Background: an optimization exercise with open tools, aiming at small area. Do not read the settings as production practice.
The RTL was checked by simulation tests, not by an equivalence proof against the original design.
The series may have gaps, and a smaller design here may also do less where the tests do not look.
No activity file was given, so power comes from the tool's default toggle rates.

**flow/run.sh**
```bash
#!/bin/bash
# synth_recipe.tcl (not shown) runs the flow's synth.tcl, then flattens the netlist and writes it again
# the make line also repeats each setting of config.mk as NAME=value (left out here)
make -C /OpenROAD-flow-scripts/flow DESIGN_CONFIG=/design/flow/config.mk WORK_HOME=/design/flow/orfs CLKGATE_MAP_FILE= SYNTH_SCRIPT=/design/flow/synth_recipe.tcl finish
```
**flow/config.mk**
```make
export PLATFORM = sky130hd
export DESIGN_NAME = sah
export DESIGN_NICKNAME = sah
export VERILOG_FILES = /design/flow/design.v
export SDC_FILE = /design/flow/constraint.sdc
export NUM_CORES = 4
export LEC_CHECK = 0
export CAP_MARGIN = 20
export CORE_MARGIN = 2
export CORE_UTILIZATION = 40
export SLEW_MARGIN = 20
```
**flow/constraint.sdc**
```tcl
create_clock -name core_clock -period 10.0 [get_ports {CLK}]
set_input_delay 2.0000 -clock core_clock [delete_from_list [all_inputs] [get_ports {CLK}]]
set_output_delay 2.0000 -clock core_clock [all_outputs]
set_load 0.01 [all_outputs]
```
**flow/design.v**
```verilog
`timescale 1ns / 1ps
module sah(
  input  CLK, BTN_R, BTN_RST, BTN_L, BTN_SR, ROT_BT, reset, SW3,
  output VGA_H, VGA_V, VGA_R, VGA_G, VGA_B
);
  reg [9:0] h_counter, v_counter;
  reg [9:0] vcount_next, hcount_next;
  reg hsync_next, vsync_next, hsync, vsync;
  reg clk25;
  reg zelena, plava, crvena;
  wire ce25 = ~clk25;
  localparam h_display    = 640;
  localparam h_frontporch = 16;
  localparam h_syncwidth  = 96;
  localparam h_backporch  = 48;
  localparam h_total      = 800;
  localparam v_display    = 480;
  localparam v_frontporch = 10;
  localparam v_syncwidth  = 2;
  localparam v_backporch  = 33;
  localparam v_total      = 525;
  reg btnL_q, btnR_q, btnU_q, btnD_q;  
  reg [2:0] pokazivac_x, pokazivac_y;  
  reg [5:0] tmp_id;  
  reg turn_white;  
  reg holding;
  reg [5:0]  sel_id;    
  reg [6:0] pos  [0:31];
  localparam [6:0] NONE = 7'h7F;
  reg [3:0] kind [0:31];
  localparam integer SLOW_TICKS = 500;
  reg [8:0] slow_cnt;
  wire tick = (slow_cnt == SLOW_TICKS-1);
  localparam integer LINE_LEFT_X1  = 60;    
  localparam integer LINE_LEFT_X2  = 100;
  localparam integer LINE_RIGHT_X1 = 540;   
  localparam integer LINE_RIGHT_X2 = 580;
  localparam integer BOOST_PIXELS = 67;
  reg [8:0]  line_y_white;   
  reg [8:0]  line_y_black;
  reg        run_white_line;
  reg        run_black_line;
  reg        first_line_started;   
  reg        turn_white_q;         
reg game_over;
  localparam integer LINE_TICKS = 375;
  reg [8:0] line_div;
  wire line_tick = (line_div == LINE_TICKS-1);
  wire [5:0] cur_idx = pokazivac_y * 6'd8 + pokazivac_x;  
  localparam ACTIVE_LOW_CLICK = 1'b1;           
  wire click_raw = (ACTIVE_LOW_CLICK) ? ~BTN_RST : BTN_RST;  
  localparam X0 = 120, Y0 = 40;
  wire inside_board = (h_counter >= X0 && h_counter < X0 + 10'd400 &&
                       v_counter >= Y0 && v_counter < Y0 + 10'd400);
  wire [9:0] lx = h_counter - X0;    
  wire [9:0] ly = v_counter - Y0;    
localparam integer DEB_TICKS  = 50;
localparam integer RATE_TICKS = 600;
reg        click_m, click_s;         
reg        click_state, click_prev_db;
reg [5:0]  dbC_cnt;                      
reg [9:0]  click_cooldown;               
reg  take_pulse;    
wire TAKE_p     = take_pulse;  
  function [2:0] seg50(input [9:0] val);
    begin
      if      (val < 10'd50)   seg50 = 3'd0;
      else if (val < 10'd100)  seg50 = 3'd1;
      else if (val < 10'd150)  seg50 = 3'd2;
      else if (val < 10'd200)  seg50 = 3'd3;
      else if (val < 10'd250)  seg50 = 3'd4;
      else if (val < 10'd300)  seg50 = 3'd5;
      else if (val < 10'd350)  seg50 = 3'd6;
      else                     seg50 = 3'd7;
    end
  endfunction
  wire [2:0] tile_x   = seg50(lx);
  wire [2:0] tile_y   = seg50(ly);
  wire [5:0] tile_idx = {tile_y,3'b000} + tile_x;    
  wire [9:0] mul50x = {tile_x,5'b0} + {tile_x,4'b0} + {tile_x,1'b0};  
  wire [9:0] mul50y = {tile_y,5'b0} + {tile_y,4'b0} + {tile_y,1'b0};
  wire [9:0] local_x = lx - mul50x;  
  wire [9:0] local_y = ly - mul50y;  
  reg sw3_m, sw3_s, sw3_prev;
always @(posedge CLK) begin
  if (reset) begin
    sw3_m <= 1'b0; sw3_s <= 1'b0; sw3_prev <= 1'b0;
  end else if (ce25) begin
    sw3_m   <= SW3;
    sw3_s   <= sw3_m;
    sw3_prev<= sw3_s;
  end
end
wire sw3_pulse = sw3_s & ~sw3_prev;   
  function pawn_pixel;   input [9:0] x,y; begin
    pawn_pixel = 1'b0;
    if (y>=10 && y<=12 && x>=20 && x<=30) pawn_pixel = 1'b1;
    else if (y>=13 && y<=18 && x>=22 && x<=28) pawn_pixel = 1'b1;
    else if (y>=19 && y<=20 && x>=23 && x<=27) pawn_pixel = 1'b1;
    else if (y>=21 && y<=24 && x>=20 && x<=30) pawn_pixel = 1'b1;
    else if (y>=25 && y<=28 && x>=18 && x<=32) pawn_pixel = 1'b1;
    else if (y>=29 && y<=32 && x>=17 && x<=33) pawn_pixel = 1'b1;
    else if (y>=33 && y<=36 && x>=16 && x<=34) pawn_pixel = 1'b1;
    else if (y>=37 && y<=40 && x>=14 && x<=36) pawn_pixel = 1'b1;
    else if (y>=41 && y<=43 && x>=12 && x<=38) pawn_pixel = 1'b1;
    else if (y>=44 && y<=45 && x>=10 && x<=40) pawn_pixel = 1'b1;
  end endfunction
  function rook_pixel;    input [9:0] x,y; begin
    rook_pixel = 1'b0;
    if (y>=10 && y<=12 && ((x>=12 && x<=16)||(x>=20 && x<=30)||(x>=34 && x<=38))) rook_pixel = 1'b1;
    else if (y>=13 && y<=32 && x>=14 && x<=36) rook_pixel = 1'b1;
    else if (y>=18 && y<=20 && x>=22 && x<=28) rook_pixel = 1'b0;
    else if (y>=33 && y<=36 && x>=12 && x<=38) rook_pixel = 1'b1;
    else if (y>=37 && y<=45 && x>=10 && x<=40) rook_pixel = 1'b1;
  end endfunction
  function bishop_pixel;  input [9:0] x,y; begin
    bishop_pixel = 1'b0;
    if (y>=10 && y<=12 && x>=22 && x<=28) bishop_pixel = 1'b1;
    else if (y>=13 && y<=16 && x>=20 && x<=30) bishop_pixel = 1'b1;
    else if (y>=17 && y<=20 && x>=18 && x<=32) bishop_pixel = 1'b1;
    else if ((x>=y && x<=y+2) && y>=18 && y<=28) bishop_pixel = 1'b1;
    else if (y>=21 && y<=30 && x>=16 && x<=34) bishop_pixel = 1'b1;
    else if (y>=31 && y<=34 && x>=14 && x<=36) bishop_pixel = 1'b1;
    else if (y>=35 && y<=45 && x>=10 && x<=40) bishop_pixel = 1'b1;
  end endfunction
  function knight_pixel;  input [9:0] x,y; begin
    knight_pixel = 1'b0;
    if (y>=12 && y<=16 && x>=24 && x<=32) knight_pixel = 1'b1;
    else if (y>=16 && y<=20 && x>=20 && x<=30) knight_pixel = 1'b1;
    else if (y>=20 && y<=24 && x>=18 && x<=28) knight_pixel = 1'b1;
    else if (y>=24 && y<=28 && x>=16 && x<=26) knight_pixel = 1'b1;
    else if (y>=28 && y<=34 && x>=14 && x<=30) knight_pixel = 1'b1;
    else if (y>=35 && y<=45 && x>=10 && x<=40) knight_pixel = 1'b1;
    if (y>=17 && y<=18 && x>=27 && x<=28) knight_pixel = 1'b0;
  end endfunction
  function queen_pixel;   input [9:0] x,y; begin
    queen_pixel = 1'b0;
    if (y>=10 && y<=12 && ((x>=12 && x<=14)||(x>=20 && x<=22)||(x>=28 && x<=30)||(x>=36 && x<=38))) queen_pixel = 1'b1;
    else if (y>=13 && y<=15 && x>=14 && x<=36) queen_pixel = 1'b1;
    else if (y>=16 && y<=24 && x>=16 && x<=34) queen_pixel = 1'b1;
    else if (y>=25 && y<=28 && x>=18 && x<=32) queen_pixel = 1'b1;
    else if (y>=29 && y<=32 && x>=16 && x<=34) queen_pixel = 1'b1;
    else if (y>=33 && y<=36 && x>=14 && x<=36) queen_pixel = 1'b1;
    else if (y>=37 && y<=45 && x>=10 && x<=40) queen_pixel = 1'b1;
  end endfunction
 function king_pixel;  input [9:0] x,y; begin
  king_pixel = 1'b0;
  if (y >= 4  && y <= 12 && x >= 24 && x <= 26) king_pixel = 1'b1;
  if (y >= 7  && y <= 9  && x >= 20 && x <= 30) king_pixel = 1'b1;
  if (y>=10 && y<=12 && x>=24 && x<=26) king_pixel = 1'b1;
  if (y>=12 && y<=14 && x>=22 && x<=28) king_pixel = 1'b1;
  if (y>=15 && y<=18 && x>=20 && x<=30) king_pixel = 1'b1;
  if (y>=19 && y<=30 && x>=18 && x<=32) king_pixel = 1'b1;
  if (y>=31 && y<=34 && x>=16 && x<=34) king_pixel = 1'b1;
  if (y>=35 && y<=45 && x>=10 && x<=40) king_pixel = 1'b1;
end endfunction
  function piece_on; input [3:0] code; input [9:0] x,y; begin
    case (code)
      4'd1, 4'd7:  piece_on = king_pixel(x,y);
      4'd2, 4'd8:  piece_on = queen_pixel(x,y);
      4'd3, 4'd9:  piece_on = rook_pixel(x,y);
      4'd4, 4'd10: piece_on = bishop_pixel(x,y);
      4'd5, 4'd11: piece_on = knight_pixel(x,y);
      4'd6, 4'd12: piece_on = pawn_pixel(x,y);
      default:     piece_on = 1'b0;
    endcase
  end endfunction
 task reset_board_ids;
  integer p;
  begin
    pos[0]  <= 56; kind[0]  <= 4'd3;    
    pos[1]  <= 57; kind[1]  <= 4'd5;    
    pos[2]  <= 58; kind[2]  <= 4'd4;    
    pos[3]  <= 59; kind[3]  <= 4'd2;    
    pos[4]  <= 60; kind[4]  <= 4'd1;    
    pos[5]  <= 61; kind[5]  <= 4'd4;    
    pos[6]  <= 62; kind[6]  <= 4'd5;    
    pos[7]  <= 63; kind[7]  <= 4'd3;    
    for (p=0; p<8; p=p+1) begin
      pos[8+p]  <= 6'd48 + p[5:0];
      kind[8+p] <= 4'd6;
    end
    for (p=0; p<8; p=p+1) begin
      pos[16+p]  <= 6'd8 + p[5:0];
      kind[16+p] <= 4'd12;
    end
    pos[24] <=  0; kind[24] <= 4'd9;    
    pos[25] <=  1; kind[25] <= 4'd11;   
    pos[26] <=  2; kind[26] <= 4'd10;   
    pos[27] <=  3; kind[27] <= 4'd8;    
    pos[28] <=  4; kind[28] <= 4'd7;    
    pos[29] <=  5; kind[29] <= 4'd10;   
    pos[30] <=  6; kind[30] <= 4'd11;   
    pos[31] <=  7; kind[31] <= 4'd9;    
  end
endtask
  function [5:0] find_piece_at_idx;
  input [5:0] idx;
  integer i;
  begin
    find_piece_at_idx = 6'h3F;
    for (i=0; i<32; i=i+1)
      if (pos[i] != NONE && pos[i][6:0] == idx) begin
        find_piece_at_idx = i[5:0];
      end
  end
endfunction
always @(posedge CLK) begin
 if (reset) begin
  click_m        <= 1'b0;
  click_s        <= 1'b0;
  click_state    <= 1'b0;
  dbC_cnt        <= 0;
  take_pulse     <= 1'b0;
  click_cooldown <= 0;
  click_prev_db  <= 0;
 end else if (ce25) begin
  click_m <= click_raw;
  click_s <= click_m;
  if (click_s == click_state) begin
    dbC_cnt <= 0;          
  end else begin
    if (dbC_cnt == DEB_TICKS-1) begin
      click_state <= click_s;   
      dbC_cnt     <= 0;
    end else begin
      dbC_cnt <= dbC_cnt + 1;
    end
  end
  take_pulse <= 1'b0;
    if (click_cooldown != 0) click_cooldown <= click_cooldown - 1;
    if ( (click_state & ~click_prev_db) && (click_cooldown == 0) ) begin
      take_pulse     <= 1'b1;            
      click_cooldown <= RATE_TICKS;      
    end
    click_prev_db <= click_state;
 end
end
always @(posedge CLK) begin
  if (reset) line_div <= 0;
  else if (ce25) line_div <= line_tick ? 0 : line_div + 1;
end
always @(posedge CLK) begin
  if (reset) begin
    line_y_white       <= 0;
    line_y_black       <= 0;
    run_white_line     <= 1'b0;
    run_black_line     <= 1'b0;
    first_line_started <= 1'b0;
    turn_white_q       <= 1'b1;
    game_over          <= 1'b0;
  end else if (ce25) begin
  if (sw3_pulse) begin
  line_y_white <= 9'd0;
  line_y_black <= 9'd0;
  run_white_line <=1'b0;
  run_black_line <=1'b0;
  first_line_started <= 1'b0;
  turn_white_q <= 1'b1;  
  game_over     <= 1'b0;
  end
  if (!game_over) begin
if (turn_white != turn_white_q) begin
  if (turn_white_q) begin
    if (line_y_white > BOOST_PIXELS) line_y_white <= line_y_white - BOOST_PIXELS;
    else                             line_y_white <= 9'd0;
    run_white_line <= 1'b0;    
    run_black_line <= 1'b1;    
  end else begin
    if (line_y_black > BOOST_PIXELS) line_y_black <= line_y_black - BOOST_PIXELS;
    else                             line_y_black <= 9'd0;
    run_black_line <= 1'b0;    
    run_white_line <= 1'b1;    
  end
  turn_white_q <= turn_white;
end
end
    if (!first_line_started && TAKE_p && turn_white && !holding) begin
      run_white_line     <= 1'b1;
      first_line_started <= 1'b1;  
    end
    if (line_tick) begin
      if (run_white_line && line_y_white < 9'd399) line_y_white <= line_y_white + 1;
      if (run_black_line && line_y_black < 9'd399) line_y_black <= line_y_black + 1;
    end
     if ( (run_white_line && (line_y_white >= 9'd399)) ||
            (run_black_line && (line_y_black >= 9'd399)) ) begin
            run_white_line <= 1'b0;
            run_black_line <= 1'b0;
            game_over       <= 1'b1;
  end
end
end
    always @(posedge CLK) begin
    if (reset) begin
      slow_cnt <= 0;
      pokazivac_x <= 0; pokazivac_y <= 0;
      btnL_q <= 0; btnR_q <= 0; btnU_q <= 0; btnD_q <= 0;
      holding <= 1'b0; sel_id <= 6'h3F;
      reset_board_ids();
        turn_white <= 1'b1;
    end else if (ce25) begin
    if (slow_cnt == SLOW_TICKS-1) slow_cnt <= 0;
    else                          slow_cnt <= slow_cnt + 1;
      if (!game_over && tick) begin
        if (BTN_L && (!btnL_q || BTN_L) && pokazivac_x > 0) pokazivac_x <= pokazivac_x - 1;
        else if (BTN_R && (!btnR_q || BTN_R) && pokazivac_x < 7) pokazivac_x <= pokazivac_x + 1;
        else if (BTN_SR && (!btnD_q || BTN_SR) && pokazivac_y < 7) pokazivac_y <= pokazivac_y + 1;  
        else if (ROT_BT && (!btnU_q || ROT_BT) && pokazivac_y > 0) pokazivac_y <= pokazivac_y - 1;  
        btnL_q <= BTN_L; btnR_q <= BTN_R; btnU_q <= ROT_BT; btnD_q <= BTN_SR;
      end
if (SW3) begin
  reset_board_ids();
  holding   <= 1'b0;
  sel_id    <= 6'h3F;
  turn_white <= 1'b1;
end
if (!game_over && TAKE_p) begin
  if (!holding) begin
    tmp_id = find_piece_at_idx(cur_idx);
    if (tmp_id != 6'h3F) begin
      if ( (turn_white && (kind[tmp_id] <= 4'd6)) ||
           (!turn_white && (kind[tmp_id] >= 4'd7)) ) begin
        sel_id  <= tmp_id;
        holding <= 1'b1;
        pos[tmp_id] <= NONE;            
      end
    end
  end else begin
    tmp_id = find_piece_at_idx(cur_idx);   
    if (tmp_id == 6'h3F) begin
      pos[sel_id] <= {1'b0, cur_idx};
      holding     <= 1'b0;
      sel_id      <= 6'h3F;
      turn_white  <= ~turn_white;         
    end else begin
      if ( (kind[sel_id] <= 4'd6) != (kind[tmp_id] <= 4'd6) ) begin
        pos[tmp_id]   <= NONE;
        pos[sel_id]   <= {1'b0, cur_idx};
        holding       <= 1'b0;
        sel_id        <= 6'h3F;
        turn_white    <= ~turn_white;     
      end
    end
  end
end
end
end
  always @(posedge CLK) begin
    if (reset) clk25 <= 1'b0;
    else       clk25 <= ~clk25;
  end
  always @(posedge CLK) begin
    if (reset) begin
      vsync <= 1'b0; hsync <= 1'b0;
      v_counter <= 0; h_counter <= 0;
    end else begin
      vsync <= vsync_next; hsync <= hsync_next;
      v_counter <= vcount_next; h_counter <= hcount_next;
    end
  end
  always @(posedge CLK) begin
    if (reset)                        hcount_next <= 0;
    else if (ce25) begin
      if (h_counter == h_total - 1) hcount_next <= 0;
      else                          hcount_next <= h_counter + 1;
    end
  end
  always @(posedge CLK) begin
    if (reset)                        vcount_next <= 0;
    else if (ce25) begin
      if (h_counter == h_total - 1) begin
        if (v_counter == v_total - 1) vcount_next <= 0;
        else                          vcount_next <= v_counter + 1;
      end
    end
  end
  always @(posedge CLK) begin
   if (reset) begin
    crvena <= 0; zelena <= 0; plava <= 0;
   end else begin
    if (((h_counter >= 110 && h_counter <= 120) && (v_counter >= 40 && v_counter <= 440)) ||
        ((h_counter >= 520 && h_counter <= 530) && (v_counter >= 40 && v_counter <= 440)) ||
        ((v_counter >= 30 && v_counter <= 40)  && (h_counter >= 110 && h_counter <= 530)) ||
        ((v_counter >= 440 && v_counter <= 450) && (h_counter >= 110 && h_counter <= 530))) begin
      zelena <= 1; plava <= 1; crvena <= 1;
    end
    else if (((h_counter >= 169 && h_counter <= 170) && (v_counter >= 40 && v_counter <= 440)) ||
             ((h_counter >= 219 && h_counter <= 220) && (v_counter >= 40 && v_counter <= 440)) ||
             ((h_counter >= 269 && h_counter <= 270) && (v_counter >= 40 && v_counter <= 440)) ||
             ((h_counter >= 319 && h_counter <= 320) && (v_counter >= 40 && v_counter <= 440)) ||
             ((h_counter >= 369 && h_counter <= 370) && (v_counter >= 40 && v_counter <= 440)) ||
             ((h_counter >= 419 && h_counter <= 420) && (v_counter >= 40 && v_counter <= 440)) ||
             ((h_counter >= 469 && h_counter <= 470) && (v_counter >= 40 && v_counter <= 440))) begin
      zelena <= 1; plava <= 1; crvena <= 1;
    end
    else if (((h_counter >= 120 && h_counter <= 520) && (v_counter >= 89  && v_counter <= 90 )) ||
             ((h_counter >= 120 && h_counter <= 520) && (v_counter >= 139 && v_counter <= 140)) ||
             ((h_counter >= 120 && h_counter <= 520) && (v_counter >= 189 && v_counter <= 190)) ||
             ((h_counter >= 120 && h_counter <= 520) && (v_counter >= 239 && v_counter <= 240)) ||
             ((h_counter >= 120 && h_counter <= 520) && (v_counter >= 289 && v_counter <= 290)) ||
             ((h_counter >= 120 && h_counter <= 520) && (v_counter >= 339 && v_counter <= 340)) ||
             ((h_counter >= 120 && h_counter <= 520) && (v_counter >= 389 && v_counter <= 390))) begin
      zelena <= 1; plava <= 1; crvena <= 1;
    end
    else begin
      crvena <= 0; zelena <= 0; plava <= 0;
    end
    begin : DRAW_PIECE
      integer i;
      reg hit; reg [3:0] ht_kind;
      hit = 1'b0; ht_kind = 4'd0;
      if (inside_board) begin
        for (i=0; i<32; i=i+1)
          if (!hit && pos[i] != NONE && pos[i][6:0] == tile_idx) begin
  hit = 1'b1; ht_kind = kind[i];
end
        if (hit && piece_on(ht_kind, local_x, local_y)) begin
          if (ht_kind <= 4'd6) begin
            crvena<=1; zelena<=1; plava<=1;       
          end else begin
            crvena<=0; zelena<=0; plava<=1;       
          end
        end
      end
    end
if ( (v_counter == (Y0 + line_y_white)) &&
     (h_counter >= LINE_LEFT_X1 && h_counter <= LINE_LEFT_X2) ) begin
  crvena <= 1; zelena <= 1; plava <= 0;    
end
if ( (v_counter == (Y0 + line_y_black)) &&
     (h_counter >= LINE_RIGHT_X1 && h_counter <= LINE_RIGHT_X2) ) begin
  crvena <= 1; zelena <= 0; plava <= 0;    
end
if (inside_board && (tile_idx == cur_idx)) begin
  if (local_x < 2 || local_x > 47 || local_y < 2 || local_y > 47) begin
    if (turn_white) begin
      crvena <= 1; zelena <= 1; plava <= 0;
    end else begin
      crvena <= 1; zelena <= 0; plava <= 0;
    end
  end
end
   end
end
  always @(posedge CLK) begin
    if (reset) begin
      hsync_next <= 1'b0; vsync_next <= 1'b0;
    end else if (ce25) begin
    hsync_next <= (h_counter >= (h_display + h_frontporch) &&
                   h_counter <= (h_display + h_frontporch + h_syncwidth - 1));
    vsync_next <= (v_counter >= (v_display + v_frontporch) &&
                   v_counter <= (v_display + v_frontporch + v_syncwidth - 1));
    end
  end
  assign VGA_H = ~hsync;
  assign VGA_V = ~vsync;
  assign VGA_G = zelena;
  assign VGA_B = plava;
  assign VGA_R = crvena;
endmodule
```
==> impl_metrics.tcl, run 1 <==
set metrics [dict create \
    hold_viol_final 0 \
    tightestPinTransition_ns 1.13 \
    async_reset_ff_frac 0 \
    synth_edf_count 192 \
    wirelength_met1_um 39000 \
    critPathKind "flip-flop to flip-flop" \
    vias 24300 \
    critPathSlowestCell "dfxtp_1" \
    status "complete, no violations" \
    cts-resized-gates 0 \
    use_met1 0.364 \
    r2r_setup_slack_ns 1.18 \
    clkSinkCount 350 \
    final_util 0.437 \
    drive_gt1_frac 0.0665 \
    min-delay-start "vcount_next[8]" \
    yosysUniqueCellTypes 109 \
    start_util 0.404 \
    cts_tree "yes" \
    end_kind "flip-flop" \
    power.group.top "registers" \
    wl_um 88000 \
    synth_xor_area_frac 0.137 \
    clk_path_buf_depth 3 \
    wire_per_inst_um 22.1 \
    critPathMaxStageDelay_ns 0.86 \
    switching_share 0.242 \
    synth-adder-area-share 0.0412 \
    synth-seq-cells 350 \
    p_seq_mw 1.61 \
    synth_simple_gate_area_frac 0.231 \
    rr_worst_depth 28 \
    final.setup.tns_ns 0 \
    ant_nets 0 \
    p_switching_mw 0.823 \
    area_growth_pct 8.17 \
    worst_hold_slack_ns 0.435 \
    synthMuxAreaShare 0.00457 \
    synthFlopType "edfxtp_1" \
    r2r-end "zelena" \
    use_met3 0.0366 \
    hold_end "v_counter[8]" \
    relSlewSlack 0.238 \
    die-area_um2 68400 \
    pwr-share-seq 0.473 \
    timing.rr.start "h_counter[3]" \
    cts-htree-levels 2 \
    min_path_cells 2 \
    postCtsSetupBuffers 0 \
    skew_ns 0.0280 \
    postLayoutCellArea_um2 28700 \
    fin_crit_sh 0.882 \
    highest_layer "met4" \
    final_common_cell "nand2_1" \
    track_usage 0.254 \
    clk_pin_slew_ns 0.06 \
    avgViaCountPerCell 6.10 \
    n_antenna_cell 0 \
    die_w_um 262 \
    period_minus_slack_ns 8.82 \
    place_congestion 0.959 \
    power_density_nw_per_um2 118 \
    grt_setup_unrepaired "no" \
    synth_cells 3164 \
    routed-wl-met3_um 7740 \
    min-delay-path-class "flip-flop to flip-flop" \
    setup_slack_ns 1.18 \
    drv_slew 0 \
    ys_seq_area_frac 0.336 \
    combPwrFrac 0.077 \
    synth_top_family_by_area "simple AND/OR/NAND/NOR gates" \
    grt.overflow.total 0 \
    drc 0 \
    syn-num-nets 3257 \
    max_cap_violations 0 \
    synth_compound_area_frac 0.201 \
    pin_count 13 \
    p_total_mw 3.39 \
    fin_cells 3977 \
    place_area_um2 27400 \
    grt_max_degree 66 \
    cp_max_fo 26 \
    internal-power_mw 2.57 \
    grt_pass1_wl_um 135000 \
    cts_buffers 41 \
    met2_usage 0.394 \
    p_clk_mw 1.53 \
    synthesis.area_um2 26500 \
    hpwlAfterDp_um 60600 \
    portBuffers 12 \
    root_buffer "clkbuf_16" \
    cp-start-kind "flip-flop" \
    worstPathArrival_ns 9.24 \
    die_h_um 262 \
    antenna_found_initial 0 \
    rows 94 \
    regArea_um2 8940 \
    most-common-layout-cells "nand2_1 (301), nor2_1 (264), xnor2_1 (257)" \
    multi_input_area_um2 16300 \
    nets 3175 \
    dp_slack_ns 1.46 \
    power_frac_clock 0.450 \
    leakagePower_nw 10.5 \
    clk-insertion-delay-late_ns 0.57 \
    pg_comb_mw 0.262 \
    first_pass_iters 6 \
]
[run 1: state kept, by name (all words and copies together), names as in the netlist, 3 cells and up]
| signal | flops |
|---|---|
| h_counter | 10 |
| pokazivac_x | 3 |
| v_counter | 10 |
| slow_cnt | 9 |
| pokazivac_y | 3 |
| click_cooldown | 10 |
| vcount_next | 10 |
| sel_id | 5 |
| dbC_cnt | 6 |
| pos | 224 |
| line_div | 9 |
| line_y_black | 9 |
| hcount_next | 10 |
| line_y_white | 9 |
[run 1: synth_stat cells (all sizes together) (12+ instances only)]
cell type,number,share of area
nor3,93,0.019
and3,36,0.0085
dfxtp,158,0.12
or3,39,0.0094
a21oi,151,0.029
o211ai,24,0.0077
nor4,75,0.018
clkbuf,139,0.020
o21a,28,0.0079
nor2b,43,0.010
xnor2,258,0.085
nand4,76,0.018
a211oi,25,0.0074
o22ai,21,0.0049
nand2b,40,0.0094
ha,81,0.038
nand3,130,0.025
or4,12,0.0034
or2,22,0.0052
a21o,83,0.023
o21ai,174,0.033
a22o,15,0.0049
a31oi,34,0.0086
a22oi,21,0.0063
a211o,13,0.0043
buf,54,0.012
o32ai,16,0.0053
nor2,265,0.038
nand2,304,0.043
a2111oi,15,0.0049
a21boi,20,0.0057
edfxtp,192,0.22
and2,17,0.0040
inv,114,0.016
nor4b,13,0.0051
o31ai,19,0.0054
o2111ai,23,0.0081
xor2,156,0.052
[run 1: worst max-delay path, delay by kind of cell, from the launching register on]
| kind | cells | cell delay [ns] |
|---|---|---|
| compound gates | 11 | 2.62 |
| simple gates | 7 | 1.84 |
| fa+ha+maj | 4 | 1.76 |
| flops | 1 | 0.86 |
| buf+inv | 4 | 0.71 |
| xor+xnor | 1 | 0.57 |
| mux | 1 | 0.30 |
[run 1: final cells by class]
cell class,instances,area share
clock buffers,57,0.0414
repair buffers,68,0.0187
flip-flops and latches,350,0.311
inverters,122,0.0160
multi-input cells,2499,0.569
well taps,864,0.0376
clock inverters,17,0.00601
[run 1: worst max path at each step]
stage | end | slack [ns] | cells after the start
CTS | zelena | 1.40 | 28
detailed placement | zelena | 1.46 | 28
global route | crvena | 0.58 | 28
global placement | crvena | 1.63 | 28
finish | zelena | 1.18 | 28
floorplan | zelena | 3.18 | 31
Figure 1. Cell placement (run 1).
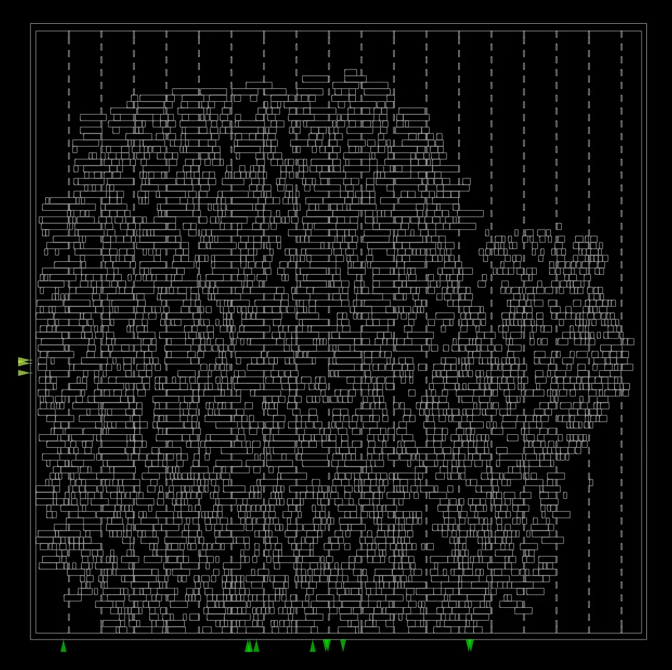
fraction of area in registers: 0.311
Tapcell Cnt: 864
core area: 65700 um^2

Figure 2. Clock wires, drivers and flops (run 1).
Scale: 2 px per um.
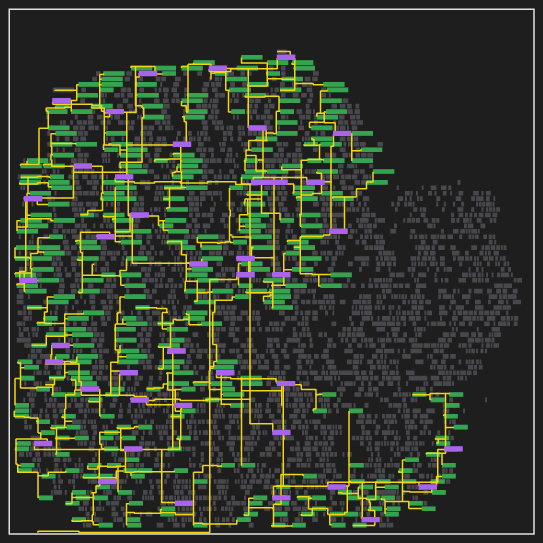
[purple] clock drivers | count: 41
[green] flip-flops | count: 350
[yellow] clock wires | length: 5040 um
routed clock nets	42

Figure 3. Power grid (run 1).
Scale: 1.5 px per um. Pins as bars on the die edge.
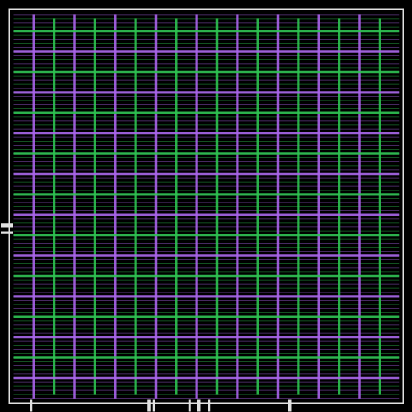
color	net
purple	VSS
green	VDD
met1 rails	95
met5 straps	18
met4 straps	18

--- run 2 (changed files replaced; the others as in run 1) ---
==> flow/design.v <==
`timescale 1ns / 1ps
module sah(
  input  CLK, BTN_R, BTN_RST, BTN_L, BTN_SR, ROT_BT, reset, SW3,
  output VGA_H, VGA_V, VGA_R, VGA_G, VGA_B
);
  reg ph;
  wire ce = ~ph;
  always @(posedge CLK) begin
    if (reset) ph <= 1'b0;
    else       ph <= ~ph;
  end
  reg [3:0] hc; reg [5:0] hf;
  reg [3:0] vr; reg [5:0] vg;
  wire hf_last = (hf == 6'd49);
  wire hwrap   = (hc == 4'd13) && (hf == 6'd29);    
  wire vwrap   = (vr == 4'd10) && (vg == 6'd24);    
  always @(posedge CLK) begin
    if (reset) begin
      hc <= 4'd13; hf <= 6'd30;    
      vr <= 4'd9;  vg <= 6'd35;    
    end else if (ph) begin
      if (hf_last) begin hf <= 6'd0; hc <= hc + 4'd1; end
      else hf <= hf + 6'd1;
      if (hwrap) begin
        if (vwrap) begin vr <= 4'd0; vg <= 6'd0; end
        else if (vg == 6'd49) begin vg <= 6'd0; vr <= vr + 4'd1; end
        else vg <= vg + 6'd1;
      end
    end
  end
  wire p25 = (hf == 6'd4) || (hf == 6'd29);         
  reg [3:0] m15;                                    
  always @(posedge CLK) begin
    if (reset) m15 <= 4'd0;
    else if (ph && p25) m15 <= (m15 == 4'd14) ? 4'd0 : m15 + 4'd1;
  end
  wire [1:0] q_s  = (hf < 6'd5) ? 2'd0 : (hf < 6'd30) ? 2'd1 : 2'd2;
  wire [1:0] q4   = {hc[0], 1'b0} + q_s;            
  wire m5is4      = (m15 == 4'd4) || (m15 == 4'd9) || (m15 == 4'd14);
  wire tick       = p25 && (q4 == 2'd3) && m5is4;   
  wire line_tick  = p25 && (m15 == 4'd14);          
  reg click_m, click_s, click_state, click_prev_db, take_pulse;
  reg [5:0] dbC_cnt;
  reg [9:0] click_cooldown;
  always @(posedge CLK) begin
    if (reset) begin
      click_m <= 1'b0; click_s <= 1'b0; click_state <= 1'b0; click_prev_db <= 1'b0;
      take_pulse <= 1'b0; dbC_cnt <= 6'd0; click_cooldown <= 10'd0;
    end else if (ce) begin
      click_m <= ~BTN_RST;
      click_s <= click_m;
      if (click_s == click_state) dbC_cnt <= 6'd0;
      else if (dbC_cnt == 6'd49) begin click_state <= click_s; dbC_cnt <= 6'd0; end
      else dbC_cnt <= dbC_cnt + 6'd1;
      take_pulse <= 1'b0;
      if (click_cooldown != 10'd0) click_cooldown <= click_cooldown - 10'd1;
      if (click_state && !click_prev_db && click_cooldown == 10'd0) begin
        take_pulse <= 1'b1;
        click_cooldown <= 10'd600;
      end
      click_prev_db <= click_state;
    end
  end
  reg sw3_m, sw3_s, sw3_prev;
  always @(posedge CLK) begin
    if (reset) begin
      sw3_m <= 1'b0; sw3_s <= 1'b0; sw3_prev <= 1'b0;
    end else if (ce) begin
      sw3_m <= SW3; sw3_s <= sw3_m; sw3_prev <= sw3_s;
    end
  end
  wire sw3_pulse = sw3_s & ~sw3_prev;
  reg [2:0] cx, cy;
  reg turn_white, holding;
  reg [4:0] sel;
  reg game_over;
  wire [5:0] cur = {cy, cx};
  reg [5:0] pos [0:31];
  reg [31:0] off;
  reg pend;      
  wire [2:0] txn  = hf_last ? hc[2:0] + 3'd1 : hc[2:0];
  wire [5:0] bidx = ph ? {vr[2:0], txn} : cur;
  reg  [31:0] match;
  reg  [4:0]  mn, mx;
  reg         any;
  integer i;
  always @* begin
    for (i = 0; i < 32; i = i + 1) match[i] = ~off[i] && (pos[i] == bidx);
    any = |match;
    mn = 5'd0; mx = 5'd0;
    for (i = 31; i >= 0; i = i - 1) if (match[i]) mn = i[4:0];
    for (i = 0; i < 32; i = i + 1)  if (match[i]) mx = i[4:0];
  end
  wire act     = ce && !game_over && take_pulse;
  wire pick    = act && !holding && any && (mx[4] != turn_white);
  wire place   = act && holding && !any;
  wire capture = act && holding && any && (sel[4] != mx[4]);
  wire pickcap  = pick | capture;
  wire placecap = place | capture;
  wire sw3b    = ce && SW3;
  wire rst_pos = reset | sw3b;
  wire wr_sel  = ~reset & ((placecap & ~SW3) | (ph & pend));
  integer p;
  always @(posedge CLK) begin
    for (p = 0; p < 32; p = p + 1) begin
      if (rst_pos) pos[p] <= {~p[4], ~p[4], ~p[3], p[2:0]};
      else if (wr_sel && sel == p[4:0]) pos[p] <= cur;
    end
  end
  always @(posedge CLK) begin
    for (p = 0; p < 32; p = p + 1) begin
      if (reset) off[p] <= 1'b0;
      else if (ce) begin
        if (pickcap && mx == p[4:0]) off[p] <= 1'b1;
        else if (SW3) off[p] <= 1'b0;
        else if (placecap && sel == p[4:0]) off[p] <= 1'b0;
      end
    end
  end
  always @(posedge CLK) begin
    if (reset) begin
      holding <= 1'b0; turn_white <= 1'b1; pend <= 1'b0;
    end else if (ce) begin
      if (SW3) begin holding <= 1'b0; turn_white <= 1'b1; end
      if (pick) begin holding <= 1'b1; sel <= mx; end
      if (placecap) begin holding <= 1'b0; turn_white <= ~turn_white; end
      pend <= SW3 & placecap;
    end else begin
      pend <= 1'b0;
    end
  end
  always @(posedge CLK) begin
    if (reset) begin
      cx <= 3'd0; cy <= 3'd0;
    end else if (ce && !game_over && tick) begin
      if (BTN_L && cx != 3'd0) cx <= cx - 3'd1;
      else if (BTN_R && cx != 3'd7) cx <= cx + 3'd1;
      else if (BTN_SR && cy != 3'd7) cy <= cy + 3'd1;
      else if (ROT_BT && cy != 3'd0) cy <= cy - 3'd1;
    end
  end
  reg [2:0] ywr, ybr; reg [5:0] ywg, ybg;
  reg run_w, run_b, first_started, turn_q;
  wire yw_gt67 = (ywr > 3'd1) || (ywr == 3'd1 && ywg > 6'd17);
  wire yb_gt67 = (ybr > 3'd1) || (ybr == 3'd1 && ybg > 6'd17);
  wire yw_max  = (ywr == 3'd7) && (ywg == 6'd49);
  wire yb_max  = (ybr == 3'd7) && (ybg == 6'd49);
  always @(posedge CLK) begin
    if (reset) begin
      ywr <= 3'd0; ywg <= 6'd0; ybr <= 3'd0; ybg <= 6'd0;
      run_w <= 1'b0; run_b <= 1'b0; first_started <= 1'b0; turn_q <= 1'b1; game_over <= 1'b0;
    end else if (ce) begin
      if (sw3_pulse) begin
        ywr <= 3'd0; ywg <= 6'd0; ybr <= 3'd0; ybg <= 6'd0;
        run_w <= 1'b0; run_b <= 1'b0; first_started <= 1'b0; turn_q <= 1'b1; game_over <= 1'b0;
      end
      if (!game_over && turn_white != turn_q) begin
        if (turn_q) begin
          if (yw_gt67) begin
            if (ywg >= 6'd17) begin ywr <= ywr - 3'd1; ywg <= ywg - 6'd17; end
            else begin ywr <= ywr - 3'd2; ywg <= ywg + 6'd33; end
          end else begin ywr <= 3'd0; ywg <= 6'd0; end
          run_w <= 1'b0; run_b <= 1'b1;
        end else begin
          if (yb_gt67) begin
            if (ybg >= 6'd17) begin ybr <= ybr - 3'd1; ybg <= ybg - 6'd17; end
            else begin ybr <= ybr - 3'd2; ybg <= ybg + 6'd33; end
          end else begin ybr <= 3'd0; ybg <= 6'd0; end
          run_b <= 1'b0; run_w <= 1'b1;
        end
        turn_q <= turn_white;
      end
      if (!first_started && take_pulse && turn_white && !holding) begin
        run_w <= 1'b1; first_started <= 1'b1;
      end
      if (line_tick) begin
        if (run_w && !yw_max) begin
          if (ywg == 6'd49) begin ywg <= 6'd0; ywr <= ywr + 3'd1; end else ywg <= ywg + 6'd1;
        end
        if (run_b && !yb_max) begin
          if (ybg == 6'd49) begin ybg <= 6'd0; ybr <= ybr + 3'd1; end else ybg <= ybg + 6'd1;
        end
      end
      if ((run_w && yw_max) || (run_b && yb_max)) begin
        run_w <= 1'b0; run_b <= 1'b0; game_over <= 1'b1;
      end
    end
  end
  reg Lv, Lt; reg [4:0] Lm;
  wire [5:0] tile = {vr[2:0], hc[2:0]};
  wire       u_v = (tile[5] == tile[4]);
  wire [4:0] u   = {~tile[5], ~tile[3], tile[2:0]};
  wire       sel_lt_m = (sel < Lm);
  always @(posedge CLK) begin
    if (reset) begin
      Lv <= 1'b0; Lt <= 1'b0; Lm <= 5'd0;
    end else if (ph) begin
      if (pend) begin
        begin : PEND
          reg av, bv;
          av = any && (mn != sel);
          bv = (cur == {vr[2:0], txn});
          Lv <= av | bv;
          Lt <= av & bv;
          Lm <= (av && (!bv || mn < sel)) ? mn : sel;
        end
      end else begin
        Lv <= any;
        Lm <= mn;
        Lt <= any && (mn != mx);
      end
    end else if (SW3) begin
      begin : SW3L
        reg av, bv;
        av = u_v && !(pickcap && u == mx) && !(placecap && u == sel);
        bv = placecap && (cur == tile);
        Lv <= av | bv;
        Lt <= av & bv;
        Lm <= (av && (!bv || u < sel)) ? u : sel;
      end
    end else if (tile == cur) begin
      if (pick) begin
        Lv <= Lt; Lt <= 1'b0;
      end else if (place) begin
        Lv <= 1'b1; Lt <= 1'b0; Lm <= sel;
      end else if (capture) begin
        Lv <= 1'b1;
        if (Lt) begin Lm <= sel_lt_m ? sel : Lm; end
        else Lm <= sel;
      end
    end
  end
  function pawn_pixel;   input [5:0] x,y; begin
    pawn_pixel = 1'b0;
    if (y>=10 && y<=12 && x>=20 && x<=30) pawn_pixel = 1'b1;
    else if (y>=13 && y<=18 && x>=22 && x<=28) pawn_pixel = 1'b1;
    else if (y>=19 && y<=20 && x>=23 && x<=27) pawn_pixel = 1'b1;
    else if (y>=21 && y<=24 && x>=20 && x<=30) pawn_pixel = 1'b1;
    else if (y>=25 && y<=28 && x>=18 && x<=32) pawn_pixel = 1'b1;
    else if (y>=29 && y<=32 && x>=17 && x<=33) pawn_pixel = 1'b1;
    else if (y>=33 && y<=36 && x>=16 && x<=34) pawn_pixel = 1'b1;
    else if (y>=37 && y<=40 && x>=14 && x<=36) pawn_pixel = 1'b1;
    else if (y>=41 && y<=43 && x>=12 && x<=38) pawn_pixel = 1'b1;
    else if (y>=44 && y<=45 && x>=10 && x<=40) pawn_pixel = 1'b1;
  end endfunction
  function rook_pixel;    input [5:0] x,y; begin
    rook_pixel = 1'b0;
    if (y>=10 && y<=12 && ((x>=12 && x<=16)||(x>=20 && x<=30)||(x>=34 && x<=38))) rook_pixel = 1'b1;
    else if (y>=13 && y<=32 && x>=14 && x<=36) rook_pixel = 1'b1;
    else if (y>=33 && y<=36 && x>=12 && x<=38) rook_pixel = 1'b1;
    else if (y>=37 && y<=45 && x>=10 && x<=40) rook_pixel = 1'b1;
  end endfunction
  function bishop_pixel;  input [5:0] x,y; begin
    bishop_pixel = 1'b0;
    if (y>=10 && y<=12 && x>=22 && x<=28) bishop_pixel = 1'b1;
    else if (y>=13 && y<=16 && x>=20 && x<=30) bishop_pixel = 1'b1;
    else if (y>=17 && y<=20 && x>=18 && x<=32) bishop_pixel = 1'b1;
    else if (y>=21 && y<=30 && x>=16 && x<=34) bishop_pixel = 1'b1;
    else if (y>=31 && y<=34 && x>=14 && x<=36) bishop_pixel = 1'b1;
    else if (y>=35 && y<=45 && x>=10 && x<=40) bishop_pixel = 1'b1;
  end endfunction
  function knight_pixel;  input [5:0] x,y; begin
    knight_pixel = 1'b0;
    if (y>=12 && y<=16 && x>=24 && x<=32) knight_pixel = 1'b1;
    else if (y>=16 && y<=20 && x>=20 && x<=30) knight_pixel = 1'b1;
    else if (y>=20 && y<=24 && x>=18 && x<=28) knight_pixel = 1'b1;
    else if (y>=24 && y<=28 && x>=16 && x<=26) knight_pixel = 1'b1;
    else if (y>=28 && y<=34 && x>=14 && x<=30) knight_pixel = 1'b1;
    else if (y>=35 && y<=45 && x>=10 && x<=40) knight_pixel = 1'b1;
    if (y>=17 && y<=18 && x>=27 && x<=28) knight_pixel = 1'b0;
  end endfunction
  function queen_pixel;   input [5:0] x,y; begin
    queen_pixel = 1'b0;
    if (y>=10 && y<=12 && ((x>=12 && x<=14)||(x>=20 && x<=22)||(x>=28 && x<=30)||(x>=36 && x<=38))) queen_pixel = 1'b1;
    else if (y>=13 && y<=15 && x>=14 && x<=36) queen_pixel = 1'b1;
    else if (y>=16 && y<=24 && x>=16 && x<=34) queen_pixel = 1'b1;
    else if (y>=25 && y<=28 && x>=18 && x<=32) queen_pixel = 1'b1;
    else if (y>=29 && y<=32 && x>=16 && x<=34) queen_pixel = 1'b1;
    else if (y>=33 && y<=36 && x>=14 && x<=36) queen_pixel = 1'b1;
    else if (y>=37 && y<=45 && x>=10 && x<=40) queen_pixel = 1'b1;
  end endfunction
  function king_pixel;  input [5:0] x,y; begin
    king_pixel = 1'b0;
    if (y >= 4  && y <= 12 && x >= 24 && x <= 26) king_pixel = 1'b1;
    if (y >= 7  && y <= 9  && x >= 20 && x <= 30) king_pixel = 1'b1;
    if (y>=12 && y<=14 && x>=22 && x<=28) king_pixel = 1'b1;
    if (y>=15 && y<=18 && x>=20 && x<=30) king_pixel = 1'b1;
    if (y>=19 && y<=30 && x>=18 && x<=32) king_pixel = 1'b1;
    if (y>=31 && y<=34 && x>=16 && x<=34) king_pixel = 1'b1;
    if (y>=35 && y<=45 && x>=10 && x<=40) king_pixel = 1'b1;
  end endfunction
  function piece_on; input [4:0] id; input [5:0] x,y; begin
    if (id[4] ^ id[3]) piece_on = pawn_pixel(x,y);
    else case (id[2:0])
      3'd0, 3'd7: piece_on = rook_pixel(x,y);
      3'd1, 3'd6: piece_on = knight_pixel(x,y);
      3'd2, 3'd5: piece_on = bishop_pixel(x,y);
      3'd3:       piece_on = queen_pixel(x,y);
      default:    piece_on = king_pixel(x,y);
    endcase
  end endfunction
  wire inb = ~hc[3] & ~vr[3];
  wire vin  = ~vr[3] || (vr == 4'd8 && vg == 6'd0);                                
  wire hin  = (hc == 4'd15 && hf >= 6'd40) || ~hc[3] || (hc == 4'd8 && hf <= 6'd10);  
  wire fr_b1 = ((hc == 4'd15 && hf >= 6'd40) || (hc == 4'd0 && hf == 6'd0)) && vin;
  wire fr_b2 = (hc == 4'd8 && hf <= 6'd10) && vin;
  wire fr_b3 = ((vr == 4'd10 && vg >= 6'd15) || (vr == 4'd0 && vg == 6'd0)) && hin;
  wire fr_b4 = (vr == 4'd8 && vg <= 6'd10) && hin;
  wire fr_vg = ((hf == 6'd49 && hc < 4'd7) || (hf == 6'd0 && hc >= 4'd1 && hc <= 4'd7)) && vin;
  wire fr_hg = ((vg == 6'd49 && vr < 4'd7) || (vg == 6'd0 && vr >= 4'd1 && vr <= 4'd7)) &&
               (~hc[3] || (hc == 4'd8 && hf == 6'd0));
  wire frame = fr_b1 | fr_b2 | fr_b3 | fr_b4 | fr_vg | fr_hg;
  wire pc_on  = inb && Lv && piece_on(Lm, hf, vg);
  wire pc_wh  = ~Lm[4];
  wire ln_y   = (vr == {1'b0, ywr}) && (vg == ywg) &&
                ((hc == 4'd14 && hf >= 6'd40) || (hc == 4'd15 && hf <= 6'd30));
  wire ln_r   = (vr == {1'b0, ybr}) && (vg == ybg) &&
                ((hc == 4'd8 && hf >= 6'd20) || (hc == 4'd9 && hf <= 6'd10));
  wire hl     = inb && (tile == cur) &&
                (hf < 6'd2 || hf > 6'd47 || vg < 6'd2 || vg > 6'd47);
  reg crvena, zelena, plava;
  always @(posedge CLK) begin
    if (reset) begin
      crvena <= 1'b0; zelena <= 1'b0; plava <= 1'b0;
    end else begin
      if (frame) begin crvena <= 1'b1; zelena <= 1'b1; plava <= 1'b1; end
      else begin crvena <= 1'b0; zelena <= 1'b0; plava <= 1'b0; end
      if (pc_on) begin
        if (pc_wh) begin crvena <= 1'b1; zelena <= 1'b1; plava <= 1'b1; end
        else       begin crvena <= 1'b0; zelena <= 1'b0; plava <= 1'b1; end
      end
      if (ln_y) begin crvena <= 1'b1; zelena <= 1'b1; plava <= 1'b0; end
      if (ln_r) begin crvena <= 1'b1; zelena <= 1'b0; plava <= 1'b0; end
      if (hl) begin crvena <= 1'b1; zelena <= turn_white; plava <= 1'b0; end
    end
  end
  wire h0    = (hc == 4'd13) && (hf == 6'd30);
  wire hsync = (hc == 4'd10 && hf >= 6'd37) || (hc == 4'd11) || (hc == 4'd12 && hf <= 6'd32);
  wire vsync = (vr == 4'd9) && ((vg == 6'd0 && !h0) || (vg == 6'd1) || (vg == 6'd2 && h0));
  assign VGA_H = ~hsync;
  assign VGA_V = ~vsync;
  assign VGA_R = crvena;
  assign VGA_G = zelena;
  assign VGA_B = plava;
endmodule
==> flow/config.mk <==
export PLATFORM = sky130hd
export DESIGN_NAME = sah
export DESIGN_NICKNAME = sah
export VERILOG_FILES = /design/flow/design.v
export SDC_FILE = /design/flow/constraint.sdc
export NUM_CORES = 4
export LEC_CHECK = 0
export ABC_AREA = 1
export CAP_MARGIN = 20
export CORE_MARGIN = 2
export CORE_UTILIZATION = 40
export SLEW_MARGIN = 20
Figure 4. Cell placement (run 2).
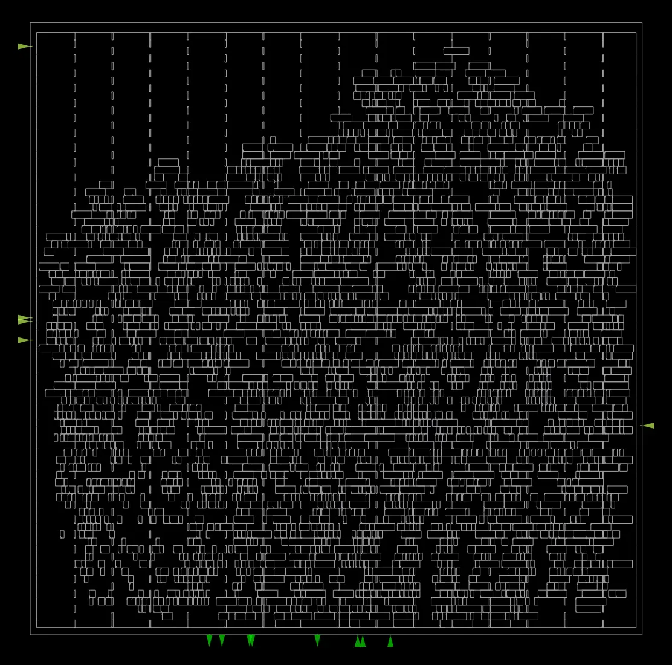
fraction of area in registers: 0.306
row count: 80
Tapcell Cnt: 615

Figure 5. Placed cells, one color a class (run 2).
Scale: 1.5 px per um.
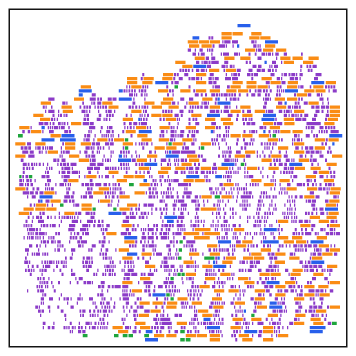
color	class	cells	share of their area
orange	sequential cells	320	32%
green	remaining buffers and delay cells	34	1.5%
blue	clock drivers and dummy loads	67	6.2%
purple	combinational and other logic	2283	61%

Figure 6. Clock wires, drivers and flops (run 2).
Scale: 2 px per um.
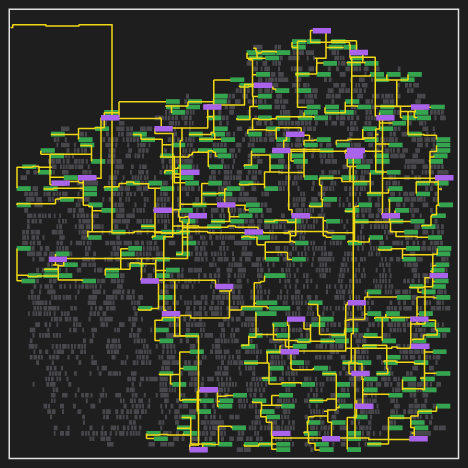
[purple] clock drivers | count: 39
[yellow] clock wires | length: 4780 um
[green] flip-flops | count: 320
flops lie	all over the die

Figure 7. Power grid (run 2).
Scale: 1.5 px per um. Pins as bars on the die edge.
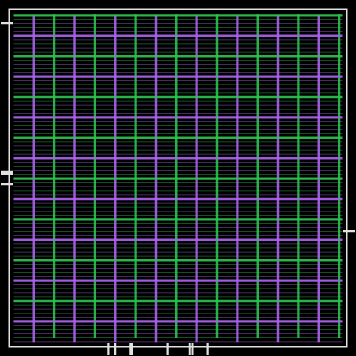
color	net
purple	VSS
green	VDD
signal pins	13
met4 straps	16
rows	80

==> impl_metrics.tcl, run 2 <==
set metrics [dict create \
    die_w_um 224 \
    crit_start "hf[1]" \
    critPathSlowestCell "nand2_1" \
    power_density_nw_per_um2 149 \
    wl_um 64600 \
    min-delay-path-class "flip-flop to flip-flop" \
    synthTopCellsByCount "nand2_1 (522), dfxtp_1 (315), inv_1 (282), nor2_1 (238), a21oi_1 (214)" \
    antenna_found_initial 1 \
    cts_buffers 39 \
    period_minus_slack_ns 6.27 \
    area_growth_pct 8.90 \
    leakagePower_nw 9.14 \
    clk_path_buf_depth 3 \
    top_register "pos" \
    synth-seq-cells 320 \
    coreArea_um2 47700 \
    tightestPinTransition_ns 1.03 \
    synth.most_common_cell "nand2_1" \
    min-delay-start "pos[13][3]" \
    synthFlopType "dfxtp_1" \
    die-area_um2 50100 \
    largest_reg_flops 192 \
    grt_max_degree 94 \
    clk_pin_slew_ns 0.06 \
    synthesis.area_um2 19300 \
    pin_count 13 \
    drive_gt1_frac 0.0599 \
    most-common-layout-cells "nand2_1 (522), dfxtp_1 (315), inv_1 (282)" \
    max_cap_violations 0 \
    postCtsSetupBuffers 0 \
    ant_nets 0 \
    drc 0 \
    cp_max_fo 15 \
    grt_setup_unrepaired "no" \
    clkSinkCount 320 \
    drv_slew 0 \
    synth_cells 2729 \
    hold_viol_final 0 \
    cts-resized-gates 0 \
    async_reset_ff_frac 0 \
    worst_hold_slack_ns 0.466 \
    hpwlAfterDp_um 44300 \
    yosysUniqueCellTypes 72 \
    fin_crit_sh 0.627 \
    cts-htree-levels 2 \
    ys_seq_area_frac 0.334 \
    synth_top_area_share 0.326 \
    synth_area_leaders "dfxtp_1 (33%), nand2_1 (10%), a21oi_1 (5.5%)" \
    critPathKind "flip-flop to flip-flop" \
    portBuffers 12 \
    die_h_um 224 \
    status "complete, no violations" \
    final_util 0.441 \
    critPathMaxStageDelay_ns 0.74 \
    wire_per_inst_um 19.5 \
    nets 2739 \
    skew_ns 0.0176 \
    synth_edf_count 5 \
    avgViaCountPerCell 5.67 \
    ctsHoldBuffers 0 \
    relSlewSlack 0.312 \
    place_congestion 0.990 \
    root_buffer "clkbuf_16" \
    drt_iter0_markers 1631 \
    timing.rr.start "hf[1]" \
    first_pass_iters 5 \
    end_kind "flip-flop" \
    cp-start-kind "flip-flop" \
    cts_tree "yes" \
    reg.largest.list "pos x192, off x32, click_cooldown x10" \
    worstPathArrival_ns 6.73 \
    start_util 0.405 \
    syn-num-nets 2790 \
]
[run 2: cell types whose count changed after synthesis, sizes merged, moves of 82 or more]
cell    before  now
nand2      304  547
xnor2      258   51
inv        114  306
edfxtp     192    5
dfxtp      158  315
o211ai      24  120
a21o        83    1
[run 2: worst max-delay path, delay by kind of cell, from the launching register on]
kind | cells | cell delay (ns)
AND/OR/NAND/NOR | 41 | 3.66
AO/OA/AOI/OAI | 5 | 0.84
adder cells (fa/ha/maj) | 2 | 0.66
flip-flops | 1 | 0.58
buffers and inverters | 2 | 0.41
[run 2: routing by layer]
layer | global-route usage | share of wire | vias to the layer above
met5 | 0 | 0.00020 | -
met2 | 0.432 | 0.47 | 539
met3 | 0.0292 | 0.052 | 140
li1 | - | - | 9205
met1 | 0.333 | 0.44 | 8933
met4 | 0.0991 | 0.035 | 2
[run 2: area by class of cell]
cell class | count | area [um^2]
clock buffer | 56 | 1100
clock inverter | 11 | 160
fill | 4885 | 26700
inverter | 310 | 1170
multi-input combinational | 1973 | 11100
sequential | 320 | 6460
tap | 615 | 769
timing repair buffer | 34 | 297
[run 2: final timing paths]
check                             endpoint  cells past startpoint
worst max-delay path                 Lm[1]                     50
worst min-delay path            pos[13][3]                      2
worst max register to register       Lm[1]                     50
worst min register to register  pos[13][3]                      2
[run 2: kinds of logic after synthesis]
kind of cell    after synthesis  synth area share
flops                       320             0.334
mux                           1          0.000517
fa+ha+maj                    53            0.0351
xor+xnor                    152            0.0692
compound gates              744             0.239
buf+inv                     436            0.0927
simple gates               1023             0.230
[run 2: per-stage QoR]
step | setup slack, ns | power (mW) | std cells | area (um^2)
6_report | 3.73 | 3.13 | 3319 | 21100
5_1_grt | 3.12 | 3.27 | 3319 | 21100
4_1_cts | 3.77 | 3.15 | 3319 | 21100
3_5_place_dp | 3.80 | 1.73 | 3252 | 19800
3_3_place_gp | 3.72 | 1.72 | 3250 | 19800
2_1_floorplan | 5.47 | 1.63 | 2729 | 19300
[run 2: where the power goes]
part	internal [mW]	switching [mW]	total, mW
sequential	1.30	0.0236	1.33
combinational	0.114	0.267	0.380
clock	0.846	0.582	1.43
total	2.26	0.872	3.13
==> run 3: changes to the inputs <==
--- a/flow/config.mk
+++ b/flow/config.mk
@@ -9,4 +9,7 @@
 export CAP_MARGIN = 20
 export CORE_MARGIN = 2
 export CORE_UTILIZATION = 40
+export CTS_BUF_LIST = sky130_fd_sc_hd__clkbuf_4
+export CTS_CLUSTER_DIAMETER = 40
+export CTS_CLUSTER_SIZE = 10
 export SLEW_MARGIN = 20
Figure 8. Cell placement (run 3).
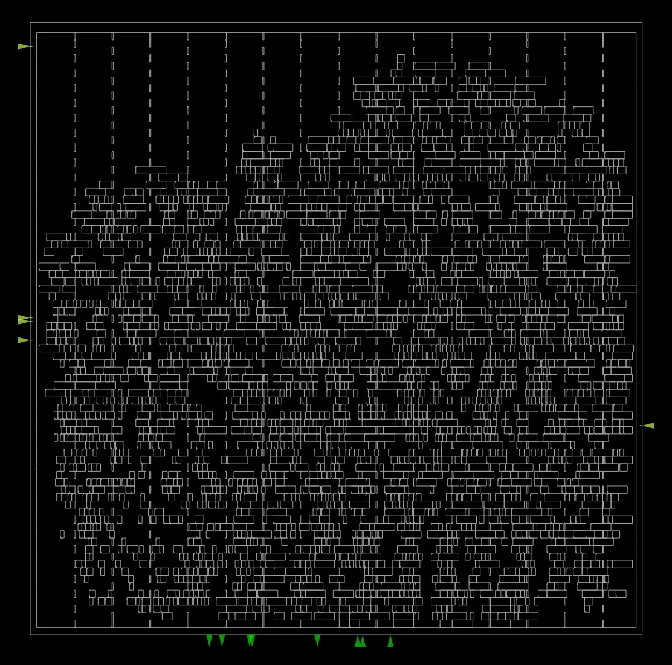
fillers: 4954
flip-flop and latch count: 320
Cell Count, Final, Fillers Out: 3350
core area: 47700 um^2
fraction of area in registers: 0.312

Figure 9. Placed cells, one color a class (run 3).
Scale: 1.5 px per um.
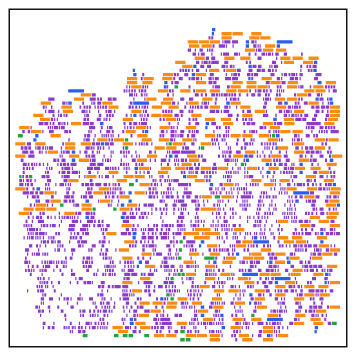
color	class	cells	share of their area
green	remaining buffers and delay cells	34	1.5%
purple	combinational and other logic	2283	62%
orange	sequential cells	320	32%
blue	clock drivers and dummy loads	97	4.3%

Figure 10. Clock wires, drivers and flops (run 3).
Scale: 2 px per um.
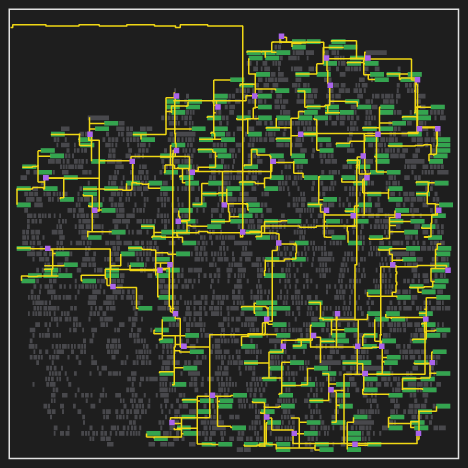
[purple] clock drivers | count: 53
[green] flip-flops | count: 320
[yellow] clock wires | length: 4680 um
flops lie	all over the die

Figure 11. Wiring by layer (run 3).
Scale: 2 px per um.
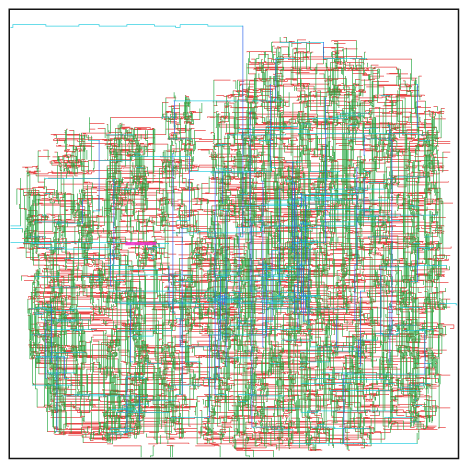
color	layer	wire length
red	metal 1	28.3 mm
magenta	metal 5	13.8 um
blue	metal 4	2300 um
cyan	metal 3	3570 um
green	metal 2	30.3 mm

==> impl_metrics.tcl, run 3 <==
set metrics [dict create \
    area_growth_pct 6.85 \
    cp_max_fo 15 \
    grt_setup_unrepaired "no" \
    max_cap_violations 0 \
    most-common-layout-cells "nand2_1 (522), dfxtp_1 (315), inv_1 (282)" \
    fin_crit_sh 0.627 \
    highest_layer "met5" \
    wire_per_inst_um 19.2 \
    status "complete, no violations" \
    yosysUniqueCellTypes 72 \
    synthesis.area_um2 19300 \
    ctsHoldBuffers 0 \
    drive_gt1_frac 0.0702 \
    reg.largest.list "pos x192, off x32, click_cooldown x10" \
    postCtsSetupBuffers 0 \
    wl_met2_um 30300 \
    synthFlopType "dfxtp_1" \
    rows 80 \
    ys_seq_area_frac 0.334 \
    die-area_um2 50100 \
    cts_tree "yes" \
    ant_nets 0 \
    pin_count 13 \
    largest_reg_flops 192 \
    skew_ns 0.0664 \
    portBuffers 12 \
    synth_edf_count 5 \
    dp.cells 3252 \
    end_kind "flip-flop" \
    synth_top_area_share 0.326 \
    root_buffer "clkbuf_4" \
    min-delay-path-class "flip-flop to flip-flop" \
    synth.most_common_cell "nand2_1" \
    cts_buffers 53 \
    cts-resized-gates 0 \
    synth-seq-cells 320 \
    cp-start-kind "flip-flop" \
    power_density_nw_per_um2 134 \
    setup_slack_ns 3.73 \
    worstPathArrival_ns 6.95 \
    tightestPinTransition_ns 1.09 \
]
## run 3: per-stage QoR
step	util	hold WS (ns)	power, mW	area, um^2
5_1_grt	0.433	0.492	2.90	20700
2_1_floorplan	-	0.422	1.63	19300
3_3_place_gp	0.414	0.443	1.72	19800
4_1_cts	0.433	0.469	2.79	20700
6_report	0.433	0.471	2.76	20700
3_5_place_dp	0.415	0.455	1.73	19800
## run 3: cells by family (layout without fill, tap and decap cells)
logic type / Yosys count / count (layout) / synth area share
AOI/OAI and AO/OA: 744 / 744 / 0.239
other: 0 / 1 / 0
xor gates and xnor gates: 152 / 152 / 0.0692
DFF: 320 / 320 / 0.334
and+or+nand+nor: 1023 / 1023 / 0.230
buffers and inverters: 436 / 441 / 0.0927
muxes: 1 / 1 / 0.000517
adders and majority gates: 53 / 53 / 0.0351
## run 3: report_power, final
group	total (mW)	switching, mW	internal [mW]
registers	1.32	0.0234	1.30
logic	0.379	0.265	0.114
clock network	1.06	0.551	0.506
total	2.76	0.840	1.92
## run 3: worst paths after layout
check | slack, ns | from | end | cells after the start
worst max-delay path | 3.73 | hf[1] | Lm[1] | 50
worst min-delay path | 0.47 | pos[13][3] | pos[13][3] | 2
worst max register to register | 3.73 | hf[1] | Lm[1] | 50
worst min register to register | 0.47 | pos[13][3] | pos[13][3] | 2
## run 3: critical path: cells and delay by family, from the launching register on
kind                     cells  cell delay, ns
AND/OR/NAND/NOR             41            3.67
AO/OA/AOI/OAI                5            0.84
adder cells (fa/ha/maj)      2            0.67
flip-flops                   1            0.60
buffers and inverters        2            0.41
## run 3: layout make-up
cell class	instances	area (um^2)	area share
Antenna cell	1	2.50	0.000121
Inverter	310	1170	0.0565
Sequential cell	320	6460	0.312
Clock inverter	39	425	0.0206
Timing Repair Buffer	34	297	0.0143
Multi-Input combinational cell	1973	11100	0.538
Clock buffer	58	435	0.0211
Tap cell	615	769	0.0372
## run 3: metal layers
metal	vias to the layer above	track usage
li1	9250	-
met1	8889	0.331
met2	614	0.429
met3	148	0.0315
met4	2	0.100
met5	-	0
==> run 4: changes to the inputs <==
--- a/flow/config.mk
+++ b/flow/config.mk
@@ -9,7 +9,7 @@
 export CAP_MARGIN = 20
 export CORE_MARGIN = 2
 export CORE_UTILIZATION = 40
-export CTS_BUF_LIST = sky130_fd_sc_hd__clkbuf_4
-export CTS_CLUSTER_DIAMETER = 40
-export CTS_CLUSTER_SIZE = 10
+export CTS_BUF_LIST = sky130_fd_sc_hd__clkbuf_8
+export CTS_CLUSTER_DIAMETER = 50
+export CTS_CLUSTER_SIZE = 15
 export SLEW_MARGIN = 20
Figure 12. Cell placement (run 4).
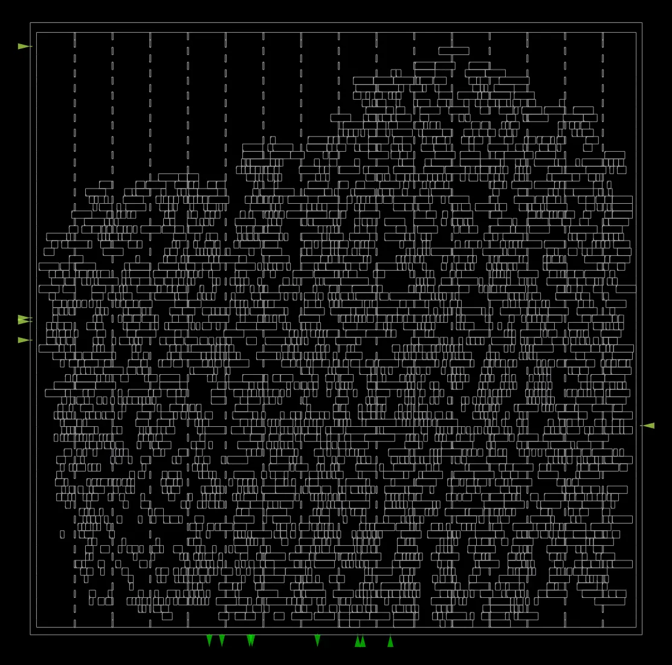
fin util: 0.434
Cell Count, Final, Fillers Out: 3323
fillers: 4958
fraction of area in registers: 0.312

Figure 13. Wiring by layer (run 4).
Scale: 2 px per um.
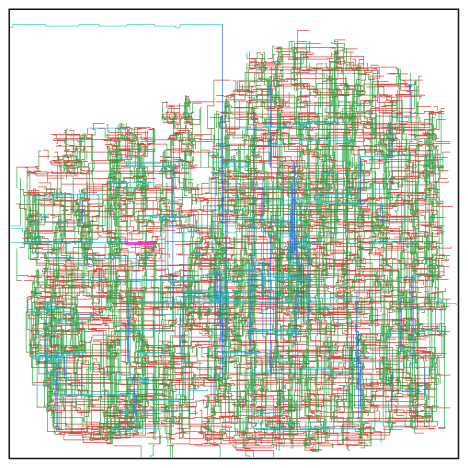
color	layer	wire length
green	metal 2	30.3 mm
magenta	metal 5	13.8 um
blue	metal 4	2180 um
cyan	metal 3	3570 um
red	metal 1	28.3 mm

Figure 14. Placed cells, one color a class (run 4).
Scale: 1.5 px per um.
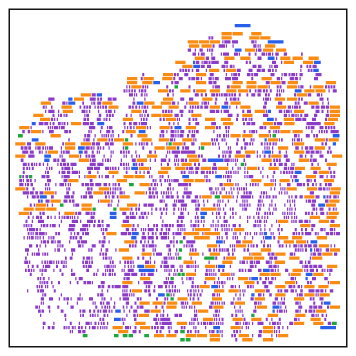
color	class	cells	share of their area
purple	combinational and other logic	2283	62%
blue	clock drivers and dummy loads	71	4.5%
orange	sequential cells	320	32%
green	remaining buffers and delay cells	34	1.5%

Figure 15. Clock wires, drivers and flops (run 4).
Scale: 2 px per um.
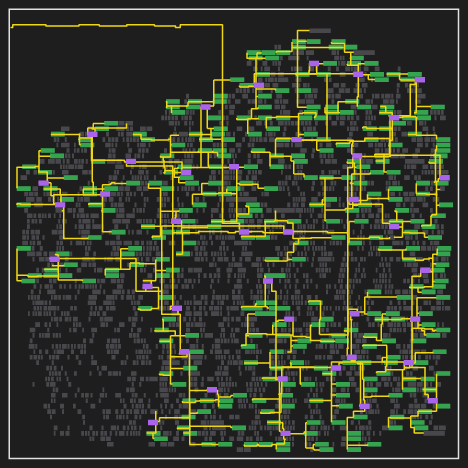
[green] flip-flops | count: 320
[purple] clock drivers | count: 39
[yellow] clock wires | length: 4600 um
flops lie	all over the die
routed clock nets	40

==> impl_metrics.tcl, run 4 <==
set metrics [dict create \
    coreArea_um2 47700 \
    tightestPinTransition_ns 1.03 \
    synth_top_area_share 0.326 \
    synth_edf_count 5 \
    ant_nets 0 \
    pin_count 13 \
    cts-resized-gates 0 \
    portBuffers 12 \
    ctsHoldBuffers 0 \
    combPwrFrac 0.135 \
    min-delay-start "pos[6][0]" \
    max_cap_violations 0 \
    track_usage 0.254 \
    relSlewSlack 0.309 \
    synth.most_common_cell "nand2_1" \
    area_growth_pct 7.05 \
    synth-seq-cells 320 \
    cp-start-kind "flip-flop" \
    rows 80 \
    grt_max_degree 94 \
    die_h_um 224 \
    status "complete, no violations" \
    ys_seq_area_frac 0.334 \
    leakagePower_nw 9.01 \
    pwr-share-seq 0.472 \
    grt_setup_unrepaired "no" \
    postCtsSetupBuffers 0 \
    drv_slew 0 \
    cp_max_fo 15 \
    drive_gt1_frac 0.0635 \
    most-common-layout-cells "nand2_1 (522), dfxtp_1 (315), inv_1 (287)" \
    wire_per_inst_um 19.4 \
    end_kind "flip-flop" \
    p_switching_mw 0.850 \
    skew_ns 0.0485 \
    yosysWarnings 2 \
    crit_start "hf[1]" \
    fmax_mhz 159 \
    r2r_setup_slack_ns 3.69 \
    yosysUniqueCellTypes 72 \
    synthesis.area_um2 19300 \
    drt_iter0_markers 1507 \
    die-area_um2 50100 \
    largest_reg_flops 192 \
    root_buffer "clkbuf_8" \
    internal-power_mw 1.96 \
    power_density_nw_per_um2 136 \
    n_antenna_cell 0 \
    cts_buffers 39 \
    switching_share 0.303 \
    timing.rr.start "hf[1]" \
    power_frac_clock 0.393 \
    dp.cells 3252 \
    reg.largest.list "pos x192, off x32, click_cooldown x10" \
    fin_crit_sh 0.631 \
    min-delay-path-class "flip-flop to flip-flop" \
    cts_tree "yes" \
    synthFlopType "dfxtp_1" \
    grt.overflow.total 0 \
    worst_hold_slack_ns 0.466 \
    worstPathArrival_ns 6.82 \
]
run 4: layout make-up:
class	instances	area, um^2	area share
well taps	615	769	0.0372
clock buffers	42	578	0.0279
repair buffers	34	297	0.0143
clock inverters	29	324	0.0156
multi-input cells	1973	11100	0.537
inverters	310	1170	0.0564
flip-flops and latches	320	6460	0.312
run 4: layer usage:
metal | vias to the layer above | part of all wire | GRT usage
met2 | 606 | 0.47 | 0.431
li1 | 9193 | - | -
met4 | 2 | 0.034 | 0.0933
met5 | - | 0.00020 | 0
met3 | 128 | 0.055 | 0.0311
met1 | 8880 | 0.44 | 0.330
run 4: critical path: cells and delay by family, from the launching register on:
kind            cells  cell delay [ns]
simple gates       41             3.67
compound gates      5             0.83
fa+ha+maj           2             0.67
flops               1             0.59
buf+inv             2             0.41
run 4: final timing paths:
path	end	depth (start not counted)
setup / recovery	Lm[1]	50
hold / removal	pos[6][0]	2
setup reg to reg	Lm[1]	50
hold reg to reg	pos[6][0]	2
run 4: stage by stage:
| stage | utilization | total power [mW] | area (um^2) |
|---|---|---|---|
| after floorplan | - | 1.63 | 19300 |
| after global placement | 0.414 | 1.72 | 19800 |
| after detailed placement | 0.415 | 1.73 | 19800 |
| after CTS | 0.434 | 2.83 | 20700 |
| after global routing | 0.434 | 2.94 | 20700 |
| final | 0.434 | 2.81 | 20700 |
run 4: cells by family after synthesis:
kind of cell             share of synthesized area
flip-flops                                   0.334
AND/OR/NAND/NOR                              0.230
multiplexers                              0.000517
XOR/XNOR                                    0.0692
buffers and inverters                       0.0927
AO/OA/AOI/OAI                                0.239
adder cells (fa/ha/maj)                     0.0351
run 4: power by group through the flow:
stage | logic (mW) | clock network, mW | registers, mW
2_1_floorplan | 0.285 | 0 | 1.34
3_3_place_gp | 0.367 | 0 | 1.35
3_5_place_dp | 0.373 | 0 | 1.35
4_1_cts | 0.376 | 1.13 | 1.32
5_1_grt | 0.427 | 1.18 | 1.33
6_report | 0.380 | 1.10 | 1.33
==> run 5: changes to the inputs <==
--- a/flow/config.mk
+++ b/flow/config.mk
@@ -6,10 +6,10 @@
 export NUM_CORES = 4
 export LEC_CHECK = 0
 export ABC_AREA = 1
-export CAP_MARGIN = 20
+export CAP_MARGIN = 0
 export CORE_MARGIN = 2
 export CORE_UTILIZATION = 40
 export CTS_BUF_LIST = sky130_fd_sc_hd__clkbuf_8
 export CTS_CLUSTER_DIAMETER = 50
 export CTS_CLUSTER_SIZE = 15
-export SLEW_MARGIN = 20
+export SLEW_MARGIN = 0
Figure 16. Placed cells, one color a class (run 5).
Scale: 1.5 px per um.
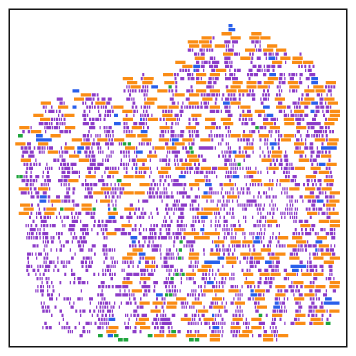
color	class	cells	share of their area
blue	clock drivers and dummy loads	70	4.5%
green	remaining buffers and delay cells	32	1.3%
purple	combinational and other logic	2283	62%
orange	sequential cells	320	32%

Figure 17. Clock wires, drivers and flops (run 5).
Scale: 2 px per um.
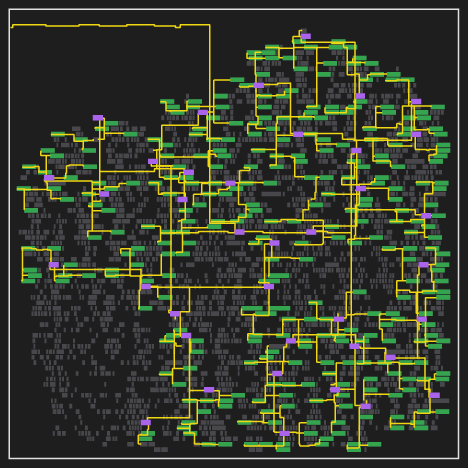
[green] flip-flops | count: 320
[purple] clock drivers | count: 38
[yellow] clock wires | length: 4520 um
routed clock nets	39

Figure 18. Cell placement (run 5).
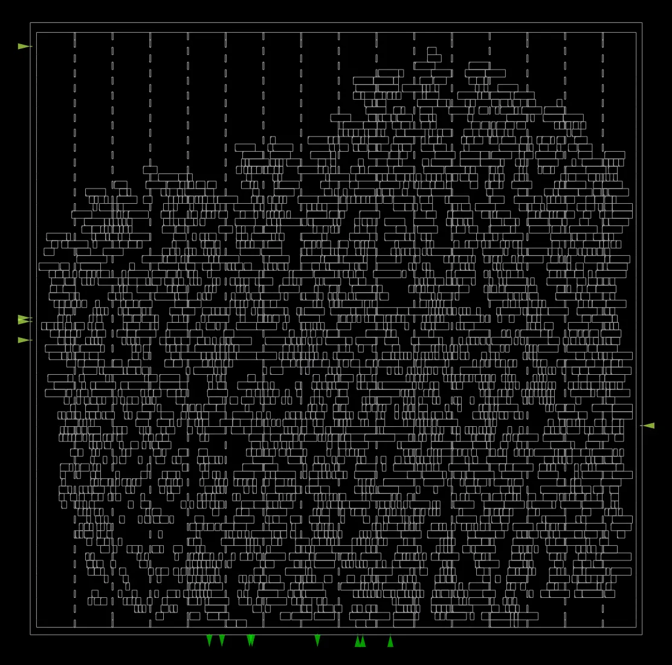
Cell Count, Final, Fillers Out: 3320
fraction of area in registers: 0.313

Figure 19. Wiring by layer (run 5).
Scale: 2 px per um.
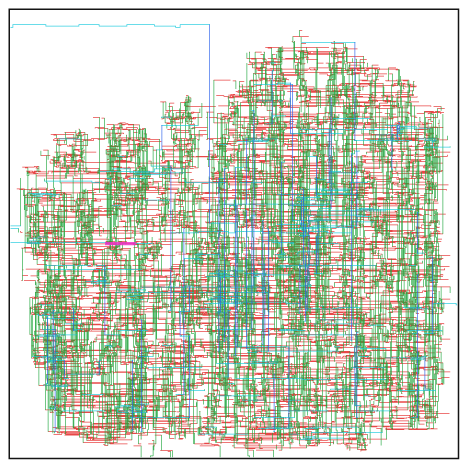
color	layer	wire length
red	metal 1	28.2 mm
blue	metal 4	2370 um
magenta	metal 5	13.8 um
green	metal 2	30.1 mm
cyan	metal 3	3210 um

==> impl_metrics.tcl, run 5 <==
set metrics [dict create \
    skew_ns 0.0507 \
    rows 80 \
    die_h_um 224 \
    n_fill_cell 4932 \
    cp_max_fo 46 \
    drive_gt1_frac 0.0621 \
    yosysWarnings 2 \
    synthesis.area_um2 19300 \
    cp-start-kind "flip-flop" \
    ys_seq_area_frac 0.334 \
    wl_um 63800 \
    drt_iter0_markers 1642 \
    coreArea_um2 47700 \
    hold_viol_final 0 \
    ctsHoldBuffers 0 \
    grt.overflow.total 0 \
    status "complete, no violations" \
    reg.largest.list "pos x192, off x32, click_cooldown x10" \
    drv_slew 0 \
    pin_count 13 \
    most-common-layout-cells "nand2_1 (522), dfxtp_1 (315), inv_1 (287)" \
    clk_path_buf_depth 3 \
    wire_per_inst_um 19.2 \
    largest_reg_flops 192 \
    clkSinkCount 320 \
    cts-resized-gates 0 \
    top_register "pos" \
    synth.most_common_cell "nand2_1" \
    cts_buffers 38 \
    tightestPinTransition_ns 1.18 \
    ant_nets 0 \
    fmax_mhz 155 \
    min-delay-path-class "flip-flop to flip-flop" \
    final-setup-viol-count 0 \
    nets 2736 \
    postCtsSetupBuffers 0 \
    worstPathArrival_ns 6.94 \
    cts_tree "yes" \
    yosysUniqueCellTypes 72 \
    synth_edf_count 5 \
    root_buffer "clkbuf_8" \
    start_util 0.405 \
    n_antenna_cell 0 \
    leakagePower_nw 8.99 \
    max_cap_violations 0 \
    die-area_um2 50100 \
    avgSynthCellArea_um2 7.09 \
    relSlewSlack 0.211 \
    vias 18800 \
    portBuffers 12 \
    critPathMaxStageDelay_ns 0.66 \
    track_usage 0.251 \
    grt_max_degree 94 \
    synthFlopType "dfxtp_1" \
    synth-seq-cells 320 \
    power_density_nw_per_um2 135 \
    dp.cells 3250 \
    fin_crit_sh 0.644 \
    end_kind "flip-flop" \
    synth_top_area_share 0.326 \
    area_growth_pct 6.78 \
    grt_setup_unrepaired "no" \
]
==> run 5: cell counts after synthesis <==
Identical to the previous run, type by type.
==> run 5: worst paths after layout <==
path	to	depth (start not counted)	startpoint	slack (ns)
setup / recovery	Lm[1]	48	hf[1]	3.56
hold / removal	pos[6][0]	2	pos[6][0]	0.46
setup reg to reg	Lm[1]	48	hf[1]	3.56
hold reg to reg	pos[6][0]	2	pos[6][0]	0.46
==> run 5: final cells by class <==
class	count	area, um^2	share of cell area
sequential	320	6460	0.313
clock inverter	28	309	0.0150
multi-input combinational	1973	11100	0.538
timing repair buffer	32	265	0.0128
inverter	310	1170	0.0566
tap	615	769	0.0372
clock buffer	42	578	0.0280
==> run 5: per-stage QoR <==
| stage | total power, mW | setup WS (ns) | hold WS (ns) | utilization | cell area (um^2) |
|---|---|---|---|---|---|
| floorplan | 1.63 | 5.47 | 0.422 | - | 19300 |
| global placement | 1.72 | 3.72 | 0.443 | 0.414 | 19800 |
| detailed placement | 1.73 | 3.70 | 0.453 | 0.414 | 19800 |
| CTS | 2.80 | 3.65 | 0.464 | 0.433 | 20700 |
| global route | 2.91 | 2.85 | 0.486 | 0.433 | 20700 |
| finish | 2.78 | 3.56 | 0.463 | 0.433 | 20700 |
==> run 5: cells by family after synthesis <==
group / Yosys count / synth area share
flops: 320 / 0.334
fa+ha+maj: 53 / 0.0351
xor+xnor: 152 / 0.0692
compound gates: 744 / 0.239
buf+inv: 436 / 0.0927
simple gates: 1023 / 0.230
mux: 1 / 0.000517
==> run 5: metal layers <==
metal / up-vias / wire [um] / global-route usage
li1: 9191 / - / -
met1: 8868 / 28200 / 0.321
met2: 585 / 30100 / 0.427
met3: 138 / 3210 / 0.0303
met4: 2 / 2370 / 0.103
met5: - / 13 / 0
==> run 5: where the power goes <==
group / internal, mW / leakage [nW] / switching [mW] / total [mW]
clock: 0.537 / 0.472 / 0.545 / 1.08
combinational: 0.113 / 5.93 / 0.264 / 0.377
sequential: 1.30 / 2.59 / 0.0235 / 1.32
==> run 5: worst max-delay path: cells and delay by family (launching register included) <==
kind | cells | cell delay [ns]
AND/OR/NAND/NOR | 39 | 3.87
AO/OA/AOI/OAI | 5 | 0.81
buffers and inverters | 2 | 0.39
adder cells (fa/ha/maj) | 2 | 0.67
flip-flops | 1 | 0.59
==> run 6: changes to the inputs <==
==> flow/config.mk (replaced) <==
export PLATFORM = sky130hd
export DESIGN_NAME = sah
export DESIGN_NICKNAME = sah
export VERILOG_FILES = /design/flow/design.v
export SDC_FILE = /design/flow/constraint.sdc
export NUM_CORES = 4
export LEC_CHECK = 0
export CAP_MARGIN = 20
export CORE_MARGIN = 2
export CORE_UTILIZATION = 40
export SLEW_MARGIN = 20
Figure 20. Clock wires, drivers and flops (run 6).
Scale: 2 px per um.
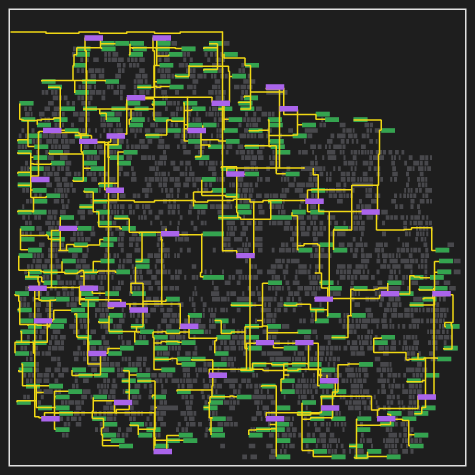
[purple] clock drivers | count: 39
[yellow] clock wires | length: 4960 um
[green] flip-flops | count: 320
routed clock nets	40
flops lie	all over the die

Figure 21. Power grid (run 6).
Scale: 1.5 px per um. Pins as bars on the die edge.
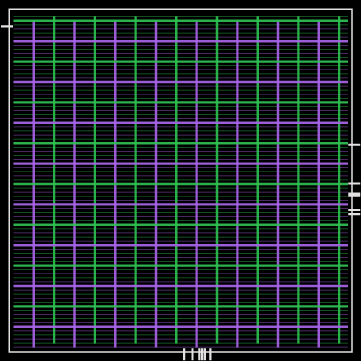
color	net
green	VDD
purple	VSS
met1 rails	82
rows	81
met5 straps	16
met4 straps	16

Figure 22. Cell placement (run 6).
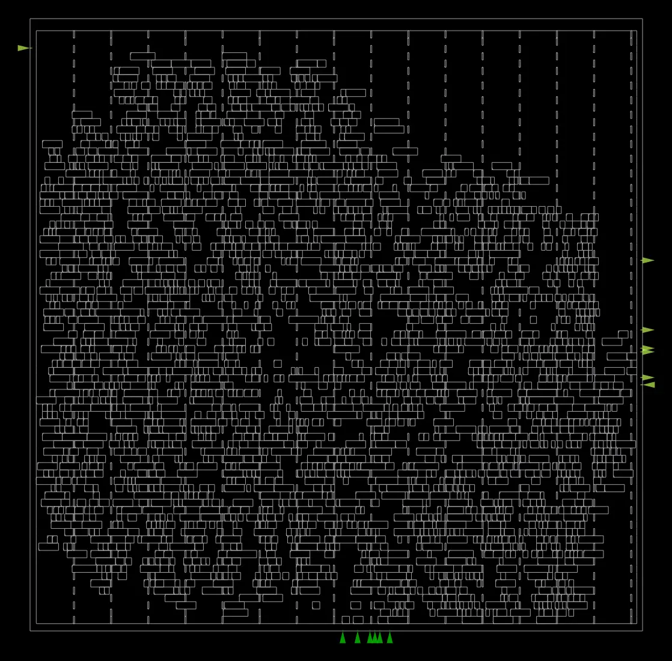
Tapcell Cnt: 664
core area: 49200 um^2
row count: 81
fin util: 0.442

Figure 23. Wiring by layer (run 6).
Scale: 2 px per um.
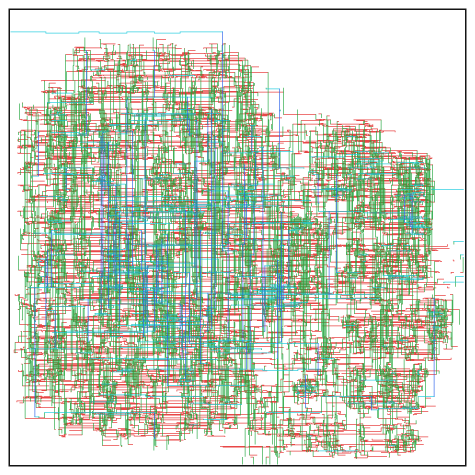
color	layer	wire length
blue	metal 4	2820 um
cyan	metal 3	4530 um
green	metal 2	31.6 mm
red	metal 1	30.3 mm

==> impl_metrics.tcl, run 6 <==
set metrics [dict create \
    status "complete, no violations" \
    min-delay-path-class "flip-flop to flip-flop" \
    critPathTopFamily "compound AO/OA/AOI/OAI gates" \
    path_depth 22 \
    pin_count 13 \
    nets 2524 \
    wire_per_inst_um 22.0 \
    worstPathArrival_ns 7.76 \
    cts_tree "yes" \
    root_buffer "clkbuf_16" \
    cts_buffers 39 \
    avgSynthCellArea_um2 7.76 \
    synthesis.area_um2 20000 \
    ant_nets 0 \
    yosysWarnings 2 \
    synth_top_area_share 0.316 \
    fmax_mhz 137 \
    grt_setup_unrepaired "no" \
    ctsHoldBuffers 0 \
    leakagePower_nw 7.41 \
    ys_seq_area_frac 0.323 \
    met2_usage 0.433 \
    dp.cells 3086 \
    most-common-layout-cells "dfxtp_1 (312), nand2_1 (253), a21oi_1 (218)" \
    cp-start-kind "flip-flop" \
    busiest_layer "met2" \
    synth_edf_count 5 \
    vias 19400 \
    synth-seq-cells 320 \
    use_met3 0.0391 \
    track_usage 0.264 \
    die-area_um2 51800 \
    start_util 0.407 \
    skew_ns 0.0347 \
    drt_iter0_markers 1883 \
    fin_crit_sh 0.731 \
    final-setup-viol-count 0 \
    wl_um 69300 \
    synthFlopType "dfxtp_1" \
    critPathMaxStageDelay_ns 0.80 \
    timing.rr.start "hc[0]" \
    largest_reg_flops 192 \
    cts-resized-gates 0 \
    drv_slew 0 \
    crit_start "hc[0]" \
    max_cap_violations 0 \
    power_density_nw_per_um2 147 \
    area_growth_pct 8.82 \
    rr_worst_depth 22 \
    yosysUniqueCellTypes 89 \
    cp_max_fo 32 \
    die_h_um 228 \
    fin_cells 3155 \
    grt.overflow.total 0 \
    reg.largest.list "pos x192, off x32, click_cooldown x10" \
    worst-path-buf-inv 4 \
    synth.most_common_cell "dfxtp_1" \
    portBuffers 12 \
    relSlewSlack 0.261 \
    clkSinkCount 320 \
    postCtsSetupBuffers 0 \
    clk_path_buf_depth 3 \
]
[run 6: cell types whose count changed after synthesis, moves of 23 or more]
| cell | change |
|---|---|
| nor2b_1 | +23 |
| clkbuf_1 | +56 |
| inv_1 | -225 |
| nand2_1 | -268 |
| nor3_1 | +71 |
| nor2_1 | -72 |
| o211ai_1 | -71 |
| xnor2_1 | +116 |
| nand3_1 | +49 |
[run 6: final cells by class]
cell class / instances / area, um^2
Fill cell: 4958 / 27400
Multi-Input combinational cell: 1995 / 12500
Sequential cell: 320 / 6460
Clock buffer: 51 / 1070
Tap cell: 664 / 831
Timing Repair Buffer: 48 / 388
Clock inverter: 18 / 287
Inverter: 59 / 221
[run 6: worst min-delay path: stages (launching register included)]
cell     delay (ns)
dfxtp_1        0.32
nand2_1        0.06
o21ai_1        0.05
[run 6: where the power goes]
| group | switching [mW] | internal, mW | total [mW] |
|---|---|---|---|
| clock | 0.605 | 0.917 | 1.52 |
| sequential | 0.0305 | 1.30 | 1.33 |
| combinational | 0.225 | 0.119 | 0.343 |
[run 6: per-layer routing]
metal,share of wire,wire [um]
met5,0,0
met4,0.041,2820
met3,0.065,4530
met2,0.46,31600
met1,0.44,30300
[run 6: kinds of logic (layout without fill, tap and decap cells)]
family	Yosys count	after routing	share of synthesized area
AND/OR/NAND/NOR	924	924	0.228
AO/OA/AOI/OAI	744	744	0.238
flip-flops	320	320	0.323
buffers and inverters	261	176	0.0553
XOR/XNOR	250	250	0.110
adder cells (fa/ha/maj)	54	54	0.0344
multiplexers	23	23	0.0118
[run 6: final timing paths]
path,to,slack (ns)
setup / recovery,Lt,2.69
hold / removal,pos[12][3],0.47
setup reg to reg,Lt,2.69
hold reg to reg,pos[12][3],0.47
[run 6: metrics by stage]
stage          hold WS, ns   util  worst slack (ns)  instance area [um^2]
2_1_floorplan        0.440      -              4.37                 20000
3_3_place_gp         0.452  0.415              2.99                 20400
3_5_place_dp         0.458  0.415              2.88                 20400
4_1_cts              0.468  0.442              2.86                 21700
5_1_grt              0.491  0.442              2.31                 21700
6_report             0.469  0.442              2.69                 21700
==> run 7: changes to the inputs <==
--- a/flow/design.v
+++ b/flow/design.v
@@ -186,50 +186,21 @@
       end
     end
   end
-  reg Lv, Lt; reg [4:0] Lm;
   wire [5:0] tile = {vr[2:0], hc[2:0]};
-  wire       u_v = (tile[5] == tile[4]);
-  wire [4:0] u   = {~tile[5], ~tile[3], tile[2:0]};
-  wire       sel_lt_m = (sel < Lm);
+  wire       pv_a = any && (mn != sel);
+  wire       pv_b = (cur == {vr[2:0], txn});
+  wire       Dv   = pend ? (pv_a | pv_b) : any;
+  wire [4:0] Dm   = (pend && !(pv_a && (!pv_b || mn < sel))) ? sel : mn;
+  reg Lv; reg [4:0] Lm;
   always @(posedge CLK) begin
     if (reset) begin
-      Lv <= 1'b0; Lt <= 1'b0; Lm <= 5'd0;
+      Lv <= 1'b0; Lm <= 5'd0;
     end else if (ph) begin
-      if (pend) begin
-        begin : PEND
-          reg av, bv;
-          av = any && (mn != sel);
-          bv = (cur == {vr[2:0], txn});
-          Lv <= av | bv;
-          Lt <= av & bv;
-          Lm <= (av && (!bv || mn < sel)) ? mn : sel;
-        end
-      end else begin
-        Lv <= any;
-        Lm <= mn;
-        Lt <= any && (mn != mx);
-      end
-    end else if (SW3) begin
-      begin : SW3L
-        reg av, bv;
-        av = u_v && !(pickcap && u == mx) && !(placecap && u == sel);
-        bv = placecap && (cur == tile);
-        Lv <= av | bv;
-        Lt <= av & bv;
-        Lm <= (av && (!bv || u < sel)) ? u : sel;
-      end
-    end else if (tile == cur) begin
-      if (pick) begin
-        Lv <= Lt; Lt <= 1'b0;
-      end else if (place) begin
-        Lv <= 1'b1; Lt <= 1'b0; Lm <= sel;
-      end else if (capture) begin
-        Lv <= 1'b1;
-        if (Lt) begin Lm <= sel_lt_m ? sel : Lm; end
-        else Lm <= sel;
-      end
+      Lv <= Dv; Lm <= Dm;
     end
   end
+  wire       Cv = ph ? Dv : Lv;
+  wire [4:0] Cm = ph ? Dm : Lm;
   function pawn_pixel;   input [5:0] x,y; begin
     pawn_pixel = 1'b0;
     if (y>=10 && y<=12 && x>=20 && x<=30) pawn_pixel = 1'b1;
@@ -310,8 +281,8 @@
   wire fr_hg = ((vg == 6'd49 && vr < 4'd7) || (vg == 6'd0 && vr >= 4'd1 && vr <= 4'd7)) &&
                (~hc[3] || (hc == 4'd8 && hf == 6'd0));
   wire frame = fr_b1 | fr_b2 | fr_b3 | fr_b4 | fr_vg | fr_hg;
-  wire pc_on  = inb && Lv && piece_on(Lm, hf, vg);
-  wire pc_wh  = ~Lm[4];
+  wire pc_on  = inb && Cv && piece_on(Cm, hf, vg);
+  wire pc_wh  = ~Cm[4];
   wire ln_y   = (vr == {1'b0, ywr}) && (vg == ywg) &&
                 ((hc == 4'd14 && hf >= 6'd40) || (hc == 4'd15 && hf <= 6'd30));
   wire ln_r   = (vr == {1'b0, ybr}) && (vg == ybg) &&
==> flow/flow/run.sh (new file) <==
#!/bin/bash
set -e
export CTS_ARGS="-sink_clustering_enable -repair_clock_nets -dont_use_dummy_load -buf_list sky130_fd_sc_hd__clkbuf_8 -sink_clustering_size 15 -sink_clustering_max_diameter 50"
bash standard.sh > standard.log 2>&1
==> flow/standard.sh (new file) <==
#!/bin/bash
# synth_recipe.tcl (not shown) runs the flow's synth.tcl, then flattens the netlist and writes it again
# the make line also repeats each setting of config.mk as NAME=value (left out here)
make -C /OpenROAD-flow-scripts/flow DESIGN_CONFIG=/design/flow/config.mk WORK_HOME=/design/flow/orfs CLKGATE_MAP_FILE= SYNTH_SCRIPT=/design/flow/synth_recipe.tcl "${@:-finish}"
--- a/flow/config.mk
+++ b/flow/config.mk
@@ -5,7 +5,11 @@
 export SDC_FILE = /design/flow/constraint.sdc
 export NUM_CORES = 4
 export LEC_CHECK = 0
-export CAP_MARGIN = 20
+export ABC_AREA = 1
+export CAP_MARGIN = 0
 export CORE_MARGIN = 2
 export CORE_UTILIZATION = 40
-export SLEW_MARGIN = 20
+export CTS_BUF_LIST = sky130_fd_sc_hd__clkbuf_8
+export CTS_CLUSTER_DIAMETER = 50
+export CTS_CLUSTER_SIZE = 15
+export SLEW_MARGIN = 0
removed: flow/run.sh
Figure 24. Wiring by layer (run 7).
Scale: 2 px per um.
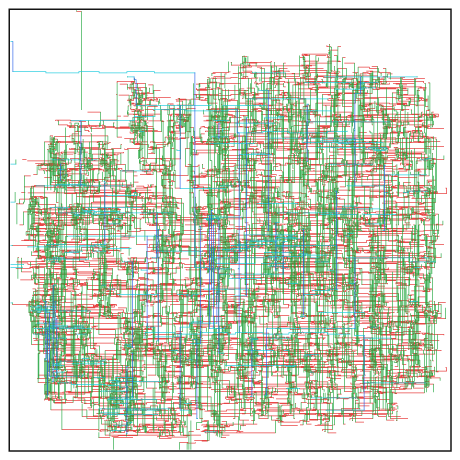
color	layer	wire length
cyan	metal 3	3010 um
blue	metal 4	1670 um
green	metal 2	27.2 mm
red	metal 1	25.7 mm

Figure 25. Cell placement (run 7).
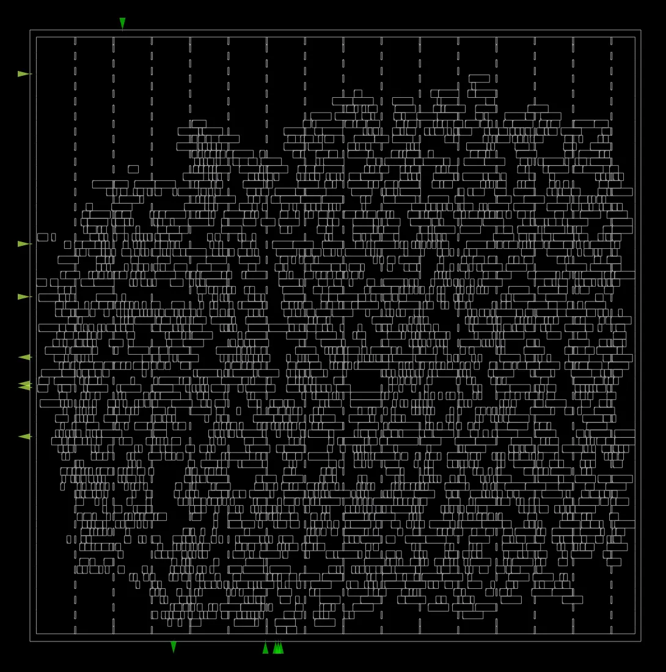
fraction of area in registers: 0.328
fillers: 4820
Cell Count, Final, Fillers Out: 3175
core area: 46400 um^2
fin util: 0.423

Figure 26. Power grid (run 7).
Scale: 1.5 px per um. Pins as bars on the die edge.
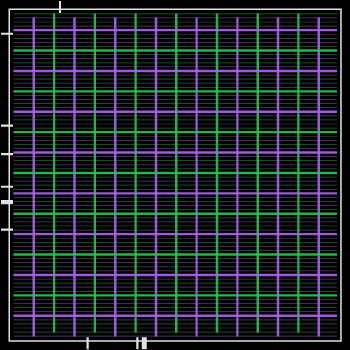
color	net
green	VDD
purple	VSS
met1 rails	80
met5 straps	15
signal pins	13

Figure 27. Placed cells, one color a class (run 7).
Scale: 1.5 px per um.
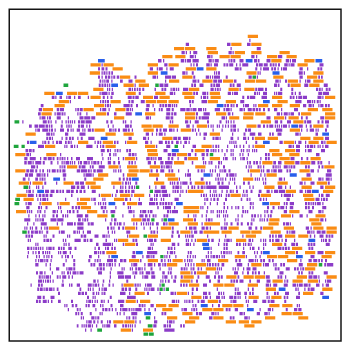
color	class	cells	share of their area
orange	sequential cells	319	34%
purple	combinational and other logic	2181	62%
green	remaining buffers and delay cells	28	1.3%
blue	clock drivers	39	2.8%

==> impl_metrics.tcl, run 7 <==
set metrics [dict create \
    status "complete, no violations" \
    combPwrFrac 0.132 \
    pin_count 13 \
    r2r_setup_slack_ns 3.06 \
    synthFlopType "dfxtp_1" \
    postLayoutCellArea_um2 19600 \
    timing.rr.start "ph" \
    start_util 0.403 \
    cp.required_ns 10.50 \
    synth_simple_gate_area_frac 0.227 \
    rows 79 \
    synth_top_family_by_area "compound AO/OA/AOI/OAI gates" \
    largest_reg_flops 192 \
    grt_setup_unrepaired "no" \
    synthMuxAreaShare 0 \
    internal-power_mw 1.74 \
    fmax_mhz 144 \
    drv_slew 0 \
    postCtsSetupBuffers 0 \
    relSlewSlack 0.224 \
    min-delay-path-class "flip-flop to flip-flop" \
    leakagePower_nw 8.20 \
    die_h_um 220 \
    cts_tree "yes" \
    synthesis.area_um2 18700 \
    yosysWarnings 2 \
    grt.overflow.total 0 \
    dp.cells 3135 \
    cp-start-kind "flip-flop" \
    nets 2619 \
    ys_seq_area_frac 0.344 \
    ant_nets 0 \
    wl_um 57600 \
    fin_crit_sh 0.694 \
    reg.largest.list "pos x192, off x32, click_cooldown x10" \
    clk_path_buf_depth 3 \
    ctsHoldBuffers 0 \
    track_usage 0.238 \
    avgSynthCellArea_um2 7.14 \
    final-setup-viol-count 0 \
    root_buffer "clkbuf_8" \
    cp_max_fo 38 \
    power_frac_clock 0.333 \
    critPathMaxStageDelay_ns 0.77 \
    pwr-share-seq 0.536 \
    synth_top_area_share 0.336 \
    area_growth_pct 4.98 \
    max_cap_violations 0 \
    synth_edf_count 5 \
    synth_compound_area_frac 0.235 \
    wire_per_inst_um 18.1 \
    cts-resized-gates 0 \
    skew_ns 0.0801 \
    synth.most_common_cell "nand2_1" \
    place_area_um2 19100 \
    clkSinkCount 319 \
    cts_buffers 39 \
    vias 17700 \
    switching_share 0.292 \
    power_density_nw_per_um2 125 \
    most-common-layout-cells "nand2_1 (504), dfxtp_1 (314), inv_1 (270)" \
    setup_slack_ns 3.06 \
    synth-seq-cells 319 \
    dp_slack_ns 3.05 \
    die-area_um2 48500 \
    p_switching_mw 0.715 \
    synth-adder-area-share 0.0289 \
    worstPathArrival_ns 7.44 \
]
-- run 7: changes by cell type after synthesis, moves of 33 or more --
cell      before  now
clkbuf_1     136   79
o211ai_1      41  134
inv_1         57  271
a21oi_1      218  185
nand2_1      254  504
xnor2_1      166   36
o21ai_1       31   67
nand3_1      159   96
inv_2          0   33
nor3_1       123   38
nor2_1       166  204
-- run 7: layer usage --
layer  track usage  vias up  share of wire
li1              -     8741              -
met1         0.309     8344           0.45
met2         0.407      505           0.47
met3        0.0335      100          0.052
met4        0.0758        0          0.029
met5             0        -              0
-- run 7: worst max-delay path, delay by kind of cell (launching register included) --
| family | cells | cell delay (ns) |
|---|---|---|
| buf+inv | 4 | 1.30 |
| compound gates | 10 | 1.81 |
| flops | 1 | 0.77 |
| simple gates | 33 | 2.77 |
| fa+ha+maj | 1 | 0.19 |
-- run 7: cell families (layout without fill, tap and decap cells) --
kind of cell | count (synthesis) | in the layout
XOR/XNOR | 147 | 147
buffers and inverters | 435 | 383
AND/OR/NAND/NOR | 958 | 958
AO/OA/AOI/OAI | 718 | 718
other | 0 | 1
flip-flops | 319 | 319
adder cells (fa/ha/maj) | 42 | 42
-- run 7: power groups by stage --
stage / Clock [mW] / Combinational (mW) / Sequential [mW]
after floorplan: 0 / 0.250 / 1.34
after global routing: 0.892 / 0.362 / 1.32
final: 0.816 / 0.323 / 1.31
after CTS: 0.842 / 0.322 / 1.31
after global placement: 0 / 0.318 / 1.34
after detailed placement: 0 / 0.321 / 1.34
-- run 7: worst paths after layout --
check,endpoint,cells past startpoint
worst min register to register,click_cooldown[0],1
worst max-delay path,crvena,48
worst max register to register,crvena,48
worst min-delay path,click_cooldown[0],1
-- run 7: through the flow --
stage	power, mW	hold slack [ns]	util
3_5_place_dp	1.66	0.449	0.412
5_1_grt	2.57	0.471	0.423
6_report	2.45	0.453	0.423
4_1_cts	2.48	0.458	0.423
2_1_floorplan	1.59	0.423	-
3_3_place_gp	1.66	0.439	0.412
-- run 7: layout make-up --
cell class	count	share of cell area
Inverter	316	0.0607
Sequential cell	319	0.328
Multi-Input combinational cell	1865	0.533
Timing Repair Buffer	28	0.0122
Antenna cell	1	0.000128
Clock buffer	39	0.0274
Tap cell	607	0.0387
==> run 8: changes to the inputs <==
==> flow/run.sh (new file) <==
#!/bin/bash
# synth_recipe.tcl (not shown) runs the flow's synth.tcl, then flattens the netlist and writes it again
# the make line also repeats each setting of config.mk as NAME=value (left out here)
make -C /OpenROAD-flow-scripts/flow DESIGN_CONFIG=/design/flow/config.mk WORK_HOME=/design/flow/orfs CLKGATE_MAP_FILE= SYNTH_SCRIPT=/design/flow/synth_recipe.tcl finish
removed: flow/flow/run.sh
removed: flow/standard.sh
Figure 28. Cell placement (run 8).
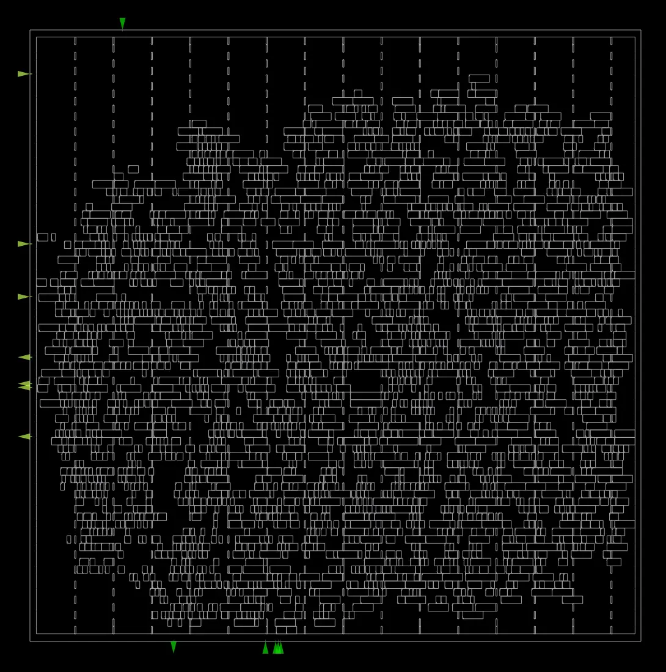
fraction of area in registers: 0.321
flip-flop and latch count: 319
fin util: 0.432
Cell Count, Final, Fillers Out: 3207

Figure 29. Wiring by layer (run 8).
Scale: 2 px per um.
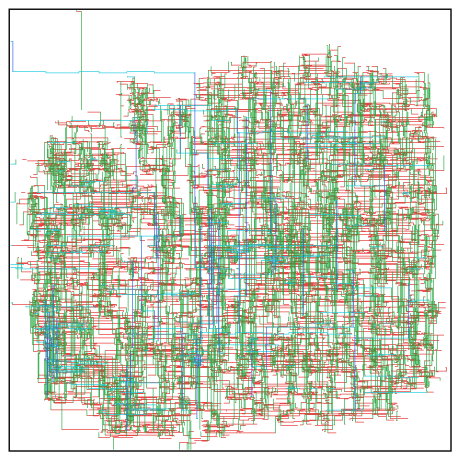
color	layer	wire length
cyan	metal 3	2820 um
green	metal 2	27.3 mm
blue	metal 4	1670 um
red	metal 1	25.9 mm

Figure 30. Clock wires, drivers and flops (run 8).
Scale: 2 px per um.
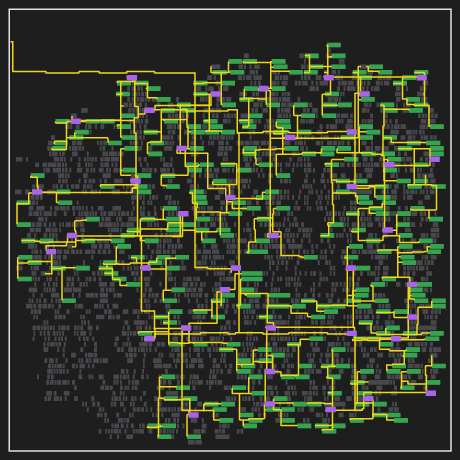
[purple] clock drivers | count: 39
[yellow] clock wires | length: 4700 um
[green] flip-flops | count: 319
flops lie	all over the die
routed clock nets	40

Figure 31. Placed cells, one color a class (run 8).
Scale: 1.5 px per um.
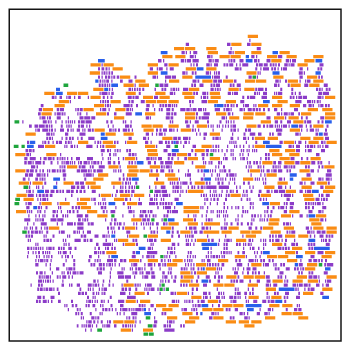
color	class	cells	share of their area
purple	combinational and other logic	2181	60%
orange	sequential cells	319	33%
green	remaining buffers and delay cells	28	1.2%
blue	clock drivers and dummy loads	71	4.9%

==> impl_metrics.tcl, run 8 <==
set metrics [dict create \
    status "complete, no violations" \
    p_total_mw 2.79 \
    worstPathArrival_ns 7.56 \
    avgSynthCellArea_um2 7.14 \
    path_cells "inv_2 -> nand2_1 -> nand2_2 -> inv_2 -> o21bai_1 -> a2111oi_0 -> o21ai_0 -> nor4_1 -> nor2_1 -> nand2_1 -> inv_2 -> nand2_4 -> nor2_8 -> xor2_1 -> inv_2 -> nand2_1 -> nand2_1 -> o22ai_4 -> inv_2 -> nor2_1 -> o21ai_0 -> a21oi_1" \
    grt_pass1_wl_um 92100 \
    tightestPinTransition_ns 1.17 \
    most-common-layout-cells "nand2_1 (504), dfxtp_1 (314), inv_1 (275)" \
    yosysTopAreaCell "dfxtp_1" \
    syn-num-nets 2669 \
    vias 17800 \
    max_cap_violations 0 \
    die_h_um 220 \
    async_reset_ff_frac 0 \
    cts_tree "yes" \
    leakagePower_nw 8.41 \
    reg.largest.list "pos x192, off x32, click_cooldown x10" \
    timing.rr.start "ph" \
    clkSinkCount 319 \
    root_buffer "clkbuf_8" \
    cp_max_fo 38 \
    fin_crit_sh 0.701 \
    synth_edf_count 5 \
    skew_ns 0.0421 \
    synthTopCellsByCount "nand2_1 (504), dfxtp_1 (314), inv_1 (271), nor2_1 (204), a21oi_1 (185)" \
    final-setup-viol-count 0 \
    synth_top_area_share 0.336 \
    hold_end "click_cooldown[0]" \
    clk_path_buf_depth 3 \
    wire_per_inst_um 18.0 \
    coreArea_um2 46400 \
    r2r_setup_slack_ns 2.99 \
    end_kind "flip-flop" \
    dp.cells 3135 \
    ys_seq_area_frac 0.344 \
    ctsHoldBuffers 0 \
    n_fill_cell 4778 \
    path_common_cell "inv_2" \
    min-delay-path-class "flip-flop to flip-flop" \
    wl_um 57700 \
    critPathMaxStageDelay_ns 0.78 \
    pin_count 13 \
    cts_buffers 39 \
    critPathTopFamily "simple AND/OR/NAND/NOR gates" \
    synthFlopType "dfxtp_1" \
    cp-start-kind "flip-flop" \
    synthesis.area_um2 18700 \
    synth_area_leaders "dfxtp_1 (34%), nand2_1 (10%), inv_1 (5.4%)" \
    grt.overflow.total 0 \
    ant_nets 0 \
    first_pass_iters 7 \
    cts-resized-gates 0 \
    min_path_cells 1 \
    largest_reg_flops 192 \
    worst-path-buf-inv 5 \
    synth.most_common_cell "nand2_1" \
    drv_slew 0 \
    nets 2619 \
    power_density_nw_per_um2 139 \
    grt_setup_unrepaired "no" \
    postCtsSetupBuffers 0 \
    fmax_mhz 143 \
    cp.required_ns 10.55 \
    r2r-end "pos[28][5]" \
    track_usage 0.238 \
    rows 79 \
    synth-seq-cells 319 \
    yosysWarnings 2 \
    start_util 0.403 \
    rr_worst_depth 22 \
    area_growth_pct 7.15 \
    relSlewSlack 0.218 \
    top_register "pos" \
    clk_pin_slew_ns 0.09 \
    die-area_um2 48500 \
]
## run 8: kinds of logic (layout without fill, tap and decap cells)
logic type,Yosys count,count (layout),share of synthesized area
DFF,319,319,0.344
buffers and inverters,435,415,0.0963
and+or+nand+nor,958,958,0.227
xor gates and xnor gates,147,147,0.0689
AOI/OAI and AO/OA,718,718,0.235
adders and majority gates,42,42,0.0289
other,0,1,0
## run 8: area by class of cell
type / instances / share of cell area
Multi-Input combinational cell: 1865 / 0.522
Sequential cell: 319 / 0.321
Inverter: 316 / 0.0595
Tap cell: 607 / 0.0379
Clock buffer: 42 / 0.0289
Clock inverter: 29 / 0.0182
Timing Repair Buffer: 28 / 0.0120
Antenna cell: 1 / 0.000125
## run 8: how the worst max path moves through the flow
stage,cells after the start,end,slack [ns]
global route,60,crvena,2.24
detailed placement,48,crvena,3.05
CTS,48,crvena,3.03
finish,22,pos[28][5],2.99
floorplan,50,crvena,5.27
global placement,60,crvena,3.21
## run 8: worst register-to-register path: cells and delay by family, from the launching register on
family	cells	cell delay, ns
and+or+nand+nor	10	2.47
xor gates and xnor gates	1	0.21
buffers and inverters	5	1.73
DFF	1	0.78
AOI/OAI and AO/OA	6	1.73
## run 8: report_power, final
part	switching (mW)	internal (mW)
logic	0.228	0.0959
clock network	0.575	0.574
registers	0.0186	1.29
total	0.822	1.96
## run 8: routing by layer
metal  part of all wire  track usage  vias up
met2               0.47        0.407      500
li1                   -            -     8779
met5                  0            0        -
met1               0.45        0.309     8385
met4              0.029       0.0770        0
met3              0.049       0.0330      106
## run 8: stage by stage
| stage | utilization | setup slack (ns) | area (um^2) | hold WS (ns) |
|---|---|---|---|---|
| 2_1_floorplan | - | 5.27 | 18700 | 0.423 |
| 3_3_place_gp | 0.412 | 3.21 | 19100 | 0.439 |
| 3_5_place_dp | 0.412 | 3.05 | 19100 | 0.449 |
| 4_1_cts | 0.432 | 3.03 | 20000 | 0.461 |
| 5_1_grt | 0.432 | 2.24 | 20000 | 0.473 |
| 6_report | 0.432 | 2.99 | 20000 | 0.456 |

[static timing again, ports no longer ideal]
How much do the figures lean on ideal ports? The routed layouts below were timed once more, with nothing changed but the port constraints. Step 1 (the two cells are an assumption about what drives the block):
set clk [get_ports {CLK}]
set_driving_cell -lib_cell sky130_fd_sc_hd__clkbuf_16 $clk
set_driving_cell -lib_cell sky130_fd_sc_hd__buf_2 [delete_from_list [all_inputs] $clk]
Step 2 adds t to the input delays and takes it off the output delays; t is the mean of the earliest and latest rising clock arrival at the registers after step 1. Input paths then give back, and output paths get back, about the clock's delay inside the block. Slacks: ideal / step 1 / step 2; pairs: ideal / step 1.
run	t, ns	slack for setup (ns)	pins driven straight from the clock port
run 1	0.611	1.181 / 1.181 / 1.181	1
run 2	0.616	3.728 / 3.728 / 3.728	1
run 3	0.844	3.730 / 3.730 / 3.730	1
run 4	0.662	3.694 / 3.694 / 3.694	1
run 5	0.657	3.555 / 3.555 / 3.555	1
run 6	0.631	2.691 / 2.691 / 2.691	1
run 7	0.654	3.059 / 3.059 / 3.059	1
run 8	0.676	2.989 / 2.989 / 2.989	1
After both steps every run listed still meets setup and hold.
